This design comes from an exercise in tuning for small area and a short achievable clock period on the open sky130 flow, not from production work. Where RTL was checked, it was by simulation tests only, not by an equivalence proof against the original. Some runs may be left out. An edit can pass the tests and still lose a function that they never use. The RTL of runs 6 and 7 was laid out without a check of its function. No activity file was given, so power comes from the tool's default toggle rates.

Run 1, flops by top-level scope:
Scale bar: 50 µm. Other sequential cells in the stronger gray, the rest of the logic in the fainter gray.
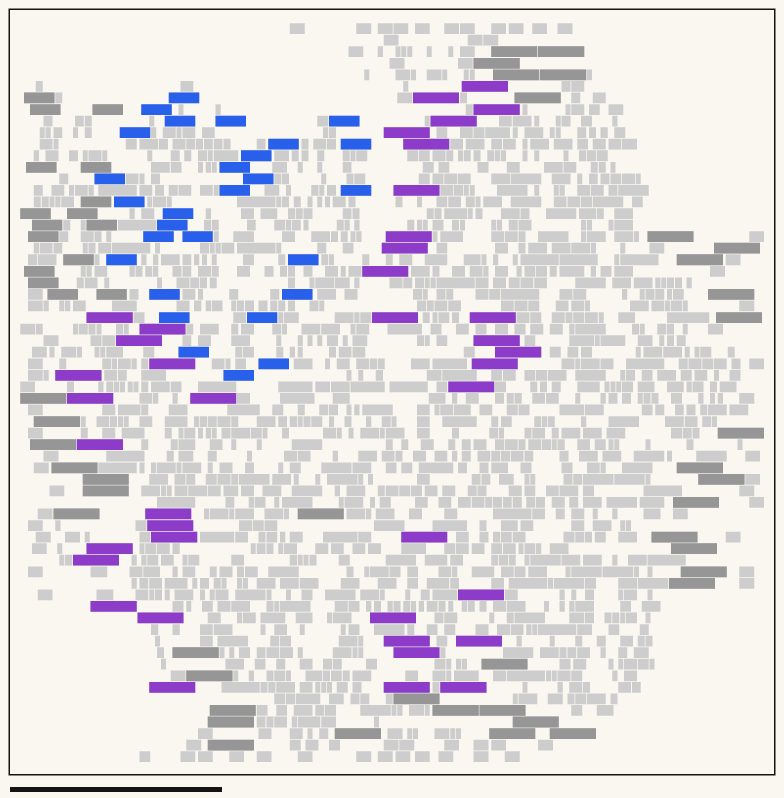
Run 1, register map, names as in the netlist:
Other sequential cells in the stronger gray, the rest of the logic in the fainter gray.
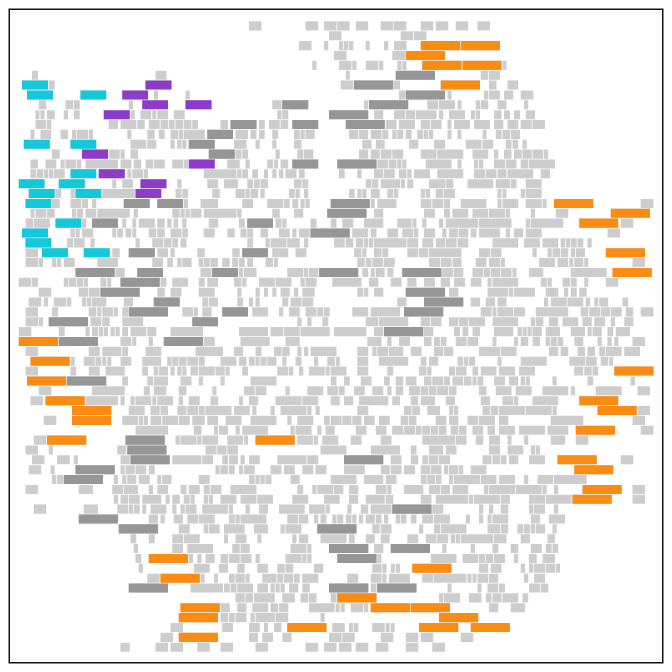
Run 1, routing congestion:
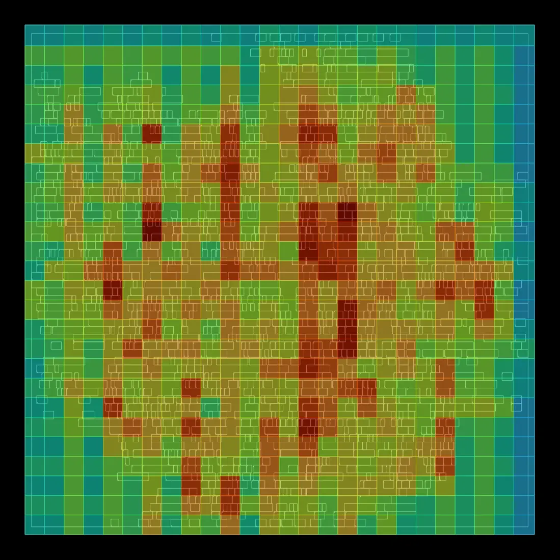
===== flow/design.v =====
`timescale 1ns / 1ps
module Counter(RESET, CLK, COUNTUP, INIT, END, OUT);
	parameter integer len = 3;
	input RESET;
	input CLK;
	input COUNTUP;
	input [len*8-1:0] INIT;
	output END;
	output [len*8-1:0] OUT;
	reg [len*8-1:0] cnt;
	assign OUT=cnt;
	wire [len*8-1:0] added;
	wire [len:0] carry;
	assign carry [0] = COUNTUP;
	assign END = carry[len];
	generate
		genvar i;
		for(i=0;i<len;i=i+1) begin: loop
			wire [7:0] total = carry[i]+cnt[i*8+7:i*8];
			wire overflow = total == 95;
			assign carry [i+1] = overflow ? 1'b1 : 1'b0;
			assign added [i*8+7:i*8] = overflow ? 8'b0 : total;
		end
	endgenerate
	always @ (posedge CLK) begin
		cnt <=
			RESET ? INIT :
			END ? cnt :
			added;
	end
endmodule
module CharDec(chr1, chr2, decoded);
	parameter [7:0] j=0;
	input [7:0] chr1;
	input [7:0] chr2;
	output [7:0] decoded;
	wire [7:0] total = chr1+j;
	wire flag = chr2 < total;
	wire [7:0] base = total - chr2;
	wire [7:0] nbase =
		base <= (95*1) ? 95 :
		base <= (95*2) ? (95*2) : 95*3;
	wire [7:0] baseK = flag ? nbase : 0;
	assign decoded = baseK + chr2 - total;
endmodule
module Decoder(RESET, CLK, ENC_TAIL, PASSWD_INIT, FOUND, END, PASSWD_OUT);
	parameter integer ENQLEN=10;
	parameter integer PASSLEN=5;
	input RESET;
	input CLK;
	input [0:8*PASSLEN-1] ENC_TAIL;
	input [0:8*PASSLEN-1] PASSWD_INIT;
    output FOUND;
	output END;
    output [0:8*PASSLEN-1] PASSWD_OUT;
	wire [0:8*PASSLEN-1] passwd;
	Counter #(PASSLEN) counter(RESET, CLK, !FOUND, PASSWD_INIT, END, passwd);
	wire [0:8*PASSLEN-1] decoded;
	generate
		genvar i;
		for(i=0;i<PASSLEN;i=i+1) begin: len
			parameter j = PASSLEN-1-((ENQLEN-PASSLEN + i)%PASSLEN);
			CharDec #(.j(j))
				dev(passwd[j*8:j*8+7], ENC_TAIL[i*8:i*8+7], decoded[i*8:i*8+7]);
		end
	endgenerate
	assign FOUND = decoded == passwd;
	assign PASSWD_OUT = passwd;
endmodule
module Serial(RESET, CLK, START, END, SIGNAL, BUFFER);
	parameter integer BUFFLEN=5;
	parameter integer CLOCK=26; 
	input RESET;
	input CLK;
	input START;
	output reg END;
	output SIGNAL;
	input [0:8*BUFFLEN-1] BUFFER;
	reg [9:0] slckcount;
	wire slckp;
	wire [9:0] next_slckcount;
	assign slckp = slckcount == CLOCK;
	assign next_slckcount = slckp ? 10'd0 : slckcount + 10'd1;
	reg [3:0] bitwidecount;
	wire bitwide;
	wire [3:0] next_bitwidecount;
	assign bitwide = bitwidecount == 15;
	assign next_bitwidecount =
		slckp ? ( bitwide ? 4'd0 : bitwidecount + 4'd1 ) :
		bitwidecount;
	reg [3:0] framecount;
	wire framelast;
	wire [3:0] next_framecount;
	assign next_framecount =
		slckp && bitwide ? (framelast ? 4'd0 : framecount + 4'd1 ):
		framecount;
	wire framefirst;
	wire framestart;
	assign framelast = framecount == 4'd10;
	assign framefirst = framecount == 4'd0;
	assign framestart = framecount == 4'd1;
	reg [7:0] charcount;
	wire [7:0] next_charcount;
	assign next_charcount =
		(slckp && bitwide && framelast) ? (END ? 8'd0 : charcount + 8'd1) :
		charcount;
	assign SIGNAL =
		((!sending) || END || framefirst || framelast) ? 1'b1 :  
		framestart ? 1'b0 :  
		charcount == 0 ? 1'b1 :
		BUFFER[8*(charcount-1)+9-framecount];
	reg sending;
	always @(posedge CLK) begin
		if (RESET) begin
			sending <= 0;
			slckcount <= 0;
			bitwidecount <= 0;
			framecount <= 0;
			charcount <= 0;
			END <= 0;
		end else if (END && !START) begin
			END <= 0;
			sending <= 0;
		end else if (!END && START && !sending) begin
			sending <= 1;
			slckcount <= 0;
			bitwidecount <= 0;
			framecount <= 0;
			charcount <= 0;
		end else if (sending) begin
			slckcount <= next_slckcount;
			bitwidecount <= next_bitwidecount;
			framecount <= next_framecount;
			charcount <= next_charcount;
			END <= next_charcount ==  (BUFFLEN+1);
			sending <= next_charcount != (BUFFLEN+1);
		end
	end
endmodule
module System(RESET, CLK, ENCRYPTED, PASSWD_INIT, FLAG, FOUND, TXD);
	parameter integer ENQLEN=17;
	parameter integer PASSLEN=5;
	input RESET;
	input CLK;
	input [0:8*PASSLEN-1] ENCRYPTED;
	input [0:8*PASSLEN-1] PASSWD_INIT;
	output FLAG;
	output FOUND;
	output TXD;
	wire [0:8*PASSLEN-1] PASSWD_OUT;
	wire SerEND;
	wire DecoderEND;
	wire SerSEND = FOUND | DecoderEND;
	reg [0:8*PASSLEN-1] ENC_REG;
	reg [15:0] DecoderCount;
	assign FLAG=DecoderEND ? 1'b1 : DecoderCount[15];
	Decoder #(ENQLEN, PASSLEN) dec(RESET, CLK, ENC_REG, PASSWD_INIT, FOUND, DecoderEND, PASSWD_OUT);
	Serial #(PASSLEN) ser(RESET, CLK, SerSEND, SerEND, TXD, PASSWD_OUT);
	always @(posedge CLK) begin
		DecoderCount <= RESET ? 16'd0 : DecoderCount+16'd1;
	end
	always @(posedge CLK) begin
		if (RESET) ENC_REG <= ENCRYPTED;
	end
endmodule

===== flow/run.sh =====
#!/bin/bash
# synth_recipe.tcl (not shown) runs the flow's synth.tcl, then flattens the netlist and writes it again
# the make line also repeats each setting of config.mk as NAME=value (left out here)
make -C /OpenROAD-flow-scripts/flow DESIGN_CONFIG=/design/flow/config.mk WORK_HOME=/design/flow/orfs CLKGATE_MAP_FILE= SYNTH_SCRIPT=/design/flow/synth_recipe.tcl finish

===== flow/config.mk =====
export PLATFORM = sky130hd
export DESIGN_NAME = System
export DESIGN_NICKNAME = System
export VERILOG_FILES = /design/flow/design.v
export SDC_FILE = /design/flow/constraint.sdc
export NUM_CORES = 4
export LEC_CHECK = 0
export CAP_MARGIN = 20
export CORE_MARGIN = 2
export CORE_UTILIZATION = 40
export SLEW_MARGIN = 20

===== flow/constraint.sdc =====
create_clock -name core_clock -period 17.0 [get_ports {CLK}]
set_input_delay 3.4000 -clock core_clock [delete_from_list [all_inputs] [get_ports {CLK}]]
set_output_delay 3.4000 -clock core_clock [all_outputs]
set_load 0.01 [all_outputs]

==> impl_metrics.env, run 1 <==
export IMPL_report_final_slew_viol_count=0
export IMPL_design_power_total_mw=1.68
export IMPL_clockRootBuffer="clkbuf_16"
export IMPL_grt_util_all_layers_pct=19.7
export IMPL_min_path_cells=1
export IMPL_cts_root_to_sink_buffers=2
export IMPL_startpoint_type="flip-flop"
export IMPL_number_of_global_route_vias_before_repair=10100
export IMPL_crit_path_max_fanout=6
export IMPL_drc=0
export IMPL_adder_cell_share_of_the_synthesized_area_pct=18.0
export IMPL_category_of_cells_accounting_for_the_largest_share_of_critical_path_delay="simple AND/OR/NAND/NOR gates"
export IMPL_cpMostUsedCell="ha_2"
export IMPL_synth_simple_gate_area_share_pct=19.1
export IMPL_max_freq_ghz=0.0619
export IMPL_min_delay_start="DecoderCount[0]"
export IMPL_finalClockSkew_ns=0.0200
export IMPL_setup_violations_final=0
export IMPL_place_area_mm2=0.0136
export IMPL_max_vdd_ir_drop_v=0.0000757
export IMPL_num_nets_final=1739
export IMPL_grt_antenna_before_repair=0
export IMPL_clk_insertion_delay_late_ns=0.44
export IMPL_antenna_violating_nets_post_route=0
export IMPL_initial_utilization_pct=40.5
export IMPL_yosys_most_used_dff="edfxtp_1"
export IMPL_worst_slack_ns=0.853
export IMPL_syn_area_mm2=0.0124
export IMPL_synth_xor_area_share_pct=11.5
export IMPL_syn_mean_instance_area_um2=8.76
export IMPL_die_w_um=180
export IMPL_dpl_worst_slack_ns=0.235
export IMPL_cts_tree="done"
export IMPL_yosys_mux_area_fraction_pct=2.95
export IMPL_post_route_core_utilization_pct=48.1
export IMPL_arrival_ns=12.75
export IMPL_core_area_mm2=0.0305
export IMPL_drive_gt1_share_pct=10.9
export IMPL_routed_wl_um=32100
export IMPL_dominant_combinational_cell_family_by_area_after_synthesis="simple AND/OR/NAND/NOR gates"
export IMPL_vias=10500
export IMPL_postSynth_asyncResetShare_pct=0
export IMPL_crit_path_end_kind="output pin"
export IMPL_worst_slew_pin_transition_ns=1.07
export IMPL_dp_final_hpwl_um=24200
export IMPL_clock_tree_htree_level_count=4
export IMPL_worst_setup_path_category="flip-flop to output pin"
export IMPL_synthDominantCellAreaShare_pct=19.4
export IMPL_drt_vias_per_instance=5.49
export IMPL_post_synth_top_area_cell="edfxtp_1"
export IMPL_rr_endpoint="ser.charcount[0]"
export IMPL_critical_path_required_ns=13.60
export IMPL_yosysSeqAreaShare_pct=26.6
export IMPL_finalWorstPathRequiredPeriod_ns=16.15
export IMPL_clk_pin_slew_worst_paths_ns=0.08
export IMPL_status="finished clean"
export IMPL_area_growth_syn_to_layout_pct=18.6
export IMPL_rows=64
export IMPL_synthMostInstantiatedCell="inv_1"
-- 'flops by top-level scope' (at the start) --
Purple is dec, sequential cells 40. Blue is ser, sequential cells 28, where top left.
Another 56 sequential cells are not colored.

-- 'register map, names as in the netlist' (at the start) --
Cyan is DecoderCount, sequential cells 16, where top left. Purple is ser.slckcount, sequential cells 10, where top left. Orange is ENC_REG, sequential cells 40, where all over the die.
Another 58 sequential cells are not colored.

-- 'routing congestion' (at the start) --
global-route met2 utilization: 33.3%
most used routing layer: met2
average wire length per cell after detail routing: 16.8 µm
met3 Usage GRT: 3.16%

run 1: repair_timing:
action | CTS | global route
endpoints found under the setup margin | 1 | 1
endpoints found under the hold margin | 0 | 0
buffers inserted | 5 | 28
hold buffers | 0 | 0
gates resized for setup | 8 | 53
pin swaps | 0 | 22
run 1: through the flow:
step	cells	setup TNS (ns)	hold slack, ns
floorplan	1411	0	0.431
global placement	1848	0	0.448
detailed placement	1848	0	0.473
CTS	1885	0	0.490
global route	1913	-0.106	0.527
finish	1913	0	0.478
run 1: layout by cell type (no fill, tap or decap), types with 47 or more instances in the layout:
cell type,synthesis,final
inv_1,136,134
nand2_1,133,131
nor2_1,103,103
ha_1,113,98
xnor2_1,97,90
clkdlybuf4s50_1,0,82
edfxtp_1,80,80
xor2_1,65,63
o21ai_0,63,59
nand3_1,49,49
a21oi_1,49,47
buf_4,0,47
run 1: cell type report:
cell class / instances / area (µm²)
well taps: 396 / 495
fillers: 2942 / 15800
repair buffers: 130 / 1180
clock inverters: 14 / 143
multi-input cells: 1095 / 8610
flip-flops and latches: 124 / 3280
clock buffers: 18 / 450
inverters: 136 / 510
run 1: kinds of logic (layout without fill, tap and decap cells):
kind of cell	after synthesis	count (layout)
compound gates	282	282
xor+xnor	162	162
fa+ha+maj	154	154
buf+inv	192	298
flops	124	124
mux	22	22
simple gates	475	475
run 1: state kept, by name, indices dropped and copies added (netlist names):
signal,flops
ser.END,1
dec.counter.cnt,40
DecoderCount,16
ser.sending,1
ser.framecount,4
ENC_REG,40
ser.bitwidecount,4
ser.charcount,8
ser.slckcount,10
run 1: routing by layer:
metal	track usage, %	vias to the layer above	wire, µm
li1	-	5223	-
met1	26.2	5015	15000
met2	33.3	241	15300
met3	3.16	31	1370
met4	5.11	0	450
met5	0	-	0
run 1: where the power goes:
part           leakage, nW  internal, mW  switching, mW
Combinational         4.50         0.414          0.520
Clock                0.293         0.204          0.173
Sequential            1.18         0.342         0.0280
Total                 5.98         0.960          0.721
run 1: worst max-delay path by stage:
stage                     slack [ns]    to
final                           0.85  FLAG
after global routing           -0.11  FLAG
after CTS                       0.08  FLAG
after detailed placement        0.24  FLAG
after global placement          0.53  FLAG
after floorplan                 1.15  FLAG
==> run 2: changes to the inputs <==
==> flow/design.v (replaced) <==
`timescale 1ns / 1ps
module System(RESET, CLK, ENCRYPTED, PASSWD_INIT, FLAG, FOUND, TXD);
	input RESET;
	input CLK;
	input [0:39] ENCRYPTED;
	input [0:39] PASSWD_INIT;
	output FLAG;
	output FOUND;
	output TXD;
	wire [6:0] e0 = ENCRYPTED[1:7];
	wire [6:0] e1 = ENCRYPTED[9:15];
	wire [6:0] e2 = ENCRYPTED[17:23];
	wire [6:0] e3 = ENCRYPTED[25:31];
	wire [6:0] e4 = ENCRYPTED[33:39];
	reg [6:0] p0, p1, p2, p3, p4;
	reg found;
	reg [15:0] hb;
	wire top = (p0 == 7'd94) & (p1 == 7'd94) & (p2 == 7'd94) & (p3 == 7'd94) & (p4 == 7'd94);
	wire stop = found | top;
	wire w4 = p4 == 7'd94;
	wire w3 = p3 == 7'd94;
	wire w2 = p2 == 7'd94;
	wire w1 = p1 == 7'd94;
	wire c4 = !stop;
	wire c3 = c4 & w4;
	wire c2 = c3 & w3;
	wire c1 = c2 & w2;
	wire c0 = c1 & w1;
	wire [6:0] i4 = c4 ? (w4 ? 7'd0 : p4 + 7'd1) : p4;
	wire [6:0] i3 = c3 ? (w3 ? 7'd0 : p3 + 7'd1) : p3;
	wire [6:0] i2 = c2 ? (w2 ? 7'd0 : p2 + 7'd1) : p2;
	wire [6:0] i1 = c1 ? (w1 ? 7'd0 : p1 + 7'd1) : p1;
	wire [6:0] i0 = c0 ? p0 + 7'd1 : p0;
	wire [6:0] n0 = RESET ? PASSWD_INIT[1:7]   : i0;
	wire [6:0] n1 = RESET ? PASSWD_INIT[9:15]  : i1;
	wire [6:0] n2 = RESET ? PASSWD_INIT[17:23] : i2;
	wire [6:0] n3 = RESET ? PASSWD_INIT[25:31] : i3;
	wire [6:0] n4 = RESET ? PASSWD_INIT[33:39] : i4;
	wire [7:0] s02 = n0 + n2;
	wire [7:0] m02 = (s02 >= 8'd95) ? s02 - 8'd95 : s02;
	wire [7:0] s34 = n3 + n4 + 8'd3;
	wire [7:0] m34 = (s34 >= 8'd190) ? s34 - 8'd190 : (s34 >= 8'd95) ? s34 - 8'd95 : s34;
	wire [6:0] h1 = e1[0] ? {1'b0, e1[6:1]} : {1'b0, e1[6:1]} + 7'd47;
	wire [7:0] e2p = e2 + 8'd2;
	wire [7:0] e4p = e4 + 8'd1;
	wire v0 = (e2p == {1'b0, e0}) | (e2p == {1'b0, e0} + 8'd95);
	wire v3 = (e4p == {1'b0, e3}) | (e4p == {1'b0, e3} + 8'd95);
	wire pass = v0 & v3 & (m02 == {1'b0, e2}) & (m34 == {1'b0, e4}) & (n1 == h1);
	always @(posedge CLK) begin
		p0 <= n0; p1 <= n1; p2 <= n2; p3 <= n3; p4 <= n4;
		found <= pass;
		hb <= RESET ? 16'd0 : hb + 16'd1;
	end
	assign FOUND = found;
	assign FLAG = (top & !found) | hb[15];
	reg [8:0] ph;
	reg [3:0] j;
	reg [2:0] b;
	reg txd;
	wire slot_end = ph == 9'd431;
	wire done = b == 3'd6;
	always @(posedge CLK) begin
		if (RESET) begin
			ph <= 9'd0;
			j <= 4'd6;
			b <= 3'd0;
		end else if (stop) begin
			ph <= slot_end ? 9'd0 : ph + 9'd1;
			if (slot_end) begin
				j <= (j == 4'd0) ? 4'd6 : j + 4'd1;
				if (j == 4'd0 && !done) b <= b + 3'd1;
			end
		end
	end
	reg dbit;
	always @(*) begin
		case (b)
			3'd1: dbit = j[2:0] == 3'd7 ? 1'b0 : p0[j[2:0]];
			3'd2: dbit = j[2:0] == 3'd7 ? 1'b0 : p1[j[2:0]];
			3'd3: dbit = j[2:0] == 3'd7 ? 1'b0 : p2[j[2:0]];
			3'd4: dbit = j[2:0] == 3'd7 ? 1'b0 : p3[j[2:0]];
			3'd5: dbit = j[2:0] == 3'd7 ? 1'b0 : p4[j[2:0]];
			default: dbit = 1'b1;
		endcase
	end
	wire low = !done & ((j == 4'd7) | (j[3] & !dbit));
	always @(posedge CLK) txd <= RESET | !low;
	assign TXD = txd;
endmodule
==> impl_metrics.env, run 2 <==
export IMPL_core_area_mm2=0.0165
export IMPL_drt_vias_per_instance=5.46
export IMPL_routed_wl_um=16300
export IMPL_worst_slew_pin_transition_ns=1.08
export IMPL_synthDominantCellAreaShare_pct=20.0
export IMPL_die_w_um=133
export IMPL_dpl_worst_slack_ns=8.06
export IMPL_cpMostUsedCell="inv_1"
export IMPL_finalClockSkew_ns=0.00646
export IMPL_yosys_most_used_dff="dfxtp_1"
export IMPL_category_of_cells_accounting_for_the_largest_share_of_critical_path_delay="compound AO/OA/AOI/OAI gates"
export IMPL_grt_antenna_before_repair=0
export IMPL_synthMostInstantiatedCell="nor2_1"
export IMPL_vias=6174
export IMPL_syn_area_mm2=0.00670
export IMPL_post_cts_setup_buffer_count=0
export IMPL_clock_tree_htree_level_count=3
export IMPL_largest_register_by_flop_count="hb"
export IMPL_design_power_total_uw=629
export IMPL_cts_root_to_sink_buffers=2
export IMPL_rows=47
export IMPL_critical_path_required_ns=17.25
export IMPL_antenna_violating_nets_post_route=0
export IMPL_clk_insertion_delay_late_ns=0.33
export IMPL_startpoint_type="input pin"
export IMPL_num_nets_final=1038
export IMPL_crit_path_max_fanout=52
export IMPL_number_of_global_route_vias_before_repair=5710
export IMPL_drc=0
export IMPL_worst_slack_ns=8.39
export IMPL_cts_tree="done"
export IMPL_postSynth_asyncResetShare_pct=0
export IMPL_arrival_ns=8.85
export IMPL_drive_gt1_share_pct=5.60
export IMPL_initial_utilization_pct=40.7
export IMPL_cts_hold_buffers=0
export IMPL_report_final_slew_viol_count=0
export IMPL_drt_wirelength_per_cell_um=14.4
export IMPL_mostFrequentLayoutCells="88 x nor2_1, 80 x nand2_1, 73 x clkdlybuf4s50_1"
export IMPL_dp_final_hpwl_um=12800
export IMPL_max_vdd_ir_drop_v=0.0000403
export IMPL_place_inst=1114
export IMPL_finalWorstPathRequiredPeriod_ns=8.61
export IMPL_crit_path_end_kind="flip-flop"
export IMPL_area_growth_syn_to_layout_pct=17.2
export IMPL_status="finished clean"
export IMPL_largest_register_ffs=16
export IMPL_grt_util_all_layers_pct=18.9
export IMPL_yosysSeqAreaShare_pct=20.9
export IMPL_biggest_registers_after_layout="hb (16), ph (9)"
export IMPL_max_freq_ghz=0.116
run 2: cell types whose count changed after synthesis, sizes merged, moves of 31 or more:
| cell | delta |
|---|---|
| edfxtp | -78 |
| fa | -38 |
| ha | -64 |
| inv | -94 |
| nand2 | -53 |
| xnor2 | -31 |
run 2: routing by layer:
| layer | share of wire, % | vias to the layer above | track usage (%) |
|---|---|---|---|
| met5 | 0 | - | 0 |
| met3 | 3.8 | 14 | 2.85 |
| met4 | 1.1 | 0 | 5.02 |
| met1 | 49 | 2861 | 26.4 |
| li1 | - | 3181 | - |
| met2 | 46 | 118 | 30.5 |
run 2: layout make-up:
cell class | count | area [µm²]
clock buffers | 13 | 240
multi-input cells | 707 | 5010
repair buffers | 76 | 751
flip-flops and latches | 69 | 1400
fillers | 1698 | 8620
inverters | 42 | 158
clock inverters | 3 | 12.5
well taps | 220 | 275
run 2: where the power goes:
part	internal (mW)	switching, mW	leakage [nW]
combinational	0.124	0.157	2.34
sequential	0.172	0.0127	0.573
clock	0.0975	0.0660	0.123
run 2: path summary, 6_finish.rpt:
path	start	end	slack (ns)	depth (start not counted)
setup / recovery	RESET	found	8.39	22
hold / removal	hb[0]	hb[0]	0.44	1
setup reg to reg	p0[0]	found	10.17	24
hold reg to reg	hb[0]	hb[0]	0.44	1
run 2: cells by family (layout without fill, tap and decap cells):
| group | after synthesis | in the layout | synth area share, % |
|---|---|---|---|
| AO/OA/AOI/OAI | 183 | 183 | 19.5 |
| XOR/XNOR | 113 | 113 | 15.4 |
| adder cells (fa/ha/maj) | 51 | 51 | 9.75 |
| buffers and inverters | 73 | 134 | 4.22 |
| flip-flops | 69 | 69 | 20.9 |
| multiplexers | 24 | 24 | 4.62 |
| AND/OR/NAND/NOR | 336 | 336 | 25.6 |
run 2: through the flow:
| stage | area [µm²] | hold slack (ns) |
|---|---|---|
| after detailed placement | 7600 | 0.418 |
| after global routing | 7850 | 0.493 |
| after CTS | 7850 | 0.432 |
| after floorplan | 6700 | 0.398 |
| final | 7850 | 0.438 |
| after global placement | 7600 | 0.413 |
Run 2, register map, names as in the netlist:
Other sequential cells in the stronger gray, the rest of the logic in the fainter gray.
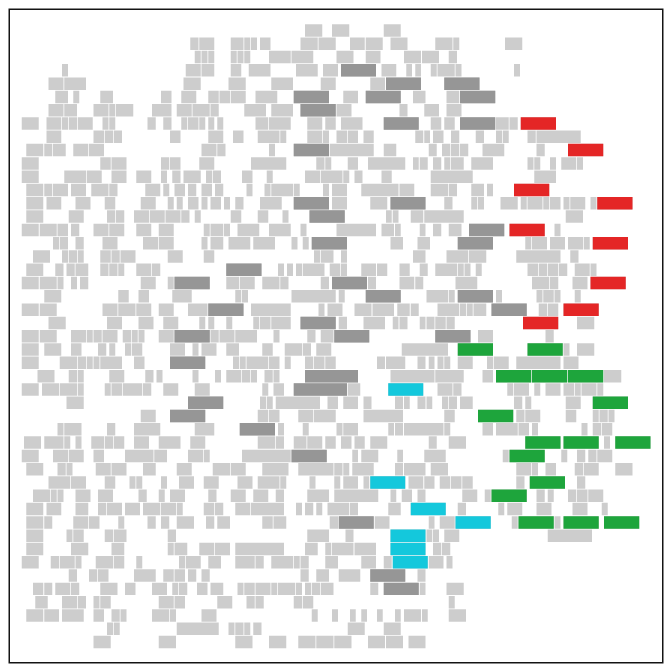
Cyan is p2, sequential cells 7, where bottom middle. Red is ph, sequential cells 9. Green is hb, sequential cells 16.
post-route core utilization: 47.7%
sequential logic power: 185 µW
area of all sequential standard cells: 0.00140 mm²
sequential cell area share: 17.9%

Run 2, routed metal per tile:
Scale bar: 50 µm. The die is cut into 27 by 27 equal tiles; dark blue is low, red is high, scaled to the fullest tile. Values are wire area over tile area, all layers added.
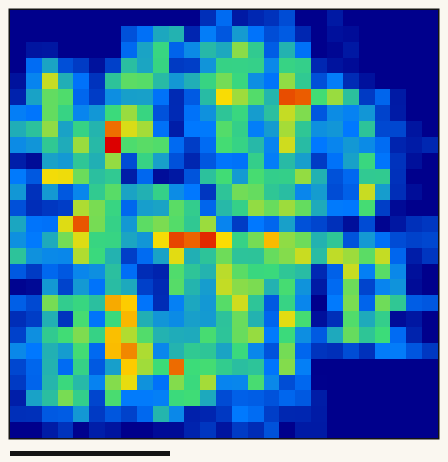
The mean over all tiles is 0.14. The fullest tile reaches 0.50. 18% of the tiles are over half the peak. The densest ninth of the die: middle.

Run 2, close-up of the layout:
Scale bar: 10 µm. Window x 18 to 48, y 85 to 115 µm. Cells in gray, sequential cells in the stronger gray; small squares are vias.
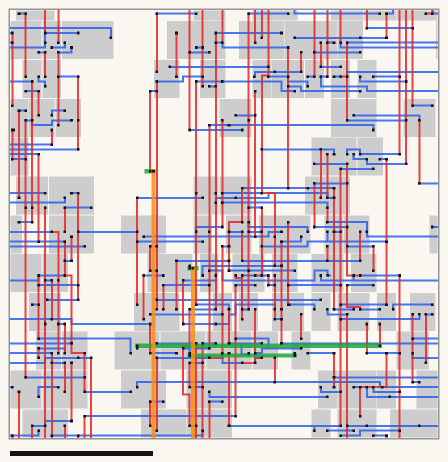
Red is met2. Blue is met1. Green is met3. Orange is met4.
74 logic cells have their middle in the window. Most frequent: nor2_1 (11), xnor2_1 (11). Sequential cells in the window: 0.

## Run 3: files that changed since run 2, shown whole
==> flow/design.v <==
`timescale 1ns / 1ps
module System(RESET, CLK, ENCRYPTED, PASSWD_INIT, FLAG, FOUND, TXD);
	input RESET;
	input CLK;
	input [0:39] ENCRYPTED;
	input [0:39] PASSWD_INIT;
	output FLAG;
	output FOUND;
	output TXD;
	function eqsum8;
		input [7:0] x, y, z;
		reg [7:0] k;
		begin
			k = (x & y) | ((x ^ y) & ~z);
			eqsum8 = (x ^ y ^ z) == {k[6:0], 1'b0};
		end
	endfunction
	function eqsum3;
		input [7:0] x, y, c, z;
		reg [7:0] s, k;
		begin
			s = x ^ y ^ c;
			k = (x & y) | (x & c) | (y & c);
			eqsum3 = eqsum8(s, {k[6:0], 1'b0}, z);
		end
	endfunction
	function [6:0] mod95;
		input [7:0] s;
		mod95 = (s >= 8'd95) ? s - 8'd95 : s[6:0];
	endfunction
	wire [6:0] e0 = ENCRYPTED[1:7];
	wire [6:0] e1 = ENCRYPTED[9:15];
	wire [6:0] e2 = ENCRYPTED[17:23];
	wire [6:0] e3 = ENCRYPTED[25:31];
	wire [6:0] e4 = ENCRYPTED[33:39];
	wire [6:0] I0 = PASSWD_INIT[1:7];
	wire [6:0] I1 = PASSWD_INIT[9:15];
	wire [6:0] I2 = PASSWD_INIT[17:23];
	wire [6:0] I3 = PASSWD_INIT[25:31];
	wire [6:0] I4 = PASSWD_INIT[33:39];
	reg rst_q;
	always @(posedge CLK) rst_q <= RESET;
	reg [6:0] p0, p1, p2, p3, p4;
	reg fv, f1, f02, f34;
	wire found = fv & f1 & f02 & f34;
	wire w4 = p4 == 7'd94;
	wire w3 = p3 == 7'd94;
	wire w2 = p2 == 7'd94;
	wire w1 = p1 == 7'd94;
	wire top = w4 & w3 & w2 & w1 & (p0 == 7'd94);
	wire stop = found | top;
	wire c4 = !stop;
	wire c3 = c4 & w4;
	wire c2 = c3 & w3;
	wire c1 = c2 & w2;
	wire c0 = c1 & w1;
	wire [6:0] i4 = c4 ? (w4 ? 7'd0 : p4 + 7'd1) : p4;
	wire [6:0] i3 = c3 ? (w3 ? 7'd0 : p3 + 7'd1) : p3;
	wire [6:0] i2 = c2 ? (w2 ? 7'd0 : p2 + 7'd1) : p2;
	wire [6:0] i1 = c1 ? (w1 ? 7'd0 : p1 + 7'd1) : p1;
	wire [6:0] i0 = c0 ? p0 + 7'd1 : p0;
	wire topn = (i0 == 7'd94) & (i1 == 7'd94) & (i2 == 7'd94) & (i3 == 7'd94) & (i4 == 7'd94);
	wire [7:0] e2p = e2 + 8'd2;
	wire [7:0] e4p = e4 + 8'd1;
	wire v = (e0 == mod95(e2p)) & (e3 == mod95(e4p));
	wire [6:0] h1 = e1[0] ? {1'b0, e1[6:1]} : {1'b0, e1[6:1]} + 7'd47;
	wire ptop = (e0 == 7'd0) & (e1 == 7'd94) & (e2 == 7'd93) & (e3 == 7'd2) & (e4 == 7'd1);
	wire r02 = eqsum8({1'b0, I0}, {1'b0, I2}, {1'b0, e2}) | eqsum3({1'b0, I0}, {1'b0, I2}, 8'd161, {1'b0, e2});
	wire r34 = eqsum3({1'b0, I3}, {1'b0, I4}, 8'd3, {1'b0, e4}) | eqsum3({1'b0, I3}, {1'b0, I4}, 8'd164, {1'b0, e4}) |
		((e4 == 7'd0) & (((I3 == 7'd93) & (I4 == 7'd94)) | ((I3 == 7'd94) & (I4 == 7'd93)))) |
		((e4 == 7'd1) & (I3 == 7'd94) & (I4 == 7'd94));
	wire topI = (I0 == 7'd94) & (I1 == 7'd94) & (I2 == 7'd94) & (I3 == 7'd94) & (I4 == 7'd94);
	wire [7:0] s02 = i0 + i2;
	wire [7:0] s34 = i3 + i4 + 8'd3;
	wire [6:0] w02 = mod95(s02);
	wire [6:0] w34 = (s34 >= 8'd190) ? s34 - 8'd190 : mod95(s34);
	reg [15:0] hb;    
	reg fl;
	always @(posedge CLK) begin
		if (RESET) begin
			p0 <= I0; p1 <= I1; p2 <= I2; p3 <= I3; p4 <= I4;
		end else begin
			p0 <= i0; p1 <= i1; p2 <= i2; p3 <= i3; p4 <= i4;
		end
		fv <= v;
		f1 <= (RESET ? I1 : i1) == h1;
		f02 <= RESET ? r02 : (w02 == e2);
		f34 <= RESET ? r34 : (w34 == e4);
		hb <= rst_q ? 16'd2 : hb + 16'd1;
		fl <= ((RESET ? topI : topn) & !ptop) | (hb[15] & !rst_q & !RESET);
	end
	assign FOUND = found;
	assign FLAG = fl;
	reg [8:0] ph;
	reg [3:0] j;
	reg [2:0] b;
	reg txd;
	wire [8:0] phe = rst_q ? 9'd0 : ph;
	wire slot_end = ph == 9'd431;
	wire done = b == 3'd6;
	always @(posedge CLK) begin
		ph <= stop ? ((phe == 9'd431) ? 9'd0 : phe + 9'd1) : 9'd0;
		if (rst_q) begin
			j <= 4'd6;
			b <= 3'd0;
		end else if (stop && slot_end) begin
			j <= (j == 4'd0) ? 4'd6 : j + 4'd1;
			if (j == 4'd0 && !done) b <= b + 3'd1;
		end
	end
	reg dbit;
	always @(*) begin
		case (b)
			3'd1: dbit = j[2:0] == 3'd7 ? 1'b0 : p0[j[2:0]];
			3'd2: dbit = j[2:0] == 3'd7 ? 1'b0 : p1[j[2:0]];
			3'd3: dbit = j[2:0] == 3'd7 ? 1'b0 : p2[j[2:0]];
			3'd4: dbit = j[2:0] == 3'd7 ? 1'b0 : p3[j[2:0]];
			3'd5: dbit = j[2:0] == 3'd7 ? 1'b0 : p4[j[2:0]];
			default: dbit = 1'b1;
		endcase
	end
	wire low = !done & ((j == 4'd7) | (j[3] & !dbit));
	always @(posedge CLK) txd <= RESET | rst_q | !low;
	assign TXD = txd;
endmodule
==> flow/config.mk <==
export PLATFORM = sky130hd
export DESIGN_NAME = System
export DESIGN_NICKNAME = System
export VERILOG_FILES = /design/flow/design.v
export SDC_FILE = /design/flow/constraint.sdc
export NUM_CORES = 4
export LEC_CHECK = 0
export CAP_MARGIN = 60
export CORE_MARGIN = 2
export CORE_UTILIZATION = 40
export SLEW_MARGIN = 80
==> impl_metrics.env, run 3 <==
export IMPL_reg2reg_slack_ns=11.41
export IMPL_arrival_ns=6.08
export IMPL_cellPowerDensity_mw_per_mm2=77.3
export IMPL_min_path_cells=1
export IMPL_cts_root_to_sink_buffers=2
export IMPL_area_growth_syn_to_layout_pct=26.1
export IMPL_num_nets_final=1219
export IMPL_cpMostUsedCell="a211oi_1"
export IMPL_rows=51
export IMPL_startpoint_type="input pin"
export IMPL_die_w_um=144
export IMPL_global_route_peak_usage_layer="met2"
export IMPL_rr_endpoint="f34"
export IMPL_crit_path_max_fanout=6
export IMPL_largest_register_ffs=16
export IMPL_number_of_global_route_vias_before_repair=6714
export IMPL_global_route_usage_met2_pct=33.4
export IMPL_yosys_mux_area_fraction_pct=5.56
export IMPL_vias=6939
export IMPL_crit_path_end_kind="flip-flop"
export IMPL_synth_simple_gate_area_share_pct=23.4
export IMPL_drt_vias_per_instance=5.31
export IMPL_antenna_violating_nets_post_route=0
export IMPL_critical_path_endpoint="fv"
export IMPL_core_area_mm2=0.0193
export IMPL_critPathLaunch="ENCRYPTED[22]"
export IMPL_cts_tree="done"
export IMPL_report_final_slew_viol_count=0
export IMPL_drc=0
export IMPL_drive_gt1_share_pct=15.4
export IMPL_category_of_cells_accounting_for_the_largest_share_of_critical_path_delay="simple AND/OR/NAND/NOR gates"
export IMPL_min_delay_start="hb[0]"
export IMPL_die_h_um=144
export IMPL_postSynth_asyncResetShare_pct=0
export IMPL_dp_final_hpwl_um=16900
export IMPL_yosysSeqAreaShare_pct=19.1
export IMPL_yosys_most_used_dff="dfxtp_1"
export IMPL_clock_tree_htree_level_count=3
export IMPL_largest_register_by_flop_count="hb"
export IMPL_status="finished clean"
export IMPL_grt_remaining_overflow=0
export IMPL_worst_r2r_startpoint="p1[0]"
export IMPL_worstRegToRegCells=25
export IMPL_cts_hold_buffers=0
export IMPL_first_pass_grt_wire_length_um=34000
export IMPL_biggest_registers_after_layout="hb (16), ph (9)"
export IMPL_finalWorstPathRequiredPeriod_ns=5.84
export IMPL_grt_antenna_before_repair=0
export IMPL_hold_path_end="hb[0]"
export IMPL_syn_area_mm2=0.00779
export IMPL_post_cts_setup_buffer_count=0
export IMPL_synth_compound_area_share_pct=11.7
export IMPL_routed_wl_um=21100
export IMPL_finalClockSkew_ns=0.00642
export IMPL_dominant_combinational_cell_family_by_area_after_synthesis="simple AND/OR/NAND/NOR gates"
export IMPL_drt_wirelength_per_cell_um=16.2
export IMPL_cp_num_cells=12
run 3: changes by cell type after synthesis, sizes merged, moves of 7 or more:
cell	delta
xnor2	+24
nor2	-8
mux2i	+10
fa	+24
o21ai	-8
ha	+26
a22o	-8
nand4	+10
inv	+47
a21oi	-7
run 3: where the power goes:
part	switching [mW]	internal [mW]	total [mW]
sequential	0.0175	0.184	0.202
clock	0.0716	0.102	0.174
combinational	0.204	0.179	0.383
run 3: worst reg2reg max path: stages, from the launching register on:
cell       delay, ns
dfxtp_2         0.41
inv_1           0.06
ha_1            0.18
and4b_2         0.29
and3_1          0.28
a2111oi_4       0.35
buf_1           0.21
buf_1           0.23
o21ai_0         0.12
nand2_1         0.08
o21ai_1         0.10
ha_1            0.36
fa_1            0.48
a21oi_1         0.18
nor2_1          0.05
nor2_1          0.21
o21bai_1        0.09
a21oi_1         0.25
xnor2_2         0.17
buf_1           0.20
mux2_2          0.35
mux2i_1         0.18
xnor2_1         0.08
nor3_1          0.17
nand3_1         0.11
o41ai_1         0.30
run 3: area by class of cell:
class / count / area, µm² / area share, %
multi-input combinational: 763 / 6520 / 66.3
clock buffer: 13 / 250 / 2.55
timing repair buffer: 99 / 860 / 8.75
sequential: 74 / 1510 / 15.4
clock inverter: 3 / 15.0 / 0.153
inverter: 89 / 334 / 3.40
tap: 265 / 332 / 3.38
run 3: kinds of logic after synthesis:
group / Yosys count
XOR/XNOR: 135
multiplexers: 35
AO/OA/AOI/OAI: 139
flip-flops: 74
adder cells (fa/ha/maj): 101
AND/OR/NAND/NOR: 353
buffers and inverters: 117
run 3: through the flow:
stage                     area (µm²)  setup WS, ns  power, mW  std cells  hold WS, ns
after floorplan                 7790         11.13      0.454        954        0.413
after global placement          8760         10.04      0.533       1267        0.426
after detailed placement        9320         10.32      0.571       1289        0.433
after CTS                       9580         10.68      0.747       1305        0.441
after global routing            9820         10.96      0.811       1306        0.477
final                           9820         11.16      0.759       1306        0.440
run 3: layer usage:
metal,vias up,part of all wire (%)
met5,-,0
met1,3248,47
li1,3490,-
met2,168,47
met4,0,2.0
met3,33,3.8
Run 3, register map, names as in the netlist:
Other sequential cells in the stronger gray, the rest of the logic in the fainter gray.
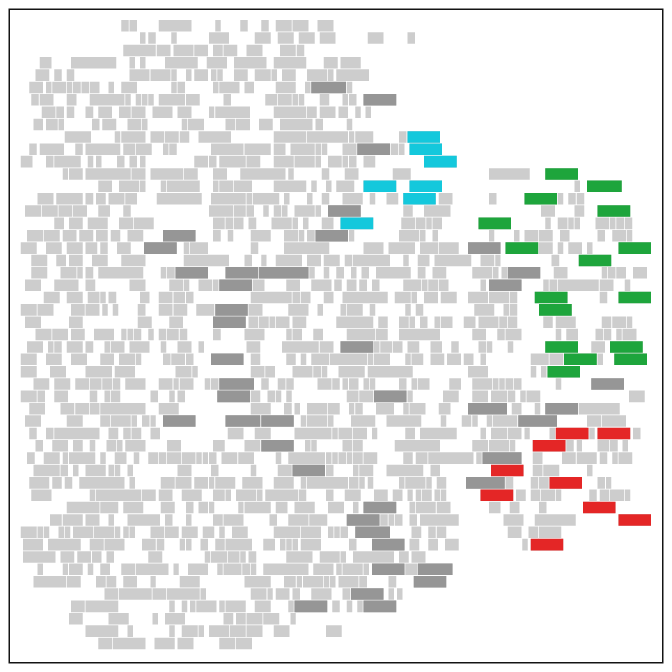
Cyan is p2, sequential cells 7. Green is hb, sequential cells 16, where right middle. Red is ph, sequential cells 9, where bottom right.
Another 42 sequential cells are not colored.
post-route core utilization: 51.0%
area of all sequential standard cells: 0.00151 mm²
sequential cell area share: 15.4%
sequential logic power: 202 µW

Run 3, routing congestion:
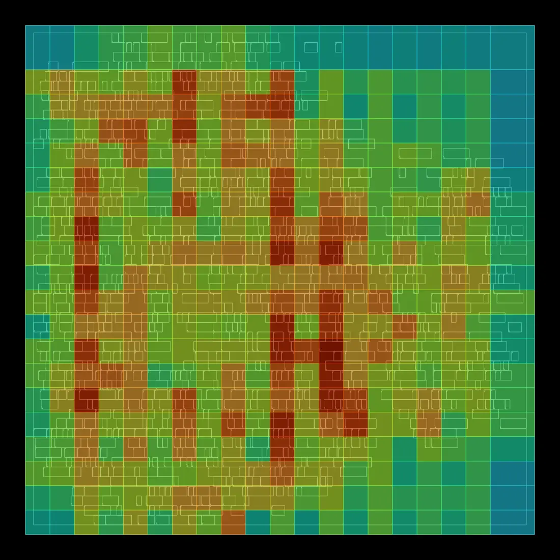
global-route track usage on met1: 28.8%
met3 Usage GRT: 3.40%

Run 3, clock wires, drivers and flops:
Scale bar: 50 µm.
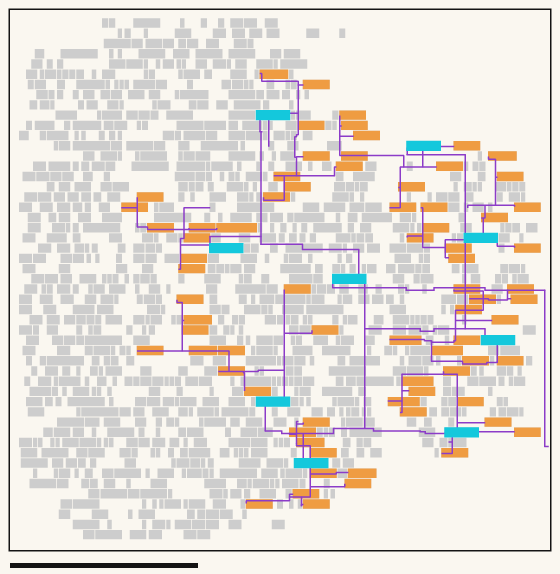
Cyan is cells driving clock nets, count 9. Orange is flip-flops, count 74. Purple is clock wires, length 1,080 µm.
There are 10 routed clock nets.

==> run 4: changes to the inputs <==
--- a/flow/config.mk
+++ b/flow/config.mk
@@ -6,6 +6,6 @@
 export NUM_CORES = 4
 export LEC_CHECK = 0
-export CAP_MARGIN = 60
+export CAP_MARGIN = 20
 export CORE_MARGIN = 2
 export CORE_UTILIZATION = 40
-export SLEW_MARGIN = 80
+export SLEW_MARGIN = 20
==> impl_metrics.env, run 4 <==
export IMPL_status="finished clean"
export IMPL_cts_root_to_sink_buffers=2
export IMPL_route_met3_wl_um=651
export IMPL_dp_final_hpwl_um=16200
export IMPL_startpoint_type="input pin"
export IMPL_reg2reg_slack_ns=11.54
export IMPL_rr_endpoint="f34"
export IMPL_syn_area_mm2=0.00779
export IMPL_first_pass_grt_wire_length_um=33300
export IMPL_largest_register_ffs=16
export IMPL_core_area_mm2=0.0193
export IMPL_arrival_ns=6.90
export IMPL_m1WireLength_um=9890
export IMPL_worst_r2r_startpoint="p1[0]"
export IMPL_critPathLaunch="ENCRYPTED[22]"
export IMPL_postSynth_asyncResetShare_pct=0
export IMPL_largest_register_by_flop_count="hb"
export IMPL_cellPowerDensity_mw_per_mm2=80.1
export IMPL_drive_gt1_share_pct=5.11
export IMPL_biggest_registers_after_layout="hb (16), ph (9)"
export IMPL_yosysSeqAreaShare_pct=19.1
export IMPL_grt_remaining_overflow=0
export IMPL_cts_hold_buffers=0
export IMPL_report_final_slew_viol_count=0
export IMPL_area_growth_syn_to_layout_pct=16.5
## run 4: area by class of cell
| type | instances | area (µm²) |
|---|---|---|
| repair buffers | 76 | 751 |
| clock inverters | 2 | 35.0 |
| well taps | 265 | 332 |
| multi-input cells | 763 | 5860 |
| inverters | 89 | 334 |
| fillers | 1991 | 10200 |
| clock buffers | 14 | 264 |
| flip-flops and latches | 74 | 1490 |
## run 4: layer usage
metal | global-route usage, % | up-vias
met5 | 0 | -
met3 | 2.37 | 27
met2 | 33.1 | 125
li1 | - | 3441
met1 | 28.4 | 3218
met4 | 5.57 | 0
## run 4: where the power goes
| group | total (mW) | internal (mW) | switching, mW |
|---|---|---|---|
| logic | 0.333 | 0.155 | 0.179 |
| registers | 0.201 | 0.184 | 0.0169 |
| clock network | 0.192 | 0.122 | 0.0706 |
| total | 0.727 | 0.460 | 0.266 |
## run 4: worst max-delay path: stages
cell,delay [ns]
clkdlybuf4s50_1,0.60
inv_1,0.22
ha_1,0.39
or4b_2,0.68
a21oi_1,0.23
a31oi_1,0.15
nand2b_1,0.28
nor3b_1,0.23
a211oi_1,0.08
a211oi_1,0.18
a21oi_1,0.07
a2111oi_0,0.37
## run 4: logic make-up (layout without fill, tap and decap cells)
family | after synthesis | count (layout) | share of synthesized area [%]
compound gates | 139 | 139 | 11.7
xor+xnor | 135 | 135 | 15.6
fa+ha+maj | 101 | 101 | 18.7
buf+inv | 117 | 181 | 5.80
flops | 74 | 74 | 19.1
mux | 35 | 35 | 5.56
simple gates | 353 | 353 | 23.4
## run 4: worst min path at each step
stage | from | endpoint | cells past startpoint
floorplan | hb[0] | hb[0] | 1
global placement | hb[0] | hb[0] | 1
detailed placement | hb[0] | hb[0] | 1
CTS | hb[0] | hb[0] | 1
global route | hb[0] | hb[0] | 1
finish | hb[0] | hb[0] | 1
## run 4: through the flow
step	cells	worst slack [ns]	hold slack, ns	util, %	power, mW
global route	1283	9.99	0.479	47.1	0.781
CTS	1283	10.36	0.441	47.0	0.731
detailed placement	1267	10.01	0.434	45.5	0.536
global placement	1267	10.04	0.426	45.5	0.533
finish	1283	10.30	0.442	47.1	0.727
floorplan	954	11.13	0.413	-	0.454
Run 4, routed metal per tile:
Scale bar: 50 µm. The die is cut into 29 by 29 equal tiles; dark blue is low, red is high, scaled to the fullest tile. Values are wire area over tile area, all layers added.
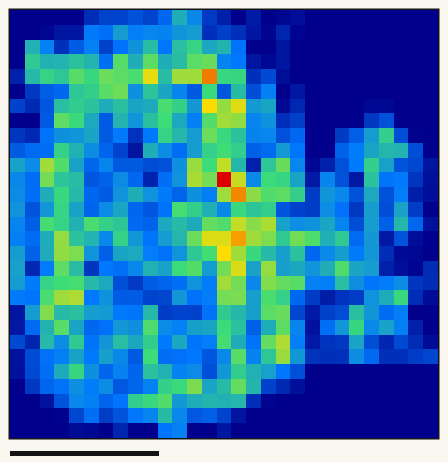
The fullest tile reaches 0.62. The emptiest ninth of the die: top right. The mean over all tiles is 0.15. The densest ninth of the die: middle. 11% of the tiles are over half the peak.
average wire length per cell after detail routing: 15.8 µm
wire length reported by the detailed router: 20,200 µm
vias after detailed routing: 6,811
gr usage total: 20.3%

Run 4, clock wires, drivers and flops:
Scale bar: 50 µm.
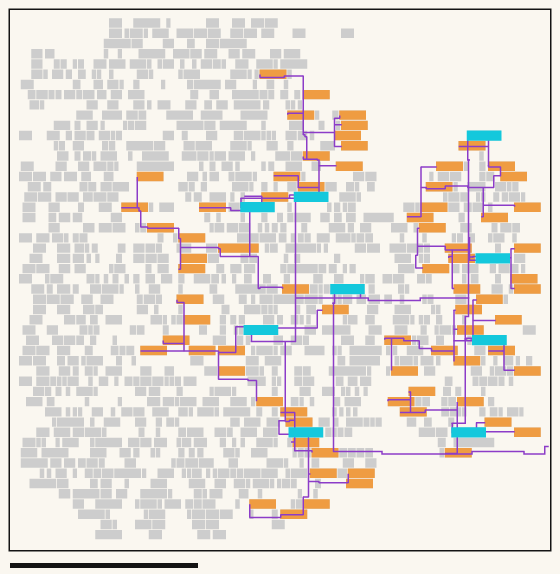
Purple is clock wires, length 1,050 µm. Cyan is cells driving clock nets, count 9. Orange is flip-flops, count 74.
There are 10 routed clock nets.
clock distribution power: 192 µW
Skew-Pair Late Insertion Delay: 0.34 ns
clock share of power: 26.4%
Fin Clk Skew: 0.0101 ns

Run 4, close-up of the layout:
Scale bar: 10 µm. Window x 21 to 51, y 93 to 123 µm. Cells in gray, sequential cells in the stronger gray; small squares are vias.
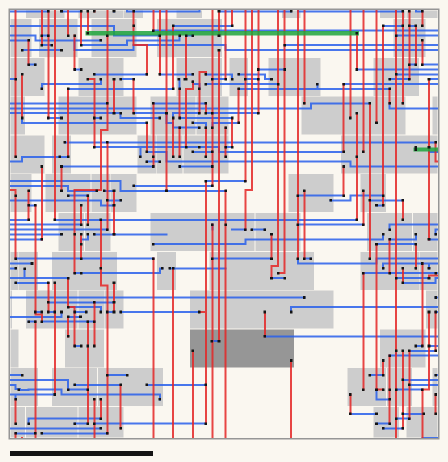
Red is met2. Blue is met1. Green is met3.
Most frequent: xnor2_1 (10), nor3_1 (5). 53 logic cells have their middle in the window. Netlist names of flops here include f02 (1). Sequential cells in the window: 1.

==> run 5: changes to the inputs <==
==> flow/flow/run.sh (new file) <==
#!/bin/bash
export BUFFER_PORTS_ARGS="-buffer_cell sky130_fd_sc_hd__buf_2"
bash standard.sh > standard.log 2>&1
==> flow/standard.sh (new file) <==
#!/bin/bash
# synth_recipe.tcl (not shown) runs the flow's synth.tcl, then flattens the netlist and writes it again
# the make line also repeats each setting of config.mk as NAME=value (left out here)
make -C /OpenROAD-flow-scripts/flow DESIGN_CONFIG=/design/flow/config.mk WORK_HOME=/design/flow/orfs CLKGATE_MAP_FILE= SYNTH_SCRIPT=/design/flow/synth_recipe.tcl "${@:-finish}"
removed: flow/run.sh
==> impl_metrics.env, run 5 <==
export IMPL_status="finished clean"
export IMPL_area_growth_syn_to_layout_pct=11.4
export IMPL_largest_register_ffs=16
export IMPL_synth_cell_type_count=76
export IMPL_clk_insertion_delay_late_ns=0.34
export IMPL_fraction_of_power_consumed_by_sequential_logic_pct=28.4
export IMPL_fill_cells=1975
export IMPL_cellPowerDensity_mw_per_mm2=81.0
export IMPL_report_final_slew_viol_count=0
export IMPL_adder_cell_share_of_the_synthesized_area_pct=18.7
export IMPL_numCtsBuffers=9
export IMPL_power_switching_uw=266
export IMPL_finalHoldWorstSlack_ns=0.445
export IMPL_drt_wirelength_per_cell_um=15.3
export IMPL_synth_xor_area_share_pct=15.6
export IMPL_dp_final_hpwl_um=15800
export IMPL_design_power_total_uw=703
export IMPL_yosys_mux_area_fraction_pct=5.56
export IMPL_biggest_registers_after_layout="hb (16), ph (9)"
export IMPL_syn_area_mm2=0.00779
export IMPL_dominant_combinational_cell_family_by_area_after_synthesis="simple AND/OR/NAND/NOR gates"
export IMPL_grt_remaining_overflow=0
export IMPL_internal_power_uw=437
export IMPL_dr_first_iter_drc_count=416
export IMPL_die_area_mm2=0.0206
export IMPL_grt_util_all_layers_pct=19.8
export IMPL_die_h_um=144
export IMPL_synth_simple_gate_area_share_pct=23.4
export IMPL_vias=6717
export IMPL_first_pass_grt_wire_length_um=32800
export IMPL_yosysSeqAreaShare_pct=19.1
export IMPL_postSynth_asyncResetShare_pct=0
export IMPL_post_route_core_utilization_pct=45.0
export IMPL_setup_violations_final=0
export IMPL_slowest_stage="or4b_2"
export IMPL_largest_register_by_flop_count="hb"
export IMPL_cts_root_to_sink_buffers=2
export IMPL_clockRootBuffer="clkbuf_16"
export IMPL_slowest_delay_ns=0.67
export IMPL_synth_compound_area_share_pct=11.7
export IMPL_core_area_mm2=0.0193
export IMPL_sw_frac_of_total_pct=37.8
export IMPL_cts_hold_buffers=0
export IMPL_multi_input_area_mm2=0.00585
export IMPL_finalClockSkew_ns=0.00658
export IMPL_cell_chain_critical_path="buf_2, inv_1, ha_1, or4b_2, a21oi_1, a31oi_1, nand2b_1, nor3b_1, a211oi_1, a211oi_1, a21oi_1, a2111oi_0"
export IMPL_arrival_ns=6.40
export IMPL_routed_wl_um=19600
export IMPL_cts_tree="done"
export IMPL_p_comb_share_pct=46.1
export IMPL_area_sequential_mm2=0.00149
export IMPL_startpoint_type="input pin"
export IMPL_clock_power_share_pct=25.5
export IMPL_drive_gt1_share_pct=12.5
==> run 5: cell counts after synthesis <==
No cell type changed its count.
==> run 5: critical path: cells and delay by family <==
family | cells | cell delay [ns]
buffers and inverters | 2 | 0.31
adders and majority gates | 1 | 0.37
and+or+nand+nor | 3 | 1.19
AOI/OAI and AO/OA | 6 | 1.12
==> run 5: final timing paths <==
check	start	end	slack [ns]	cells after the start
worst max-delay path	ENCRYPTED[22]	fv	10.78	12
worst min-delay path	hb[0]	hb[0]	0.44	1
worst max register to register	p1[0]	f34	11.12	22
worst min register to register	hb[0]	hb[0]	0.44	1
==> run 5: cell type report <==
cell class	instances	share of cell area [%]
Sequential cell	74	17.2
Clock buffer	12	2.96
Tap cell	265	3.82
Timing Repair Buffer	76	4.44
Multi-Input combinational cell	763	67.4
Clock inverter	4	0.303
Inverter	89	3.85
==> run 5: power groups by stage <==
stage	Sequential [mW]	Clock, mW	Combinational, mW
after global routing	0.201	0.191	0.365
final	0.200	0.179	0.324
after global placement	0.203	0	0.320
after detailed placement	0.203	0	0.321
after CTS	0.199	0.182	0.323
after floorplan	0.197	0	0.257
==> run 5: metrics by stage <==
| step | worst slack (ns) | std cells | cell area [µm²] |
|---|---|---|---|
| floorplan | 11.13 | 954 | 7790 |
| global placement | 10.54 | 1267 | 8390 |
| detailed placement | 10.48 | 1267 | 8390 |
| CTS | 10.83 | 1283 | 8680 |
| global route | 10.56 | 1283 | 8680 |
| finish | 10.78 | 1283 | 8680 |
==> run 5: kinds of logic (layout without fill, tap and decap cells) <==
kind of cell / after synthesis / after routing
buf+inv: 117 / 181
mux: 35 / 35
fa+ha+maj: 101 / 101
xor+xnor: 135 / 135
compound gates: 139 / 139
flops: 74 / 74
simple gates: 353 / 353
==> run 5: routing by layer <==
layer | share of wire, % | track usage (%) | vias up
met2 | 46 | 31.6 | 137
met3 | 3.6 | 2.73 | 25
li1 | - | - | 3429
met4 | 1.6 | 5.52 | 0
met5 | 0 | 0 | -
met1 | 49 | 27.9 | 3126
Run 5, clock wires, drivers and flops:
Scale bar: 50 µm.
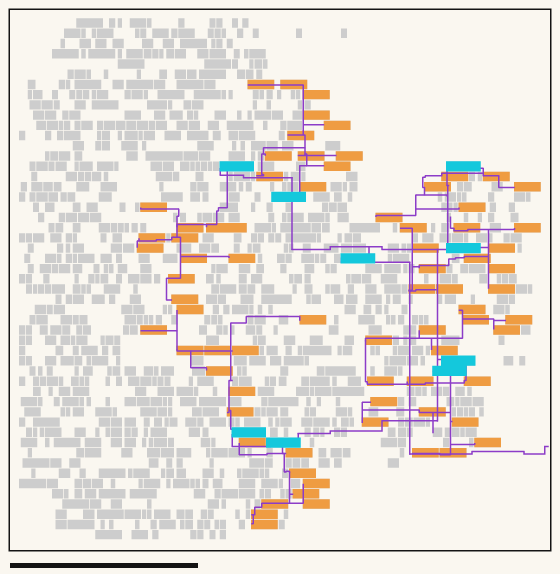
Orange is flip-flops, count 74. Cyan is cells driving clock nets, count 9. Purple is clock wires, length 1,040 µm.
There are 10 routed clock nets.

Run 5, routed metal per tile:
Scale bar: 50 µm. The die is cut into 29 by 29 equal tiles; dark blue is low, red is high, scaled to the fullest tile. Values are wire area over tile area, all layers added.
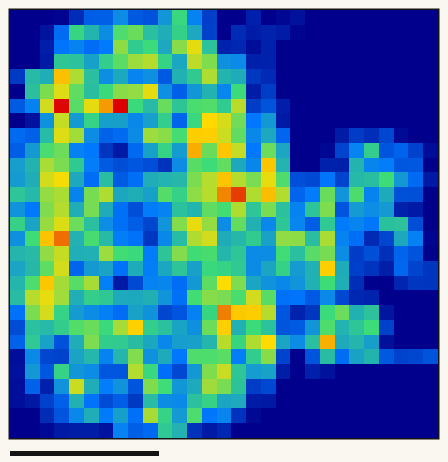
The densest ninth of the die: middle. The emptiest ninth of the die: top right. 23% of the tiles are nearly empty.

Run 5, close-up of the layout:
Scale bar: 10 µm. Window x 21 to 51, y 93 to 123 µm. Cells in gray, sequential cells in the stronger gray; small squares are vias.
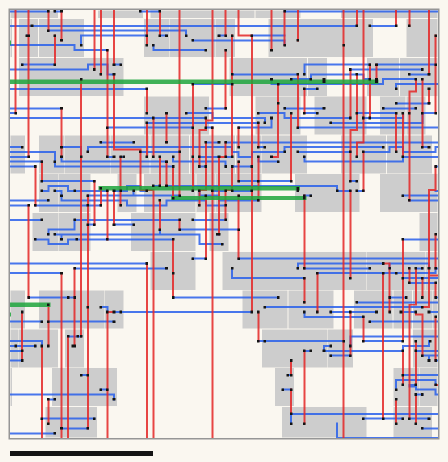
Green is met3. Blue is met1. Red is met2.
58 logic cells have their middle in the window. Sequential cells in the window: 0. Most frequent: xnor2_1 (8), inv_1 (5), nand2_1 (5).

--- run 6 (changed files replaced; the others as in run 5) ---
==> flow/design.v <==
`timescale 1ns / 1ps
module System(RESET, CLK, ENCRYPTED, PASSWD_INIT, FLAG, FOUND, TXD);
	input RESET;
	input CLK;
	input [0:39] ENCRYPTED;
	input [0:39] PASSWD_INIT;
	output FLAG;
	output FOUND;
	output TXD;
	function [7:0] add8;
		input [7:0] x, y;
		input ci;
		integer k;
		reg c;
		begin
			c = ci;
			for (k = 0; k < 8; k = k + 1) begin
				add8[k] = x[k] ^ y[k] ^ c;
				c = (x[k] & y[k]) | (c & (x[k] ^ y[k]));
			end
		end
	endfunction
	function eqsum8;
		input [7:0] x, y, z;
		reg [7:0] k;
		begin
			k = (x & y) | ((x ^ y) & ~z);
			eqsum8 = (x ^ y ^ z) == {k[6:0], 1'b0};
		end
	endfunction
	function eqsum3;
		input [7:0] x, y, c, z;
		reg [7:0] s, k;
		begin
			s = x ^ y ^ c;
			k = (x & y) | (x & c) | (y & c);
			eqsum3 = eqsum8(s, {k[6:0], 1'b0}, z);
		end
	endfunction
	function [6:0] inc7;
		input [6:0] x;
		input c;
		integer k;
		reg t;
		begin
			t = c;
			for (k = 0; k < 7; k = k + 1) begin
				inc7[k] = x[k] ^ t;
				t = t & x[k];
			end
		end
	endfunction
	wire [6:0] e0 = ENCRYPTED[1:7];
	wire [6:0] e1 = ENCRYPTED[9:15];
	wire [6:0] e2 = ENCRYPTED[17:23];
	wire [6:0] e3 = ENCRYPTED[25:31];
	wire [6:0] e4 = ENCRYPTED[33:39];
	wire [6:0] I0 = PASSWD_INIT[1:7];
	wire [6:0] I1 = PASSWD_INIT[9:15];
	wire [6:0] I2 = PASSWD_INIT[17:23];
	wire [6:0] I3 = PASSWD_INIT[25:31];
	wire [6:0] I4 = PASSWD_INIT[33:39];
	reg rst_q;
	always @(posedge CLK) rst_q <= RESET;
	reg [6:0] p0, p1, p2, p3, p4;
	reg fv, f1, f02, f34;
	wire found = fv & f1 & f02 & f34;
	wire w4 = p4 == 7'd94;
	wire w3 = p3 == 7'd94;
	wire w2 = p2 == 7'd94;
	wire w1 = p1 == 7'd94;
	wire top = w4 & w3 & w2 & w1 & (p0 == 7'd94);
	wire stop = found | top;
	wire c4 = !stop;
	wire c3 = c4 & w4;
	wire c2 = c3 & w3;
	wire c1 = c2 & w2;
	wire c0 = c1 & w1;
	wire [6:0] i4 = (c3) ? 7'd0 : inc7(p4, c4);
	wire [6:0] i3 = (c2) ? 7'd0 : inc7(p3, c3);
	wire [6:0] i2 = (c1) ? 7'd0 : inc7(p2, c2);
	wire [6:0] i1 = (c0) ? 7'd0 : inc7(p1, c1);
	wire [6:0] i0 = inc7(p0, c0);
	wire topn = top | (c4 & (p4 == 7'd93) & w3 & w2 & w1 & (p0 == 7'd94));
	wire v = (eqsum8({1'b0, e2}, 8'd2, {1'b0, e0}) | eqsum8({1'b0, e2}, 8'd163, {1'b0, e0})) &
	         (eqsum8({1'b0, e4}, 8'd1, {1'b0, e3}) | eqsum8({1'b0, e4}, 8'd162, {1'b0, e3}));
	wire ptop = (e0 == 7'd0) & (e1 == 7'd94) & (e2 == 7'd93) & (e3 == 7'd2) & (e4 == 7'd1);
	wire r1 = ((I1 == e1[6:1]) & e1[0]) | eqsum8({I1, 1'b1}, 8'd161, {1'b0, e1});
	wire r02 = eqsum8({1'b0, I0}, {1'b0, I2}, {1'b0, e2}) | eqsum3({1'b0, I0}, {1'b0, I2}, 8'd161, {1'b0, e2});
	wire r34 = eqsum3({1'b0, I3}, {1'b0, I4}, 8'd3, {1'b0, e4}) | eqsum3({1'b0, I3}, {1'b0, I4}, 8'd164, {1'b0, e4}) |
		((e4 == 7'd0) & (((I3 == 7'd93) & (I4 == 7'd94)) | ((I3 == 7'd94) & (I4 == 7'd93)))) |
		((e4 == 7'd1) & (I3 == 7'd94) & (I4 == 7'd94));
	wire topI = (I0 == 7'd94) & (I1 == 7'd94) & (I2 == 7'd94) & (I3 == 7'd94) & (I4 == 7'd94);
	wire [7:0] u1 = add8({i1, 1'b1}, 8'd161, 1'b0);
	wire q1 = ((i1 == e1[6:1]) & e1[0]) | (u1 == {1'b0, e1});
	wire [7:0] s02 = add8({1'b0, i0}, {1'b0, i2}, 1'b0);
	wire [7:0] s02b = add8(s02, 8'd161, 1'b0);
	wire q02 = (s02 == {1'b0, e2}) | (s02b == {1'b0, e2});
	wire [7:0] s34 = add8({1'b0, i3}, {1'b0, i4}, 1'b1);    
	wire [7:0] s34a = add8(s34, 8'd2, 1'b0);               
	wire [7:0] s34b = add8(s34, 8'd163, 1'b0);             
	wire q34 = (s34a == {1'b0, e4}) | (s34b == {1'b0, e4}) |
		((e4 == 7'd0) & (s34a == 8'd190)) | ((e4 == 7'd1) & (s34a == 8'd191));
	reg [14:0] hx;
	reg hb15;
	wire hz = hx[13:0] == 14'd0;
	reg fl;
	always @(posedge CLK) begin
		if (RESET) begin
			p0 <= I0; p1 <= I1; p2 <= I2; p3 <= I3; p4 <= I4;
		end else begin
			p0 <= i0; p1 <= i1; p2 <= i2; p3 <= i3; p4 <= i4;
		end
		fv <= v;
		f1 <= RESET ? r1 : q1;
		f02 <= RESET ? r02 : q02;
		f34 <= RESET ? r34 : q34;
		hx <= rst_q ? 15'd4 : {hx[13:0], hx[14] ^ hx[13] ^ hz};
		hb15 <= rst_q ? 1'b0 : hb15 ^ (hz & !hx[14]);
		fl <= ((RESET ? topI : topn) & !ptop) | (hb15 & !rst_q & !RESET);
	end
	assign FOUND = found;
	assign FLAG = fl;
	reg [8:0] ph;
	reg [3:0] j;
	reg [2:0] b;
	reg txd;
	wire [8:0] phe = rst_q ? 9'd0 : ph;
	wire slot_end = ph == 9'd431;
	wire done = b == 3'd6;
	always @(posedge CLK) begin
		ph <= (stop && phe != 9'd431) ? {phe[8:1] ^ {(&phe[7:0]), (&phe[6:0]), (&phe[5:0]), (&phe[4:0]), (&phe[3:0]), (&phe[2:0]), (&phe[1:0]), phe[0]}, ~phe[0]} : 9'd0;
		if (rst_q) begin
			j <= 4'd6;
			b <= 3'd0;
		end else if (stop && slot_end) begin
			j <= (j == 4'd0) ? 4'd6 : {j[3] ^ (&j[2:0]), j[2] ^ (&j[1:0]), j[1] ^ j[0], ~j[0]};
			if (j == 4'd0 && !done) b <= {b[2] ^ (&b[1:0]), b[1] ^ b[0], ~b[0]};
		end
	end
	reg dbit;
	always @(*) begin
		case (b)
			3'd1: dbit = j[2:0] == 3'd7 ? 1'b0 : p0[j[2:0]];
			3'd2: dbit = j[2:0] == 3'd7 ? 1'b0 : p1[j[2:0]];
			3'd3: dbit = j[2:0] == 3'd7 ? 1'b0 : p2[j[2:0]];
			3'd4: dbit = j[2:0] == 3'd7 ? 1'b0 : p3[j[2:0]];
			3'd5: dbit = j[2:0] == 3'd7 ? 1'b0 : p4[j[2:0]];
			default: dbit = 1'b1;
		endcase
	end
	wire low = !done & ((j == 4'd7) | (j[3] & !dbit));
	always @(posedge CLK) txd <= RESET | rst_q | !low;
	assign TXD = txd;
endmodule
==> impl_metrics.env, run 6 <==
export IMPL_vias=5542
export IMPL_global_route_peak_usage_layer="met2"
export IMPL_sw_frac_of_total_pct=30.9
export IMPL_design_power_total_uw=669
export IMPL_power_switching_uw=207
export IMPL_worstRegToRegCells=22
export IMPL_clockRootBuffer="clkbuf_16"
export IMPL_global_route_usage_met2_pct=30.7
export IMPL_clk_insertion_delay_late_ns=0.34
export IMPL_finalHoldWorstSlack_ns=0.453
export IMPL_cts_hold_buffers=0
export IMPL_core_area_mm2=0.0174
export IMPL_yosysSeqAreaShare_pct=20.8
export IMPL_startpoint_type="flip-flop"
export IMPL_internal_power_uw=462
export IMPL_cts_root_to_sink_buffers=2
export IMPL_report_final_slew_viol_count=0
export IMPL_place_inst=1075
export IMPL_area_growth_syn_to_layout_pct=13.1
export IMPL_dp_final_hpwl_um=13800
export IMPL_cp_num_cells=22
export IMPL_status="finished clean"
export IMPL_grt_remaining_overflow=0
export IMPL_min_path_cells=1
export IMPL_die_h_um=137
export IMPL_cellPowerDensity_mw_per_mm2=83.1
export IMPL_drt_wirelength_per_cell_um=15.3
export IMPL_grt_use_met1_pct=26.6
export IMPL_drive_gt1_share_pct=13.9
export IMPL_biggest_registers_after_layout="hx (15), ph (9)"
export IMPL_synth_cell_type_count=63
export IMPL_largest_register_by_flop_count="hx"
export IMPL_fraction_of_power_consumed_by_sequential_logic_pct=28.8
export IMPL_finish_cell_count_without_fillers=1091
export IMPL_syn_area_mm2=0.00711
export IMPL_cell_chain_critical_path="nand4bb_1, or4_4, o21bai_4, or3_1, inv_2, ha_1, and2_1, ha_1, inv_1, fa_1, fa_1, fa_1, fa_1, fa_1, fa_1, inv_1, ha_1, xnor2_1, nand4_1, nor2_1, nor3_1, a31oi_1"
==> run 6: cell types whose count changed in the layout (fill, tap and decap cells not counted), moves of 8 or more <==
| cell | change |
|---|---|
| nor4_1 | +11 |
| nor2_1 | -48 |
| nand3_1 | -34 |
| nor2b_1 | +20 |
| a21oi_1 | -25 |
| nand2_1 | -20 |
| xnor2_1 | -31 |
| nor3_1 | -8 |
| inv_1 | +21 |
| and3_1 | -13 |
| mux2i_1 | -15 |
| ha_1 | +37 |
| fa_1 | +10 |
| o211ai_1 | -8 |
==> run 6: cells by family (layout without fill, tap and decap cells) <==
logic type / Yosys count / after routing / share of synthesized area (%)
AOI/OAI and AO/OA: 80 / 80 / 7.36
xor gates and xnor gates: 98 / 98 / 12.2
adders and majority gates: 148 / 148 / 29.8
buffers and inverters: 130 / 203 / 7.27
DFF: 74 / 74 / 20.8
muxes: 21 / 21 / 3.98
and+or+nand+nor: 242 / 242 / 18.5
==> run 6: path summary, 6_finish.rpt <==
kind / start / end / slack [ns]
worst max-delay path: p1[5] / f02 / 10.55
worst min-delay path: hx[1] / hx[2] / 0.45
worst max register to register: p1[5] / f02 / 10.55
worst min register to register: hx[1] / hx[2] / 0.45
==> run 6: through the flow <==
stage                     setup WS (ns)  area [µm²]
after global placement            10.51        7680
after CTS                         10.52        8050
after detailed placement          10.57        7680
final                             10.55        8050
after floorplan                   11.14        7110
after global routing              10.23        8050
==> run 6: routing by layer <==
| layer | wire (µm) | vias up |
|---|---|---|
| li1 | - | 2819 |
| met1 | 8190 | 2597 |
| met2 | 7670 | 110 |
| met3 | 598 | 16 |
| met4 | 194 | 0 |
| met5 | 0 | - |
==> run 6: area by class of cell <==
| type | instances | share of cell area (%) |
|---|---|---|
| clock inverter | 5 | 1.56 |
| sequential | 74 | 18.4 |
| clock buffer | 11 | 3.02 |
| inverter | 111 | 5.18 |
| tap | 225 | 3.50 |
| timing repair buffer | 76 | 4.79 |
| multi-input combinational | 589 | 63.5 |
==> run 6: power groups by stage <==
stage	sequential (mW)	combinational, mW	clock, mW
after floorplan	0.193	0.184	0
after global placement	0.196	0.241	0
after detailed placement	0.196	0.242	0
after CTS	0.193	0.245	0.239
after global routing	0.194	0.278	0.245
final	0.193	0.243	0.233
Run 6, clock wires, drivers and flops:
Scale bar: 50 µm.
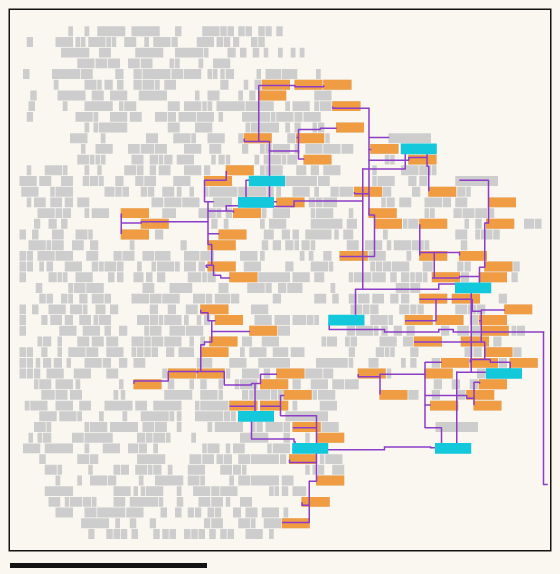
Purple is clock wires, length 1,020 µm. Orange is flip-flops, count 74. Cyan is cells driving clock nets, count 9.
There are 10 routed clock nets.
clock share of power: 34.9%
Fin Clk Skew: 0.00666 ns
clock distribution power: 233 µW

Run 6, routed metal per tile:
Scale bar: 50 µm. The die is cut into 27 by 27 equal tiles; dark blue is low, red is high, scaled to the fullest tile. Values are wire area over tile area, all layers added.
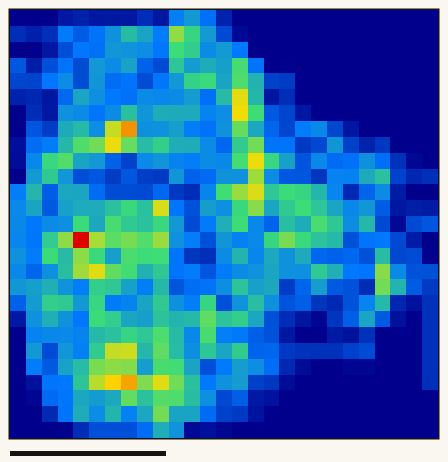
23% of the tiles are nearly empty. The emptiest ninth of the die: top right. 9.2% of the tiles are over half the peak. The mean over all tiles is 0.14. The fullest tile reaches 0.58.
gr usage total: 19.0%
wire length reported by the detailed router: 16,700 µm

Run 6, routing congestion:
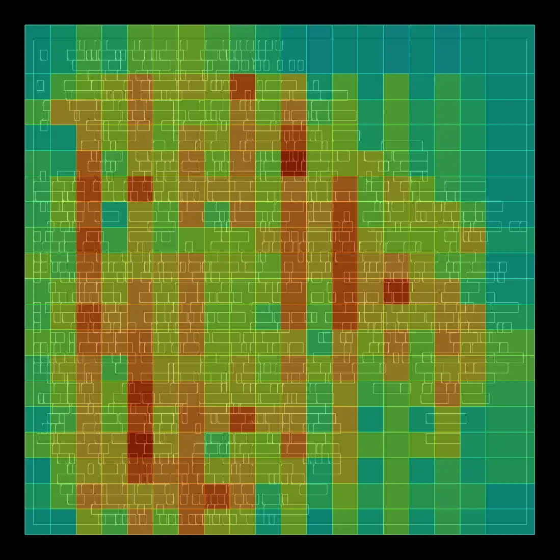
post-route core utilization: 46.4%
met3 Usage GRT: 3.13%

==> run 7: changes to the inputs <==
==> flow/flow/run.sh (replaced) <==
#!/bin/bash
export BUFFER_PORTS_ARGS="-buffer_cell sky130_fd_sc_hd__buf_2"
bash standard.sh SETUP_SLACK_MARGIN=12.3 finish > standard.log 2>&1
==> impl_metrics.env, run 7 <==
export IMPL_report_final_slew_viol_count=0
export IMPL_reg2reg_slack_ns=11.58
export IMPL_min_path_cells=1
export IMPL_biggest_registers_after_layout="hx (15), ph (9)"
export IMPL_mostFrequentLayoutCells="104 x inv_1, 103 x ha_1, 72 x buf_2"
export IMPL_grt_start_max_net_pins=73
export IMPL_crit_path_max_fanout=3
export IMPL_drt_vias_per_instance=5.13
export IMPL_setup_violations_final=0
export IMPL_post_synth_top_area_cell="dfxtp_1"
export IMPL_worstRegToRegCells=23
export IMPL_hold_path_end="hx[2]"
export IMPL_drive_gt1_share_pct=21.1
export IMPL_core_area_mm2=0.0174
export IMPL_post_route_fraction_of_the_period_consumed_by_the_critical_path_pct=31.9
export IMPL_numCtsBuffers=9
export IMPL_synth_cell_type_count=63
export IMPL_power_switching_uw=215
export IMPL_placement_io_buffers=74
export IMPL_fill_cells=1634
export IMPL_finalWorstPathRequiredPeriod_ns=5.42
export IMPL_rsz0062_at_grt="true"
export IMPL_sw_frac_of_total_pct=33.4
export IMPL_fraction_of_power_consumed_by_sequential_logic_pct=30.2
export IMPL_postSynth_asyncResetShare_pct=0
export IMPL_cts_tree="done"
export IMPL_cts_root_to_sink_buffers=2
export IMPL_yosysSeqAreaShare_pct=20.8
export IMPL_dp_final_hpwl_um=14100
export IMPL_ys_warn_count=1
export IMPL_antenna_violating_nets_post_route=0
export IMPL_clockRootBuffer="clkbuf_16"
export IMPL_clk_insertion_delay_late_ns=0.34
export IMPL_cellPowerDensity_mw_per_mm2=76.6
export IMPL_grt_remaining_overflow=0
export IMPL_first_pass_grt_wire_length_um=28300
export IMPL_critical_path_required_ns=17.26
export IMPL_min_delay_start="hx[1]"
export IMPL_drc=0
export IMPL_area_growth_syn_to_layout_pct=18.1
export IMPL_top_cells_by_area_in_the_synthesized_netlist="dfxtp_1 21%, ha_1 20%, fa_1 10%, xnor2_1 7.1%, inv_1 5.8%"
export IMPL_startpoint_type="flip-flop"
export IMPL_routed_wl_um=17300
export IMPL_worst_r2r_startpoint="p0[0]"
export IMPL_cell_chain_critical_path="nand4bb_4, or4_4, o21bai_4, buf_6, or3_4, inv_4, ha_4, and2_4, ha_4, inv_2, fa_2, fa_2, fa_2, fa_2, fa_2, fa_1, inv_1, ha_1, xnor2_1, nand4_1, nor2_1, nor3_1, a31oi_1"
export IMPL_p_comb_share_pct=40.8
export IMPL_rr_endpoint="f02"
export IMPL_synth_ff_latch_count=74
export IMPL_netlist_instances=793
export IMPL_drt_wirelength_per_cell_um=15.6
export IMPL_number_of_global_route_vias_before_repair=5646
export IMPL_largest_register_by_flop_count="hx"
export IMPL_internal_power_uw=428
export IMPL_cts_hold_buffers=0
export IMPL_hold_class="flip-flop to flip-flop"
export IMPL_max_vdd_ir_drop_v=0.0000534
export IMPL_status="finished clean"
export IMPL_syn_area_mm2=0.00711
export IMPL_design_power_total_uw=643
export IMPL_post_synth_most_frequent_cells="112 x ha_1, 110 x inv_1, 74 x dfxtp_1"
==> run 7: cell families after synthesis <==
group | after synthesis | synth area share (%)
simple gates | 242 | 18.5
fa+ha+maj | 148 | 29.8
buf+inv | 130 | 7.27
xor+xnor | 98 | 12.2
compound gates | 80 | 7.36
flops | 74 | 20.8
mux | 21 | 3.98
==> run 7: area by class of cell <==
type	instances	area (µm²)	share of cell area [%]
repair buffers	97	572	6.81
inverters	111	427	5.08
well taps	225	282	3.35
multi-input cells	589	5340	63.6
clock inverters	2	38.8	0.462
flip-flops and latches	74	1490	17.7
clock buffers	12	246	2.94
==> run 7: how the worst max path moves through the flow <==
stage          startpoint  endpoint  slack (ns)
6_report            p0[0]       f02       11.58
3_5_place_dp        p3[5]       f02       11.30
5_1_grt             p0[0]       f02       11.32
4_1_cts             p0[0]       f02       11.50
2_1_floorplan       p3[5]       f02       11.85
3_3_place_gp        p3[5]       f02       11.26
==> run 7: layer usage <==
metal  wire length, µm  global-route usage, %
met2              8120                   32.2
met3               556                   2.28
met4               412                   7.16
met5                 0                      0
met1              8250                   26.2
==> run 7: through the flow <==
stage	hold WS, ns	cell area [µm²]	std cells	setup slack (ns)
floorplan	0.415	7210	793	11.85
global placement	0.435	7770	1075	11.26
detailed placement	0.441	7770	1075	11.30
CTS	0.446	8250	1103	11.50
global route	0.456	8400	1110	11.32
finish	0.442	8400	1110	11.58
==> run 7: critical path: cells and delay by family, from the launching register on <==
| kind | cells | cell delay [ns] |
|---|---|---|
| AOI/OAI and AO/OA | 2 | 0.39 |
| xor gates and xnor gates | 1 | 0.17 |
| buffers and inverters | 4 | 0.25 |
| and+or+nand+nor | 7 | 1.27 |
| adders and majority gates | 9 | 2.90 |
| DFF | 1 | 0.33 |
==> run 7: timing repair <==
action	CTS	global route
endpoints found under the setup margin	3	5
resized for setup	26	15
cloned	0	0
buffers inserted	14	7
pin swaps	19	14
endpoints found under the hold margin	0	0
==> run 7: power by group through the flow <==
stage	Combinational, mW	Clock, mW	Sequential [mW]
2_1_floorplan	0.188	0	0.194
3_3_place_gp	0.244	0	0.197
3_5_place_dp	0.248	0	0.197
4_1_cts	0.254	0.190	0.193
5_1_grt	0.298	0.197	0.195
6_report	0.262	0.186	0.194
Run 7, clock wires, drivers and flops:
Scale bar: 50 µm.
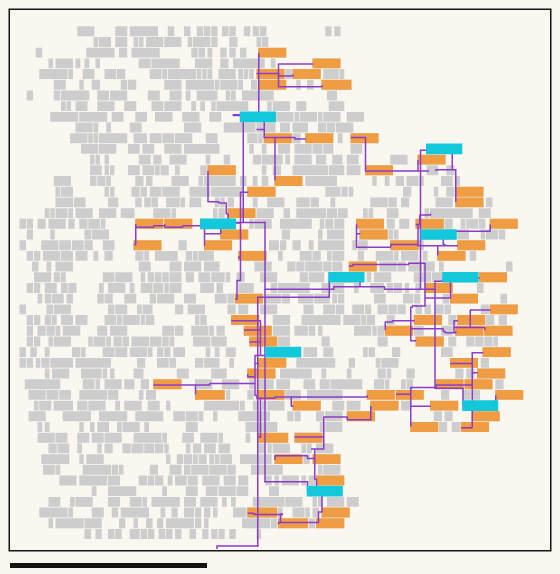
Cyan is cells driving clock nets, count 9. Purple is clock wires, length 1,030 µm. Orange is flip-flops, count 74.
There are 10 routed clock nets.
Fin Clk Skew: 0.00981 ns
clock distribution power: 186 µW
clock share of power: 29.0%

Run 7, routed metal per tile:
Scale bar: 50 µm. The die is cut into 27 by 27 equal tiles; dark blue is low, red is high, scaled to the fullest tile. Values are wire area over tile area, all layers added.
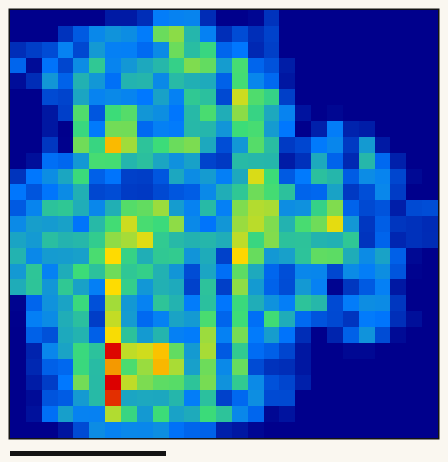
25% of the tiles are nearly empty. The emptiest ninth of the die: top right. 13% of the tiles are over half the peak.
gr usage total: 19.5%
vias after detailed routing: 5,689

Run 7, the whole layout, all layers:
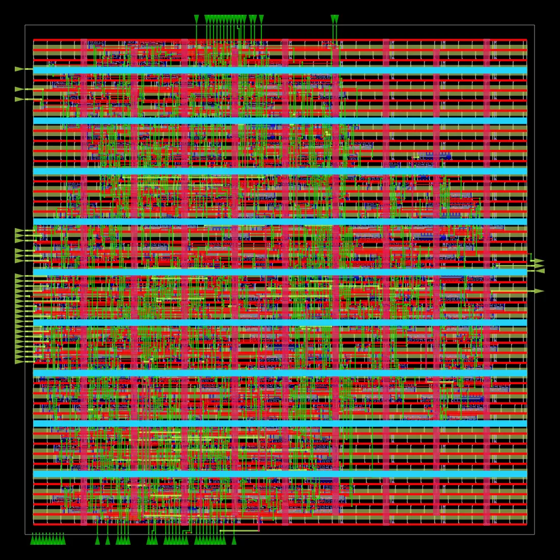
Rows: 48
post-route core utilization: 48.4%
die width: 137 µm
height of the chip: 137 µm
number of placed I/O pins: 85

==> run 8: changes to the inputs <==
--- a/flow/design.v
+++ b/flow/design.v
@@ -82,24 +82,33 @@
 	wire [6:0] i1 = (c0) ? 7'd0 : inc7(p1, c1);
 	wire [6:0] i0 = inc7(p0, c0);
-	wire topn = top | (c4 & (p4 == 7'd93) & w3 & w2 & w1 & (p0 == 7'd94));
+	function eqk9;
+		input [8:0] x, y, kc;
+		reg [8:0] c;
+		begin
+			c = (x & y) | ((x | y) & ~kc);
+			eqk9 = (x ^ y ^ kc) == {c[7:0], 1'b0};
+		end
+	endfunction
 	wire v = (eqsum8({1'b0, e2}, 8'd2, {1'b0, e0}) | eqsum8({1'b0, e2}, 8'd163, {1'b0, e0})) &
 	         (eqsum8({1'b0, e4}, 8'd1, {1'b0, e3}) | eqsum8({1'b0, e4}, 8'd162, {1'b0, e3}));
 	wire ptop = (e0 == 7'd0) & (e1 == 7'd94) & (e2 == 7'd93) & (e3 == 7'd2) & (e4 == 7'd1);
-	wire r1 = ((I1 == e1[6:1]) & e1[0]) | eqsum8({I1, 1'b1}, 8'd161, {1'b0, e1});
-	wire r02 = eqsum8({1'b0, I0}, {1'b0, I2}, {1'b0, e2}) | eqsum3({1'b0, I0}, {1'b0, I2}, 8'd161, {1'b0, e2});
-	wire r34 = eqsum3({1'b0, I3}, {1'b0, I4}, 8'd3, {1'b0, e4}) | eqsum3({1'b0, I3}, {1'b0, I4}, 8'd164, {1'b0, e4}) |
-		((e4 == 7'd0) & (((I3 == 7'd93) & (I4 == 7'd94)) | ((I3 == 7'd94) & (I4 == 7'd93)))) |
-		((e4 == 7'd1) & (I3 == 7'd94) & (I4 == 7'd94));
-	wire topI = (I0 == 7'd94) & (I1 == 7'd94) & (I2 == 7'd94) & (I3 == 7'd94) & (I4 == 7'd94);
-	wire [7:0] u1 = add8({i1, 1'b1}, 8'd161, 1'b0);
-	wire q1 = ((i1 == e1[6:1]) & e1[0]) | (u1 == {1'b0, e1});
-	wire [7:0] s02 = add8({1'b0, i0}, {1'b0, i2}, 1'b0);
-	wire [7:0] s02b = add8(s02, 8'd161, 1'b0);
-	wire q02 = (s02 == {1'b0, e2}) | (s02b == {1'b0, e2});
-	wire [7:0] s34 = add8({1'b0, i3}, {1'b0, i4}, 1'b1);    
-	wire [7:0] s34a = add8(s34, 8'd2, 1'b0);               
-	wire [7:0] s34b = add8(s34, 8'd163, 1'b0);             
-	wire q34 = (s34a == {1'b0, e4}) | (s34b == {1'b0, e4}) |
-		((e4 == 7'd0) & (s34a == 8'd190)) | ((e4 == 7'd1) & (s34a == 8'd191));
+	wire [6:0] h1a = {1'b0, e1[6:1]};
+	wire [6:0] h1b = {1'b0, e1[6:1]} + 7'd47;
+	wire [6:0] n0 = RESET ? I0 : i0;
+	wire [6:0] n1 = RESET ? I1 : i1;
+	wire [6:0] n2 = RESET ? I2 : i2;
+	wire [6:0] n3 = RESET ? I3 : i3;
+	wire [6:0] n4 = RESET ? I4 : i4;
+	wire [6:0] ne2 = ~e2;
+	wire [6:0] a02 = n0 ^ n2 ^ ne2;
+	wire [6:0] b02 = (n0 & n2) | (n0 & ne2) | (n2 & ne2);
+	wire q02 = eqk9({2'b0, a02}, {1'b0, b02, 1'b0}, 9'd127) | eqk9({2'b0, a02}, {1'b0, b02, 1'b0}, 9'd222);
+	wire [6:0] ne4 = ~e4;
+	wire [6:0] a34 = n3 ^ n4 ^ ne4;
+	wire [6:0] b34 = (n3 & n4) | (n3 & ne4) | (n4 & ne4);
+	wire q34 = eqk9({2'b0, a34}, {1'b0, b34, 1'b0}, 9'd124) | eqk9({2'b0, a34}, {1'b0, b34, 1'b0}, 9'd219) |
+	           eqk9({2'b0, a34}, {1'b0, b34, 1'b0}, 9'd314);
+	wire q1 = e1[0] ? (n1 == h1a) : (n1 == h1b);
+	wire topN = (n0 == 7'd94) & (n1 == 7'd94) & (n2 == 7'd94) & (n3 == 7'd94) & (n4 == 7'd94);
 	reg [14:0] hx;
 	reg hb15;
@@ -107,16 +116,12 @@
 	reg fl;
 	always @(posedge CLK) begin
-		if (RESET) begin
-			p0 <= I0; p1 <= I1; p2 <= I2; p3 <= I3; p4 <= I4;
-		end else begin
-			p0 <= i0; p1 <= i1; p2 <= i2; p3 <= i3; p4 <= i4;
-		end
+		p0 <= n0; p1 <= n1; p2 <= n2; p3 <= n3; p4 <= n4;
 		fv <= v;
-		f1 <= RESET ? r1 : q1;
-		f02 <= RESET ? r02 : q02;
-		f34 <= RESET ? r34 : q34;
+		f1 <= q1;
+		f02 <= q02;
+		f34 <= q34;
 		hx <= rst_q ? 15'd4 : {hx[13:0], hx[14] ^ hx[13] ^ hz};
 		hb15 <= rst_q ? 1'b0 : hb15 ^ (hz & !hx[14]);
-		fl <= ((RESET ? topI : topn) & !ptop) | (hb15 & !rst_q & !RESET);
+		fl <= (topN & !ptop) | (hb15 & !rst_q & !RESET);
 	end
 	assign FOUND = found;
==> flow/flow/run.sh (replaced) <==
#!/bin/bash
export BUFFER_PORTS_ARGS="-buffer_cell sky130_fd_sc_hd__buf_2"
bash standard.sh > standard.log 2>&1
==> impl_metrics.env, run 8 <==
export IMPL_rsz0062_at_grt="false"
export IMPL_ctsResizeCount=0
export IMPL_clk_insertion_delay_late_ns=0.34
export IMPL_dpl_worst_slack_ns=10.16
export IMPL_status="finished clean"
export IMPL_finish_cell_count_without_fillers=878
export IMPL_worst_slack_ns=10.58
export IMPL_grt_met3_usage_pct=4.45
export IMPL_fill_cells=1411
export IMPL_yosysSeqAreaShare_pct=26.5
export IMPL_finalWorstPathRequiredPeriod_ns=6.42
export IMPL_numCtsBuffers=9
export IMPL_postSynth_asyncResetShare_pct=0
export IMPL_ys_warn_count=1
export IMPL_max_vdd_ir_drop_v=0.0000477
export IMPL_top_cells_by_area_in_the_synthesized_netlist="dfxtp_1 27%, ha_1 18%, inv_1 5.0%, xnor2_1 4.9%, fa_1 4.7%"
export IMPL_finalClockSkew_ns=0.00927
export IMPL_core_area_mm2=0.0138
export IMPL_grt_use_met1_pct=23.5
export IMPL_clockRootBuffer="clkbuf_16"
export IMPL_startpoint_type="input pin"
export IMPL_netlist_instances=622
export IMPL_cts_root_to_sink_buffers=2
export IMPL_post_cts_setup_buffer_count=0
export IMPL_mostFrequentLayoutCells="79 x ha_1, 75 x inv_1, 74 x dfxtp_1, 74 x buf_2, 47 x nand2_1"
export IMPL_first_pass_grt_wire_length_um=22100
export IMPL_setup_violations_final=0
export IMPL_crit_path_max_fanout=68
export IMPL_top_level_ports=85
export IMPL_dp_final_hpwl_um=10900
export IMPL_drive_gt1_share_pct=17.2
export IMPL_area_growth_syn_to_layout_pct=15.9
## run 8: cell count changes after synthesis, moves of 7 or more
cell,change
inv_1,-35
ha_1,-33
xnor2_1,-27
fa_1,-23
o21ai_0,-20
nand2_1,-16
nand4_1,-16
xor2_1,-16
nor4_1,-8
o21a_1,+7
## run 8: critical path, cell delays in order
cell and delay (ns):
buf_2 0.07, buf_4 0.53, clkinv_1 0.53, a31oi_1 0.55, fa_1 0.53, inv_1 0.07
ha_1 0.23, xor2_1 0.16, nor3_1 0.21, a221oi_1 0.13, a211oi_1 0.24
## run 8: per-stage QoR
stage	power, mW	hold slack (ns)	util [%]	instance area, µm²
after floorplan	0.290	0.415	-	5590
after global placement	0.324	0.422	44.5	6130
after detailed placement	0.326	0.433	44.5	6130
after CTS	0.542	0.444	47.0	6470
after global routing	0.568	0.475	47.0	6470
final	0.536	0.443	47.0	6470
## run 8: routing by layer
metal	wire length [µm]	part of all wire, %
met3	610	4.6
met4	350	2.6
met1	6050	46
met2	6260	47
met5	0	0
## run 8: area by class of cell
type                       instances  area (µm²)  share of cell area, %
multi-input combinational        456        3760                   58.0
clock inverter                     4        72.6                   1.12
inverter                          76         285                   4.41
clock buffer                      12         267                   4.12
sequential                        74        1480                   22.9
tap                              180         225                   3.48
timing repair buffer              76         385                   5.95
## run 8: cells by family (layout without fill, tap and decap cells)
group / Yosys count / count (layout) / synth area share, %
flip-flops: 74 / 74 / 26.5
AND/OR/NAND/NOR: 206 / 206 / 20.8
XOR/XNOR: 54 / 54 / 8.46
multiplexers: 25 / 25 / 5.75
adder cells (fa/ha/maj): 92 / 92 / 22.3
buffers and inverters: 92 / 168 / 6.25
AO/OA/AOI/OAI: 79 / 79 / 9.85
## run 8: worst paths after layout
kind / start / slack (ns) / endpoint / cells after the start
worst max register to register: p3[5] / 12.09 / f02 / 20
worst max-delay path: RESET / 10.58 / f02 / 11
worst min register to register: hx[1] / 0.44 / hx[2] / 1
worst min-delay path: hx[1] / 0.44 / hx[2] / 1
## run 8: power by group
group	total (mW)	internal, mW	switching, mW
clock network	0.213	0.140	0.0732
registers	0.193	0.184	0.00905
logic	0.130	0.0614	0.0681
Run 8, the whole layout, all layers:
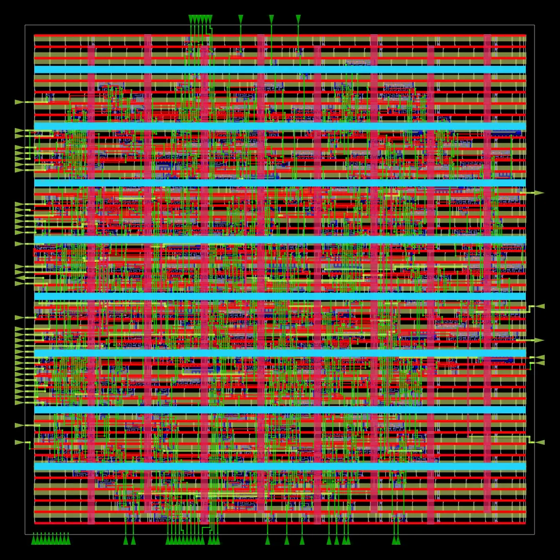
Rows: 43
die width: 122 µm

Run 8, register map, names as in the netlist:
Other sequential cells in the stronger gray, the rest of the logic in the fainter gray.
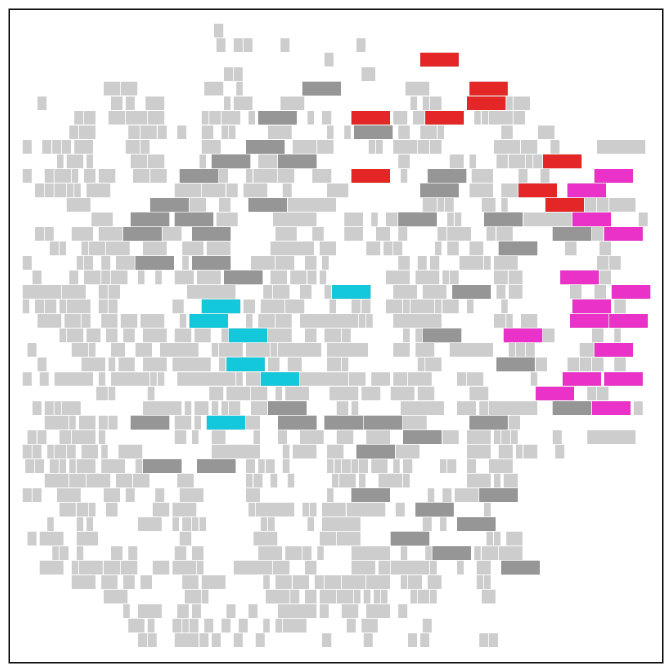
Red is ph, sequential cells 9. Magenta is hx, sequential cells 15, where right middle. Cyan is p2, sequential cells 7.
Another 43 sequential cells are not colored.
post-route core utilization: 47.0%
area of all sequential standard cells: 0.00148 mm²
sequential cell area share: 22.9%
sequential logic power: 193 µW

Run 8, routed metal per tile:
Scale bar: 20 µm. The die is cut into 24 by 24 equal tiles; dark blue is low, red is high, scaled to the fullest tile. Values are wire area over tile area, all layers added.
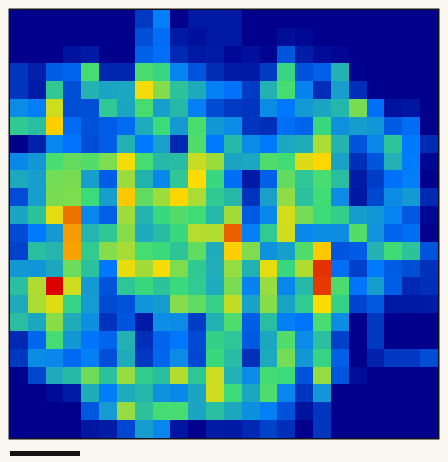
18% of the tiles are over half the peak. 19% of the tiles are nearly empty. The mean over all tiles is 0.14.
vias after detailed routing: 4,542
average wire length per cell after detail routing: 15.1 µm
gr usage total: 18.9%
wire length reported by the detailed router: 13,300 µm

==> run 9: changes to the inputs <==
==> flow/flow/run.sh (replaced) <==
#!/bin/bash
export BUFFER_PORTS_ARGS="-buffer_cell sky130_fd_sc_hd__buf_2"
bash standard.sh SETUP_SLACK_MARGIN=11.6 finish > standard.log 2>&1
==> impl_metrics.env, run 9 <==
export IMPL_status="finished clean"
export IMPL_drt_vias_per_instance=5.29
export IMPL_mostFrequentLayoutCell="ha_1"
export IMPL_max_vdd_ir_drop_v=0.0000551
export IMPL_clockRootBuffer="clkbuf_16"
export IMPL_ys_warn_count=1
export IMPL_synth_edff_count=0
export IMPL_rsz0062_at_grt="true"
export IMPL_finalHoldWorstSlack_ns=0.456
export IMPL_critical_path_required_ns=17.25
export IMPL_vias=4707
export IMPL_dp_final_hpwl_um=11100
export IMPL_power_switching_uw=162
export IMPL_fill_cells=1336
export IMPL_grt_met3_usage_pct=4.03
export IMPL_leakage_power_nw=3.21
export IMPL_worst_slack_ns=11.63
export IMPL_reg2reg_slack_ns=11.97
export IMPL_grt_util_all_layers_pct=20.0
export IMPL_mostFrequentLayoutCells="76 x ha_1, 74 x inv_1, 74 x dfxtp_1"
export IMPL_global_route_usage_met2_pct=33.9
export IMPL_top_cells_by_area_in_the_synthesized_netlist="dfxtp_1 27%, ha_1 18%, inv_1 5.0%, xnor2_1 4.9%, fa_1 4.7%"
export IMPL_grt_use_met1_pct=24.9
export IMPL_drt_wirelength_per_cell_um=16.6
export IMPL_worst_setup_path_category="input pin to flip-flop"
export IMPL_worst_r2r_startpoint="p3[5]"
export IMPL_postSynth_asyncResetShare_pct=0
export IMPL_crit_path_end_kind="flip-flop"
export IMPL_clock_power_share_pct=38.6
export IMPL_critical_path_endpoint="f02"
export IMPL_design_power_total_uw=567
export IMPL_netlist_instances=622
export IMPL_clk_insertion_delay_late_ns=0.34
export IMPL_first_pass_grt_wire_length_um=23100
export IMPL_finalClockSkew_ns=0.00689
export IMPL_synthMostInstantiatedCell="ha_1"
export IMPL_core_area_mm2=0.0138
export IMPL_die_w_um=122
export IMPL_dpl_worst_slack_ns=10.11
export IMPL_post_route_fraction_of_the_period_consumed_by_the_critical_path_pct=31.6
export IMPL_sw_frac_of_total_pct=28.6
export IMPL_worstRegToRegCells=20
export IMPL_synth_cell_type_count=66
export IMPL_cts_root_to_sink_buffers=2
export IMPL_clock_tree_htree_level_count=3
export IMPL_p_comb_share_pct=27.3
export IMPL_drive_gt1_share_pct=21.7
export IMPL_dr_first_iter_drc_count=250
export IMPL_yosysSeqAreaShare_pct=26.5
export IMPL_internal_power_uw=405
export IMPL_rows=43
export IMPL_setup_violations_final=0
export IMPL_finalWorstPathRequiredPeriod_ns=5.37
export IMPL_area_growth_syn_to_layout_pct=22.4
export IMPL_place_area_mm2=0.00615
export IMPL_numCtsBuffers=9
export IMPL_top_level_ports=85
export IMPL_rr_endpoint="f02"
export IMPL_fraction_of_power_consumed_by_sequential_logic_pct=34.1
export IMPL_crit_path_max_fanout=9
-- run 9: cell types whose count changed in the layout (fill, tap and decap cells not counted), moves of 3 or more --
| cell | before | now |
|---|---|---|
| buf_4 | 2 | 7 |
| buf_6 | 0 | 3 |
| ha_1 | 79 | 76 |
| nand2_1 | 47 | 44 |
| nand2_2 | 0 | 3 |
| o21ai_0 | 15 | 12 |
-- run 9: area by class of cell --
cell class	count	area, µm²	share of cell area [%]
multi-input combinational	456	3930	57.4
timing repair buffer	88	572	8.36
sequential	74	1480	21.7
inverter	76	293	4.28
clock inverter	5	103	1.50
tap	180	225	3.29
clock buffer	10	239	3.49
-- run 9: layer usage --
metal	vias to the layer above	wire length (µm)
met2	108	7120
met3	26	602
met4	0	357
met1	2243	6650
met5	-	0
li1	2330	-
-- run 9: power by group through the flow --
stage                     Sequential [mW]  Combinational [mW]  Clock (mW)
after floorplan                     0.193              0.0994           0
after global placement              0.196               0.128           0
after detailed placement            0.197               0.132           0
after CTS                           0.193               0.137       0.222
after global routing                0.194               0.172       0.229
final                               0.193               0.155       0.219
-- run 9: repair_timing --
action / in CTS / in global routing
resized for setup: 11 / 36
buffers inserted: 0 / 10
cloned: 2 / 0
pin swaps: 0 / 14
hold buffers: 0 / 0
setup endpoints to repair: 3 / 3
-- run 9: how the worst min path moves through the flow --
stage / cells after the start / slack, ns / endpoint / startpoint
after floorplan: 1 / 0.42 / hx[2] / hx[1]
after global placement: 1 / 0.42 / hx[2] / hx[1]
after detailed placement: 1 / 0.44 / hx[2] / hx[1]
after CTS: 1 / 0.47 / hx[2] / hx[1]
after global routing: 1 / 0.48 / hx[4] / hx[3]
final: 1 / 0.46 / hx[2] / hx[1]
-- run 9: kinds of logic (layout without fill, tap and decap cells) --
family          count (synthesis)  in the layout  share of synthesized area (%)
mux                            25             25                           5.75
buf+inv                        92            179                           6.25
simple gates                  206            206                           20.8
fa+ha+maj                      92             92                           22.3
xor+xnor                       54             54                           8.46
flops                          74             74                           26.5
compound gates                 79             79                           9.85
-- run 9: critical path, stage by stage --
cell,delay [ns]
buf_8,0.09
buf_12,0.13
buf_6,0.16
inv_8,0.07
a31oi_4,0.21
fa_1,0.47
inv_1,0.11
ha_4,0.21
xor2_2,0.19
nor3_2,0.26
a221oi_2,0.11
a211oi_2,0.22
Run 9, register map, names as in the netlist:
Other sequential cells in the stronger gray, the rest of the logic in the fainter gray.
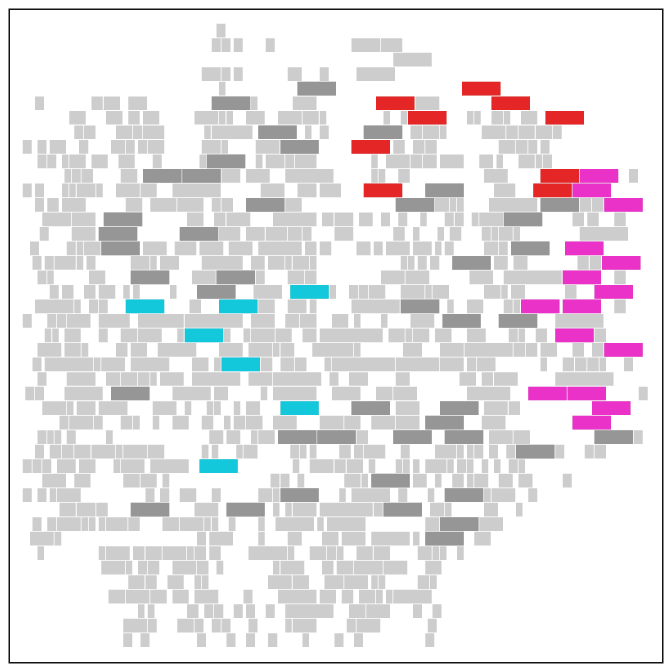
Magenta is hx, sequential cells 15, where right middle. Red is ph, sequential cells 9. Cyan is p2, sequential cells 7.
Another 43 sequential cells are not colored.
post-route core utilization: 49.7%
sequential cell area share: 21.7%

Run 9, the whole layout, all layers:
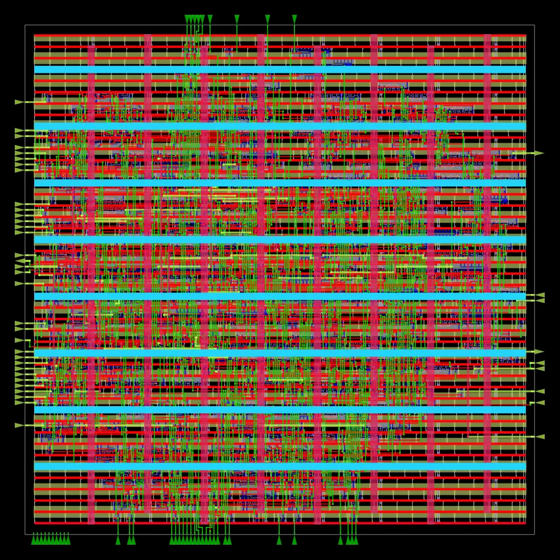
height of the chip: 122 µm
wire length reported by the detailed router: 14,700 µm
fin area: 0.00684 mm²
total die area: 0.0149 mm²
Non-Filler Instances: 889

Run 9, close-up of the layout:
Scale bar: 10 µm. Window x 16 to 46, y 77 to 107 µm. Cells in gray, sequential cells in the stronger gray; small squares are vias.
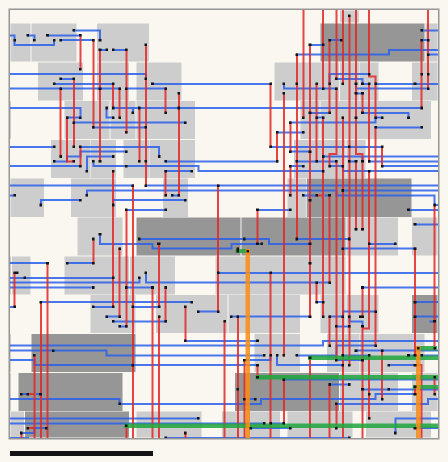
Red is met2. Orange is met4. Green is met3. Blue is met1.
Sequential cells in the window: 8. Most frequent: dfxtp_1 (8), xnor2_1 (7), ha_1 (5). 52 logic cells have their middle in the window. Netlist names of flops here include p0 (4), p1 (3).

==> run 10: changes to the inputs <==
==> flow/flow/run.sh (replaced) <==
#!/bin/bash
export BUFFER_PORTS_ARGS="-buffer_cell sky130_fd_sc_hd__buf_2"
bash standard.sh SETUP_SLACK_MARGIN=12.8 finish > standard.log 2>&1
==> impl_metrics.env, run 10 <==
export IMPL_status="finished clean"
export IMPL_die_h_um=122
export IMPL_netlist_instances=622
export IMPL_fraction_of_power_consumed_by_sequential_logic_pct=34.8
export IMPL_mostFrequentLayoutCell="dfxtp_1"
export IMPL_area_sequential_mm2=0.00148
export IMPL_synth_edff_count=0
export IMPL_yosysSeqAreaShare_pct=26.5
export IMPL_p_comb_share_pct=30.7
export IMPL_drive_gt1_share_pct=27.1
export IMPL_critical_path_required_ns=17.21
export IMPL_clk_insertion_delay_late_ns=0.35
export IMPL_leakage_power_nw=3.24
export IMPL_fill_cells=1327
export IMPL_place_area_mm2=0.00628
export IMPL_worst_setup_path_category="input pin to flip-flop"
export IMPL_finalWorstPathRequiredPeriod_ns=5.22
export IMPL_synth_cell_type_count=66
export IMPL_rsz0062_at_grt="true"
export IMPL_numCtsBuffers=9
export IMPL_cts_root_to_sink_buffers=2
export IMPL_die_w_um=122
export IMPL_mostFrequentLayoutCells="72 x dfxtp_1, 69 x ha_1, 67 x buf_2"
export IMPL_clockRootBuffer="clkbuf_16"
export IMPL_dpl_worst_slack_ns=10.37
export IMPL_first_pass_grt_wire_length_um=24700
export IMPL_drt_vias_per_instance=5.28
export IMPL_final_design_area_no_fill_mm2=0.00712
export IMPL_dp_final_hpwl_um=11300
export IMPL_post_route_fraction_of_the_period_consumed_by_the_critical_path_pct=30.7
export IMPL_postSynth_asyncResetShare_pct=0
export IMPL_internal_power_uw=382
export IMPL_dr_first_iter_drc_count=202
export IMPL_top_cells_by_area_in_the_synthesized_netlist="dfxtp_1 27%, ha_1 18%, inv_1 5.0%, xnor2_1 4.9%, fa_1 4.7%"
export IMPL_die_area_mm2=0.0149
run 10: cell counts after synthesis:
Identical to the previous run, type by type.
run 10: critical path, stage by stage:
cell,delay [ns]
buf_12,0.12
buf_12,0.15
mux2_4,0.32
inv_2,0.06
fa_1,0.45
inv_2,0.09
ha_4,0.21
xor2_4,0.16
buf_4,0.14
a221oi_2,0.26
a211oi_2,0.06
run 10: worst paths after layout:
kind	start	to	slack, ns	cells after the start
min reg2reg	hx[1]	hx[2]	0.45	1
max	RESET	f02	11.78	11
max reg2reg	p3[5]	f02	12.10	20
min	hx[1]	hx[2]	0.45	1
run 10: metrics by stage:
step | hold WS, ns | utilization (%) | instances | total power, mW
after floorplan | 0.415 | - | 622 | 0.297
after global placement | 0.422 | 45.6 | 862 | 0.330
after detailed placement | 0.439 | 45.6 | 862 | 0.334
after CTS | 0.454 | 51.3 | 892 | 0.554
after global routing | 0.466 | 51.7 | 892 | 0.588
final | 0.449 | 51.7 | 892 | 0.556
run 10: cell type report:
class / count / area share [%]
clock inverter: 6 / 0.949
inverter: 76 / 4.43
timing repair buffer: 90 / 8.94
tap: 180 / 3.16
sequential: 74 / 20.8
multi-input combinational: 456 / 58.5
clock buffer: 10 / 3.21
run 10: cell families (layout without fill, tap and decap cells):
logic type      count (synthesis)  after routing  synth area share [%]
buf+inv                        92            182                  6.25
flops                          74             74                  26.5
compound gates                 79             79                  9.85
mux                            25             25                  5.75
simple gates                  206            206                  20.8
xor+xnor                       54             54                  8.46
fa+ha+maj                      92             92                  22.3
run 10: per-layer routing:
| metal | GRT usage, % | routed length [µm] |
|---|---|---|
| met1 | 26.8 | 6720 |
| met2 | 37.7 | 7450 |
| met3 | 4.49 | 607 |
| met4 | 6.54 | 264 |
| met5 | 0 | 0 |
run 10: what timing repair did:
action / 4_1_cts / 5_1_grt
cloned: 3 / 0
buffers inserted: 11 / 0
pin swaps: 22 / 12
resized for setup: 69 / 13
endpoints found under the setup margin: 30 / 10
hold buffers: 0 / 0
run 10: power by group through the flow:
stage	registers, mW	clock network [mW]	logic [mW]
finish	0.193	0.192	0.171
global route	0.194	0.204	0.190
CTS	0.193	0.196	0.165
detailed placement	0.197	0	0.137
global placement	0.196	0	0.134
floorplan	0.193	0	0.104
Run 10, routed metal per tile:
Scale bar: 20 µm. The die is cut into 24 by 24 equal tiles; dark blue is low, red is high, scaled to the fullest tile. Values are wire area over tile area, all layers added.
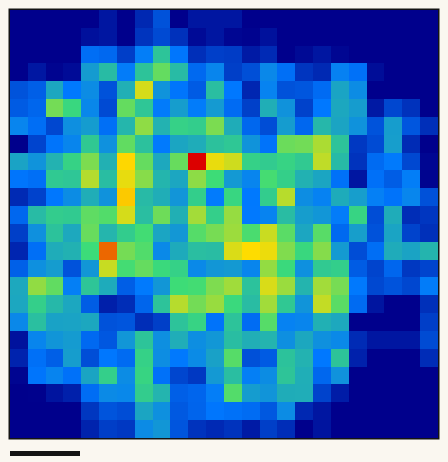
The densest ninth of the die: middle. The fullest tile reaches 0.59. 18% of the tiles are nearly empty.
gr usage total: 21.7%
vias after detailed routing: 4,713
average wire length per cell after detail routing: 16.9 µm
wire length reported by the detailed router: 15,000 µm

Run 10, close-up of the layout:
Scale bar: 10 µm. Window x 16 to 46, y 77 to 107 µm. Cells in gray, sequential cells in the stronger gray; small squares are vias.
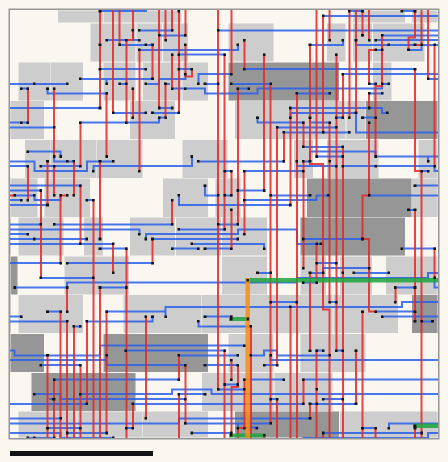
Red is met2. Blue is met1. Orange is met4. Green is met3.
Sequential cells in the window: 7. 56 logic cells have their middle in the window. Most frequent: xnor2_1 (9), ha_1 (6), dfxtp_1 (6). Netlist names of flops here include p0 (3), p1 (3).

Run 10, register map, names as in the netlist:
Other sequential cells in the stronger gray, the rest of the logic in the fainter gray.
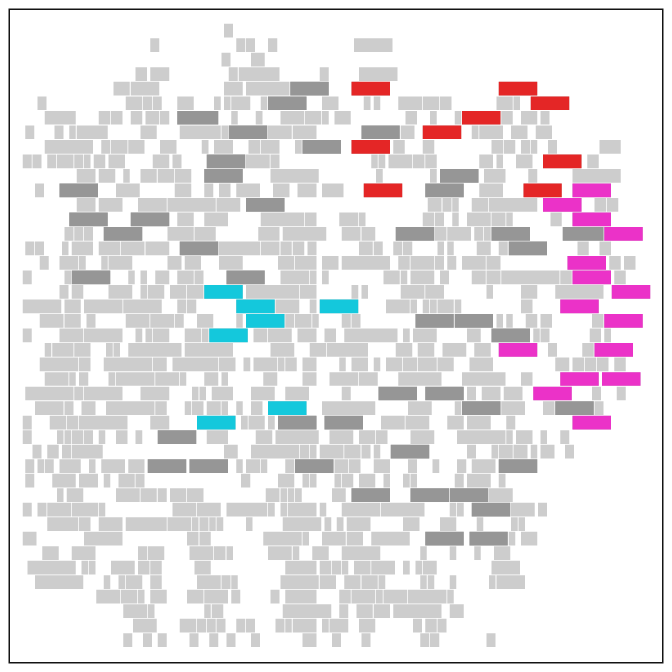
Magenta is hx, sequential cells 15, where right middle. Cyan is p2, sequential cells 7. Red is ph, sequential cells 9.
Another 43 sequential cells are not colored.

==> run 11: changes to the inputs <==
==> flow/flow/run.sh (replaced) <==
#!/bin/bash
export BUFFER_PORTS_ARGS="-buffer_cell sky130_fd_sc_hd__buf_2"
bash standard.sh SETUP_SLACK_MARGIN=12.3 finish > standard.log 2>&1
==> impl_metrics.env, run 11 <==
export IMPL_global_route_usage_met2_pct=35.5
export IMPL_worst_r2r_startpoint="p3[0]"
export IMPL_routed_wl_um=14800
export IMPL_final_design_area_no_fill_mm2=0.00715
export IMPL_clk_insertion_delay_late_ns=0.34
export IMPL_rr_endpoint="f02"
export IMPL_worstRegToRegCells=20
export IMPL_synth_edff_count=0
export IMPL_finish_cell_count_without_fillers=896
export IMPL_rsz0062_at_grt="true"
export IMPL_cts_hold_buffers=0
export IMPL_slowest_stage="a311oi_4"
export IMPL_critical_path_required_ns=17.26
export IMPL_status="finished clean"
export IMPL_top_cells_by_area_in_the_synthesized_netlist="dfxtp_1 27%, ha_1 18%, inv_1 5.0%, xnor2_1 4.9%, fa_1 4.7%"
export IMPL_reg2reg_slack_ns=12.09
export IMPL_slowest_delay_ns=0.34
export IMPL_dp_final_hpwl_um=11000
export IMPL_clockRootBuffer="clkbuf_16"
export IMPL_die_area_mm2=0.0149
export IMPL_postSynth_asyncResetShare_pct=0
export IMPL_die_w_um=122
export IMPL_critical_path_endpoint="f02"
export IMPL_place_area_mm2=0.00623
export IMPL_worst_setup_path_category="input pin to flip-flop"
export IMPL_netlist_instances=622
export IMPL_numCtsBuffers=9
export IMPL_die_h_um=122
export IMPL_dpl_worst_slack_ns=10.36
export IMPL_post_route_fraction_of_the_period_consumed_by_the_critical_path_pct=30.5
export IMPL_cell_chain_critical_path="buf_12, buf_16, buf_4, a311oi_4, or2_4, xor2_2, ha_1, xor2_1, nor3_2, nand2b_1, a211oi_2"
export IMPL_leakage_power_nw=3.27
export IMPL_synth_cell_type_count=66
export IMPL_design_power_total_uw=575
export IMPL_vias=4660
export IMPL_dr_first_iter_drc_count=167
export IMPL_first_pass_grt_wire_length_um=23900
## run 11: cell families (layout without fill, tap and decap cells)
kind of cell | count (synthesis) | after routing | share of synthesized area [%]
flip-flops | 74 | 74 | 26.5
buffers and inverters | 92 | 186 | 6.25
XOR/XNOR | 54 | 54 | 8.46
AO/OA/AOI/OAI | 79 | 79 | 9.85
AND/OR/NAND/NOR | 206 | 206 | 20.8
multiplexers | 25 | 25 | 5.75
adder cells (fa/ha/maj) | 92 | 92 | 22.3
## run 11: layer usage
layer / up-vias / share of wire [%] / wire length (µm)
met5: - / 0 / 0
met2: 103 / 49 / 7260
li1: 2338 / - / -
met4: 0 / 1.3 / 195
met3: 16 / 4.2 / 627
met1: 2203 / 45 / 6680
## run 11: power by group
part / total [mW] / leakage, nW / internal, mW / switching [mW]
Combinational: 0.172 / 2.50 / 0.0850 / 0.0871
Clock: 0.209 / 0.156 / 0.133 / 0.0758
Sequential: 0.194 / 0.611 / 0.184 / 0.00939
## run 11: worst max-delay path, delay by kind of cell
kind	cells	cell delay, ns
compound gates	2	0.53
xor+xnor	2	0.24
buf+inv	3	0.41
simple gates	3	0.52
fa+ha+maj	1	0.34
## run 11: layout make-up
cell class	count	area [µm²]
Multi-Input combinational cell	456	4180
Clock inverter	5	85.1
Fill cell	1289	6620
Clock buffer	11	243
Timing Repair Buffer	94	637
Inverter	76	303
Tap cell	180	225
Sequential cell	74	1480
## run 11: worst min path at each step
stage | from | slack, ns | end | cells past startpoint
6_report | hx[1] | 0.46 | hx[2] | 1
5_1_grt | hx[1] | 0.48 | hx[2] | 1
4_1_cts | hx[1] | 0.46 | hx[2] | 1
3_5_place_dp | hx[1] | 0.44 | hx[2] | 1
3_3_place_gp | hx[1] | 0.43 | hx[2] | 1
2_1_floorplan | hx[1] | 0.42 | hx[2] | 1
## run 11: repair_timing
action                                  4_1_cts  5_1_grt
gates cloned                                  3        0
buffers inserted                             13        2
endpoints found under the setup margin        7        5
pin swaps                                    15       22
gates resized for setup                      50       42
Run 11, close-up of the layout:
Scale bar: 10 µm. Window x 16 to 46, y 77 to 107 µm. Cells in gray, sequential cells in the stronger gray; small squares are vias.
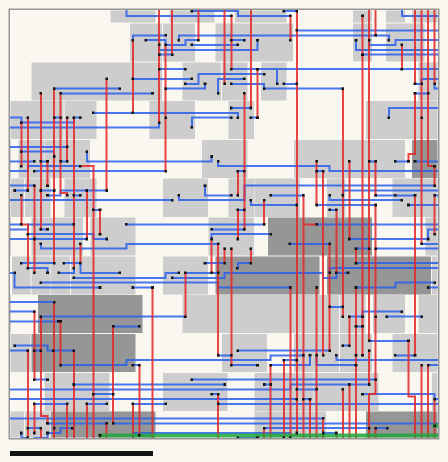
Red is met2. Green is met3. Blue is met1.
Netlist names of flops here include p0 (3), p1 (2). Most frequent: xnor2_1 (8), dfxtp_1 (7), ha_1 (5). Sequential cells in the window: 7. 56 logic cells have their middle in the window.

Run 11, routing congestion:
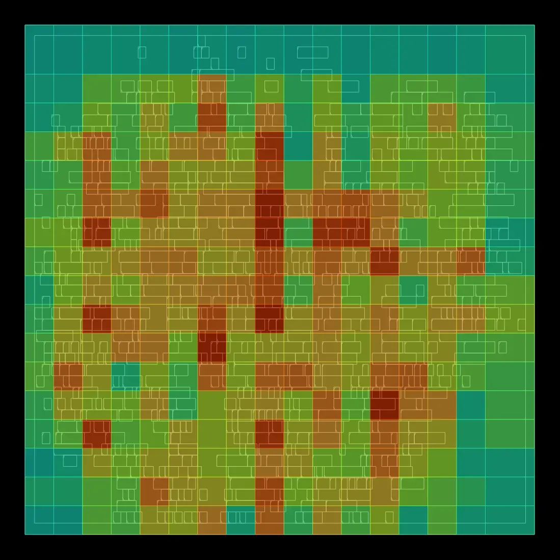
met3 Usage GRT: 3.75%
post-route core utilization: 51.9%
global-route track usage on met1: 27.3%
gr usage total: 20.7%
average wire length per cell after detail routing: 16.5 µm

Run 11, clock wires, drivers and flops:
Scale bar: 20 µm.
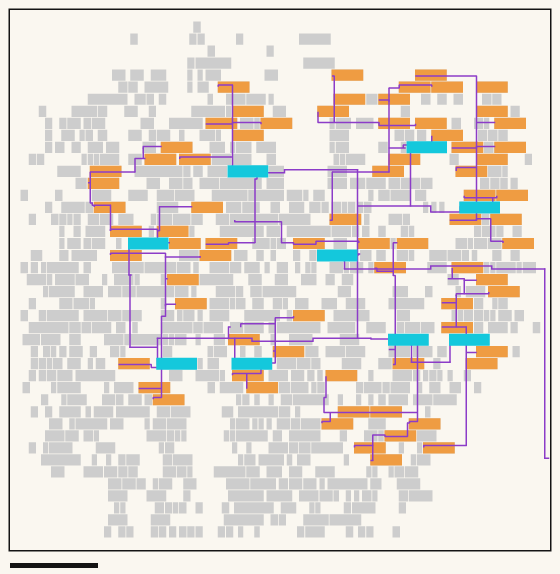
Orange is flip-flops, count 74. Purple is clock wires, length 1,030 µm. Cyan is cells driving clock nets, count 9.
There are 10 routed clock nets.

==> run 12: changes to the inputs <==
--- a/flow/config.mk
+++ b/flow/config.mk
@@ -8,4 +8,4 @@
 export CAP_MARGIN = 20
 export CORE_MARGIN = 2
-export CORE_UTILIZATION = 40
+export CORE_UTILIZATION = 65
 export SLEW_MARGIN = 20
==> impl_metrics.env, run 12 <==
export IMPL_netlist_instances=622
export IMPL_synth_edff_count=0
export IMPL_routed_wl_um=14500
export IMPL_dr_first_iter_drc_count=247
export IMPL_category_of_cells_accounting_for_the_largest_share_of_critical_path_delay="adder cells"
export IMPL_critical_path_required_ns=17.28
export IMPL_rsz0062_at_grt="true"
export IMPL_hold_path_end="hx[2]"
export IMPL_num_nets_final=880
export IMPL_reg2reg_slack_ns=12.01
export IMPL_drive_gt1_share_pct=25.2
export IMPL_min_path_cells=1
export IMPL_slowest_stage="fa_1"
export IMPL_clk_insertion_delay_late_ns=0.37
export IMPL_slowest_delay_ns=0.49
export IMPL_numCtsBuffers=9
export IMPL_clockRootBuffer="clkbuf_8"
export IMPL_setup_violations_final=0
export IMPL_cp_num_cells=12
export IMPL_worst_setup_path_category="input pin to flip-flop"
export IMPL_leakage_power_nw=3.20
export IMPL_cell_chain_critical_path="buf_8, buf_12, buf_8, and2_4, a31oi_4, fa_1, inv_2, ha_4, xor2_4, nor3_4, nand2b_1, a211oi_1"
export IMPL_dp_final_hpwl_um=10500
export IMPL_critical_path_n_buffers_inverters=4
export IMPL_rr_endpoint="f02"
export IMPL_design_power_total_uw=519
export IMPL_first_pass_grt_wire_length_um=24100
export IMPL_dpl_worst_slack_ns=10.62
export IMPL_min_delay_start="hx[1]"
export IMPL_status="finished clean"
export IMPL_synth_cell_type_count=66
export IMPL_top_cells_by_area_in_the_synthesized_netlist="dfxtp_1 27%, ha_1 18%, inv_1 5.0%, xnor2_1 4.9%, fa_1 4.7%"
export IMPL_post_route_fraction_of_the_period_consumed_by_the_critical_path_pct=31.2
export IMPL_antenna_violating_nets_post_route=0
export IMPL_postSynth_asyncResetShare_pct=0
[run 12: cell counts after synthesis]
Identical to the previous run, type by type.
[run 12: worst max-delay path by stage]
stage	slack, ns	endpoint	start
2_1_floorplan	11.28	f34	RESET
3_3_place_gp	10.65	f02	RESET
3_5_place_dp	10.62	f02	RESET
4_1_cts	11.77	f34	RESET
5_1_grt	11.61	f02	RESET
6_report	11.70	f02	RESET
[run 12: metal layers]
metal,global-route usage [%],vias to the layer above,wire [µm]
met3,5.42,44,594
li1,-,2345,-
met5,0,-,0
met1,38.7,2355,6130
met4,12.6,0,489
met2,56.4,158,7260
[run 12: through the flow]
stage	utilization, %	cells	cell area (µm²)
2_1_floorplan	-	622	5740
3_3_place_gp	74.3	787	6140
3_5_place_dp	74.3	787	6140
4_1_cts	81.1	814	6700
5_1_grt	82.8	816	6840
6_report	82.8	816	6840
[run 12: cells by family (layout without fill, tap and decap cells)]
group / Yosys count / count (layout) / share of synthesized area, %
buffers and inverters: 92 / 181 / 6.25
AND/OR/NAND/NOR: 206 / 206 / 20.8
multiplexers: 25 / 25 / 5.75
flip-flops: 74 / 74 / 26.5
AO/OA/AOI/OAI: 79 / 79 / 9.85
adder cells (fa/ha/maj): 92 / 92 / 22.3
XOR/XNOR: 54 / 54 / 8.46
[run 12: worst reg2reg max path, stage by stage (launching register included)]
cell and delay, ns:
dfxtp_1 0.35, nand4b_2 0.28, nor4_4 0.59, a21bo_2 0.36
inv_1 0.11, and3_1 0.22, ha_1 0.20, ha_1 0.19
ha_1 0.18, ha_1 0.18, ha_1 0.18, ha_1 0.26
mux2_2 0.30, inv_1 0.10, fa_1 0.44, inv_2 0.10
ha_4 0.21, xor2_4 0.20, nor3_4 0.19, nand2b_1 0.07
a211oi_1 0.23
[run 12: cell type report]
cell class                      instances  area [µm²]
Sequential cell                        74        1480
Inverter                               76         298
Clock inverter                          7         101
Tap cell                              105         131
Timing Repair Buffer                   89         576
Fill cell                             515        1420
Multi-Input combinational cell        456        4120
Clock buffer                            9         124
[run 12: where the power goes]
group / internal (mW) / switching (mW)
sequential: 0.184 / 0.00954
clock: 0.0841 / 0.0720
combinational: 0.0816 / 0.0881
[run 12: what timing repair did]
item | 4_1_cts | 5_1_grt
cloned | 2 | 0
pin swaps | 20 | 18
hold buffers | 0 | 0
resized for setup | 48 | 22
buffers inserted | 9 | 2
setup endpoints to repair | 6 | 6
Run 12, clock wires, drivers and flops:
Scale bar: 20 µm.
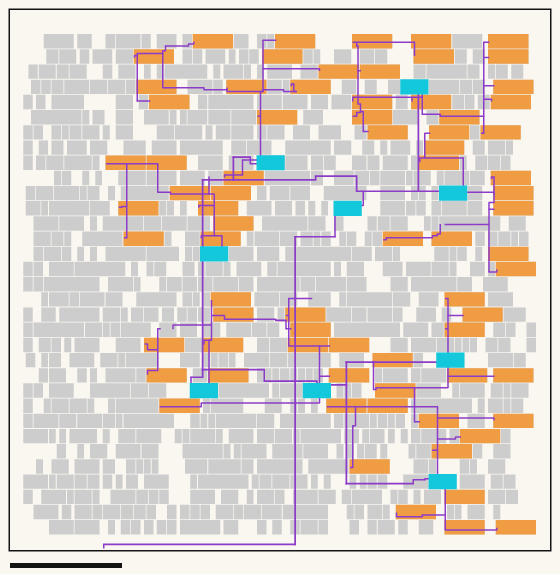
Purple is clock wires, length 908 µm. Orange is flip-flops, count 74. Cyan is cells driving clock nets, count 9.
Position of the flops: all over the die. There are 10 routed clock nets.

Run 12, routing congestion:
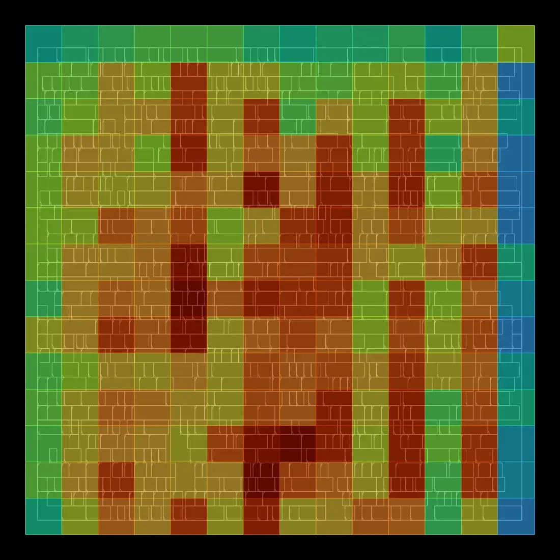
post-route core utilization: 82.8%
global-route met2 utilization: 56.4%
gr usage total: 32.0%
average wire length per cell after detail routing: 17.7 µm
met3 Usage GRT: 5.42%

Run 12, the whole layout, all layers:
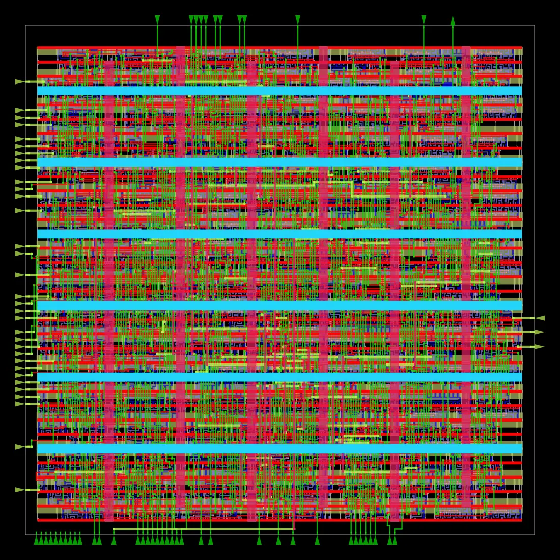
total die area: 0.00935 mm²
height of the chip: 96.7 µm
die width: 96.7 µm
Rows: 33


==> screenshots <==
Routed metal per tile.
image #1
Scale bar: 20 µm. The die is cut into 24 by 24 equal tiles; dark blue is low, red is high, scaled to the fullest tile. Values are wire area over tile area, all layers added.
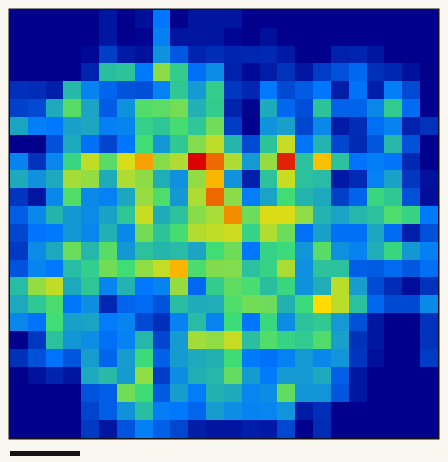
image #2
Scale bar: 50 µm. The die is cut into 29 by 29 equal tiles; dark blue is low, red is high, scaled to the fullest tile. Values are wire area over tile area, all layers added.
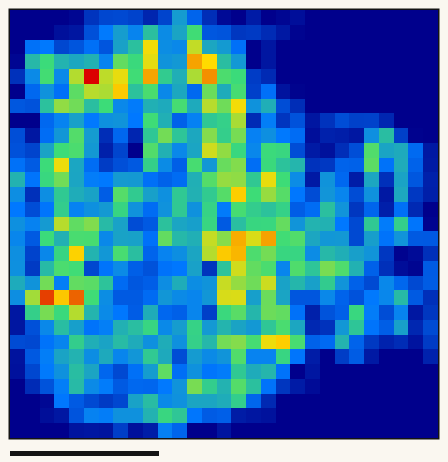
image #3
Scale bar: 20 µm. The die is cut into 19 by 19 equal tiles; dark blue is low, red is high, scaled to the fullest tile. Values are wire area over tile area, all layers added.
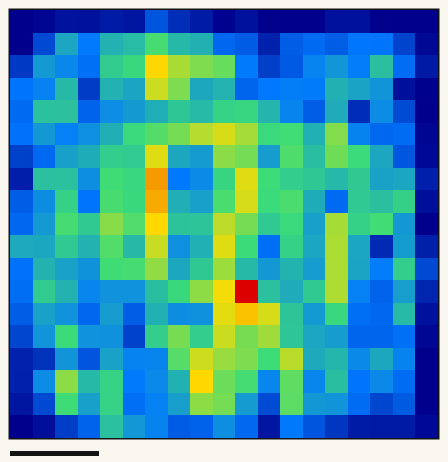
image #4
Scale bar: 50 µm. The die is cut into 36 by 36 equal tiles; dark blue is low, red is high, scaled to the fullest tile. Values are wire area over tile area, all layers added.
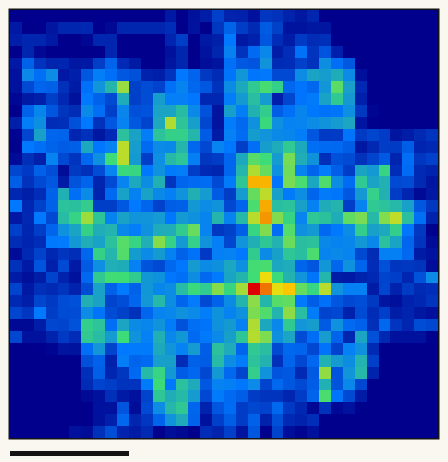
Image #4 comes from run 1.
Image #1 comes from run 11.
Image #2 comes from run 3.
Image #3 comes from run 12.

Key to image #1:
The fullest tile reaches 0.57. The emptiest ninth of the die: top right. 17% of the tiles are nearly empty. 16% of the tiles are over half the peak. The densest ninth of the die: middle. The mean over all tiles is 0.15.


==> screenshots <==
The whole layout, all layers.
Plate I
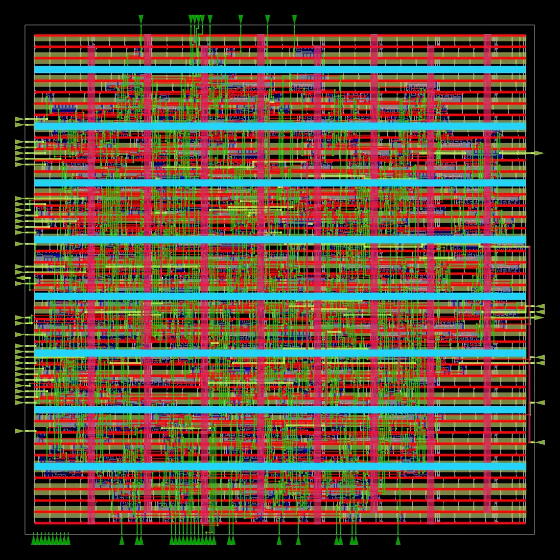
Plate II
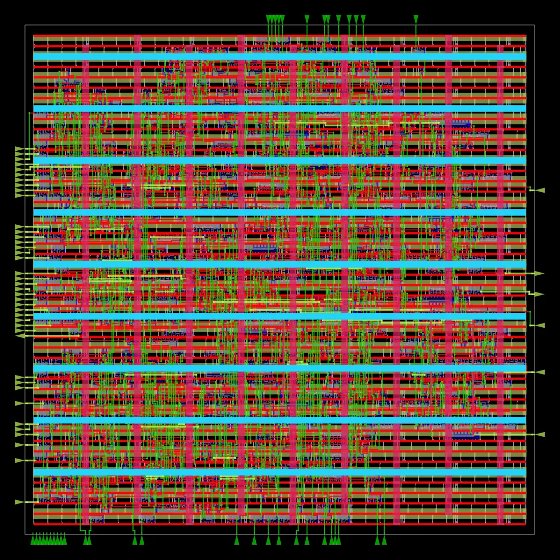
Plate III
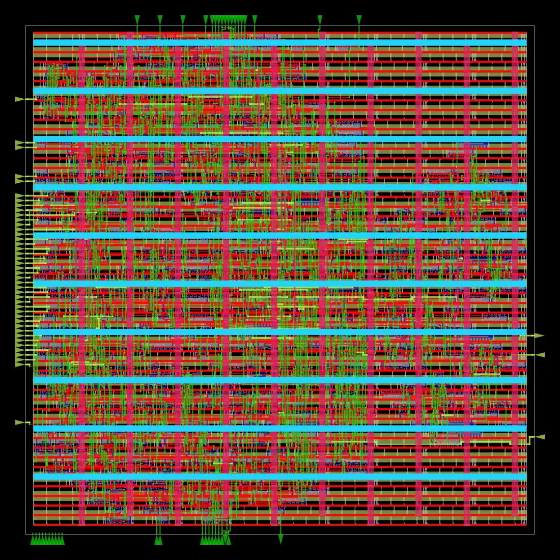
Plate IV
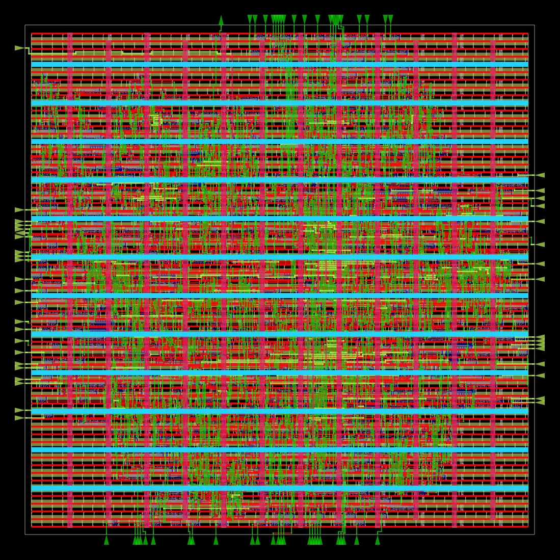
Plate V
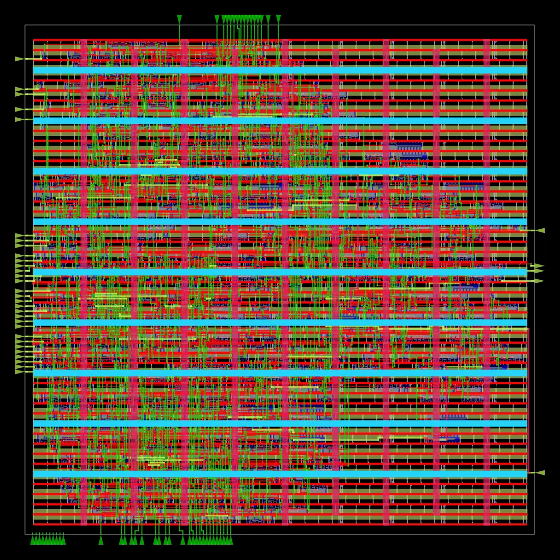
- smallest die: Plate I
- most cells: Plate IV
run 10: Plate I
run 2: Plate II
run 6: Plate V
run 1: Plate IV
run 4: Plate III

-- static timing again, ports no longer ideal --
The results above use ideal ports. As a check the final layouts listed here were re-extracted and re-timed, cells and wires unchanged.
Step 1 (the two cells are an assumption about what drives the block):
set clk [get_ports {CLK}]
set_driving_cell -lib_cell sky130_fd_sc_hd__clkbuf_16 $clk
set_driving_cell -lib_cell sky130_fd_sc_hd__buf_2 [delete_from_list [all_inputs] $clk]
Step 2 also shifts input and output timing later by t, the mid clock arrival at the registers, as if the neighbouring blocks saw the same clock.
Slacks: ideal / step 1 / step 2; pairs: ideal / step 1.
| run | shift t [ns] | setup slack, ns | worst hold slack (ns) | latest minus earliest clock arrival (ns) |
|---|---|---|---|---|
| run 1 | 0.483 | 0.853 / 0.804 / 1.287 | 0.478 / 0.478 / 0.478 | 0.020 / 0.020 |
| run 2 | 0.368 | 8.394 / 8.401 / 8.033 | 0.438 / 0.438 / 0.438 | 0.006 / 0.006 |
| run 3 | 0.384 | 11.162 / 11.169 / 10.786 | 0.440 / 0.440 / 0.440 | 0.007 / 0.007 |
| run 4 | 0.378 | 10.298 / 10.305 / 9.927 | 0.442 / 0.442 / 0.442 | 0.011 / 0.010 |
| run 5 | 0.378 | 10.777 / 10.792 / 10.415 | 0.445 / 0.445 / 0.445 | 0.007 / 0.007 |
| run 6 | 0.374 | 10.553 / 10.553 / 10.553 | 0.453 / 0.453 / 0.453 | 0.007 / 0.007 |
| run 7 | 0.375 | 11.577 / 11.577 / 11.518 | 0.442 / 0.442 / 0.442 | 0.010 / 0.010 |
| run 8 | 0.374 | 10.576 / 10.590 / 10.216 | 0.443 / 0.443 / 0.443 | 0.010 / 0.010 |
| run 9 | 0.369 | 11.628 / 11.616 / 11.246 | 0.456 / 0.456 / 0.456 | 0.007 / 0.007 |
| run 10 | 0.383 | 11.781 / 11.759 / 11.376 | 0.449 / 0.449 / 0.449 | 0.007 / 0.008 |
| run 11 | 0.376 | 11.811 / 11.803 / 11.428 | 0.458 / 0.458 / 0.458 | 0.011 / 0.011 |
| run 12 | 0.403 | 11.702 / 11.696 / 11.293 | 0.462 / 0.462 / 0.462 | 0.012 / 0.013 |
After both steps every run listed still meets setup and hold. For run 12, which loses most, drivers alone change the setup slack by -0.006 ns; drivers and shift together by -0.409 ns.
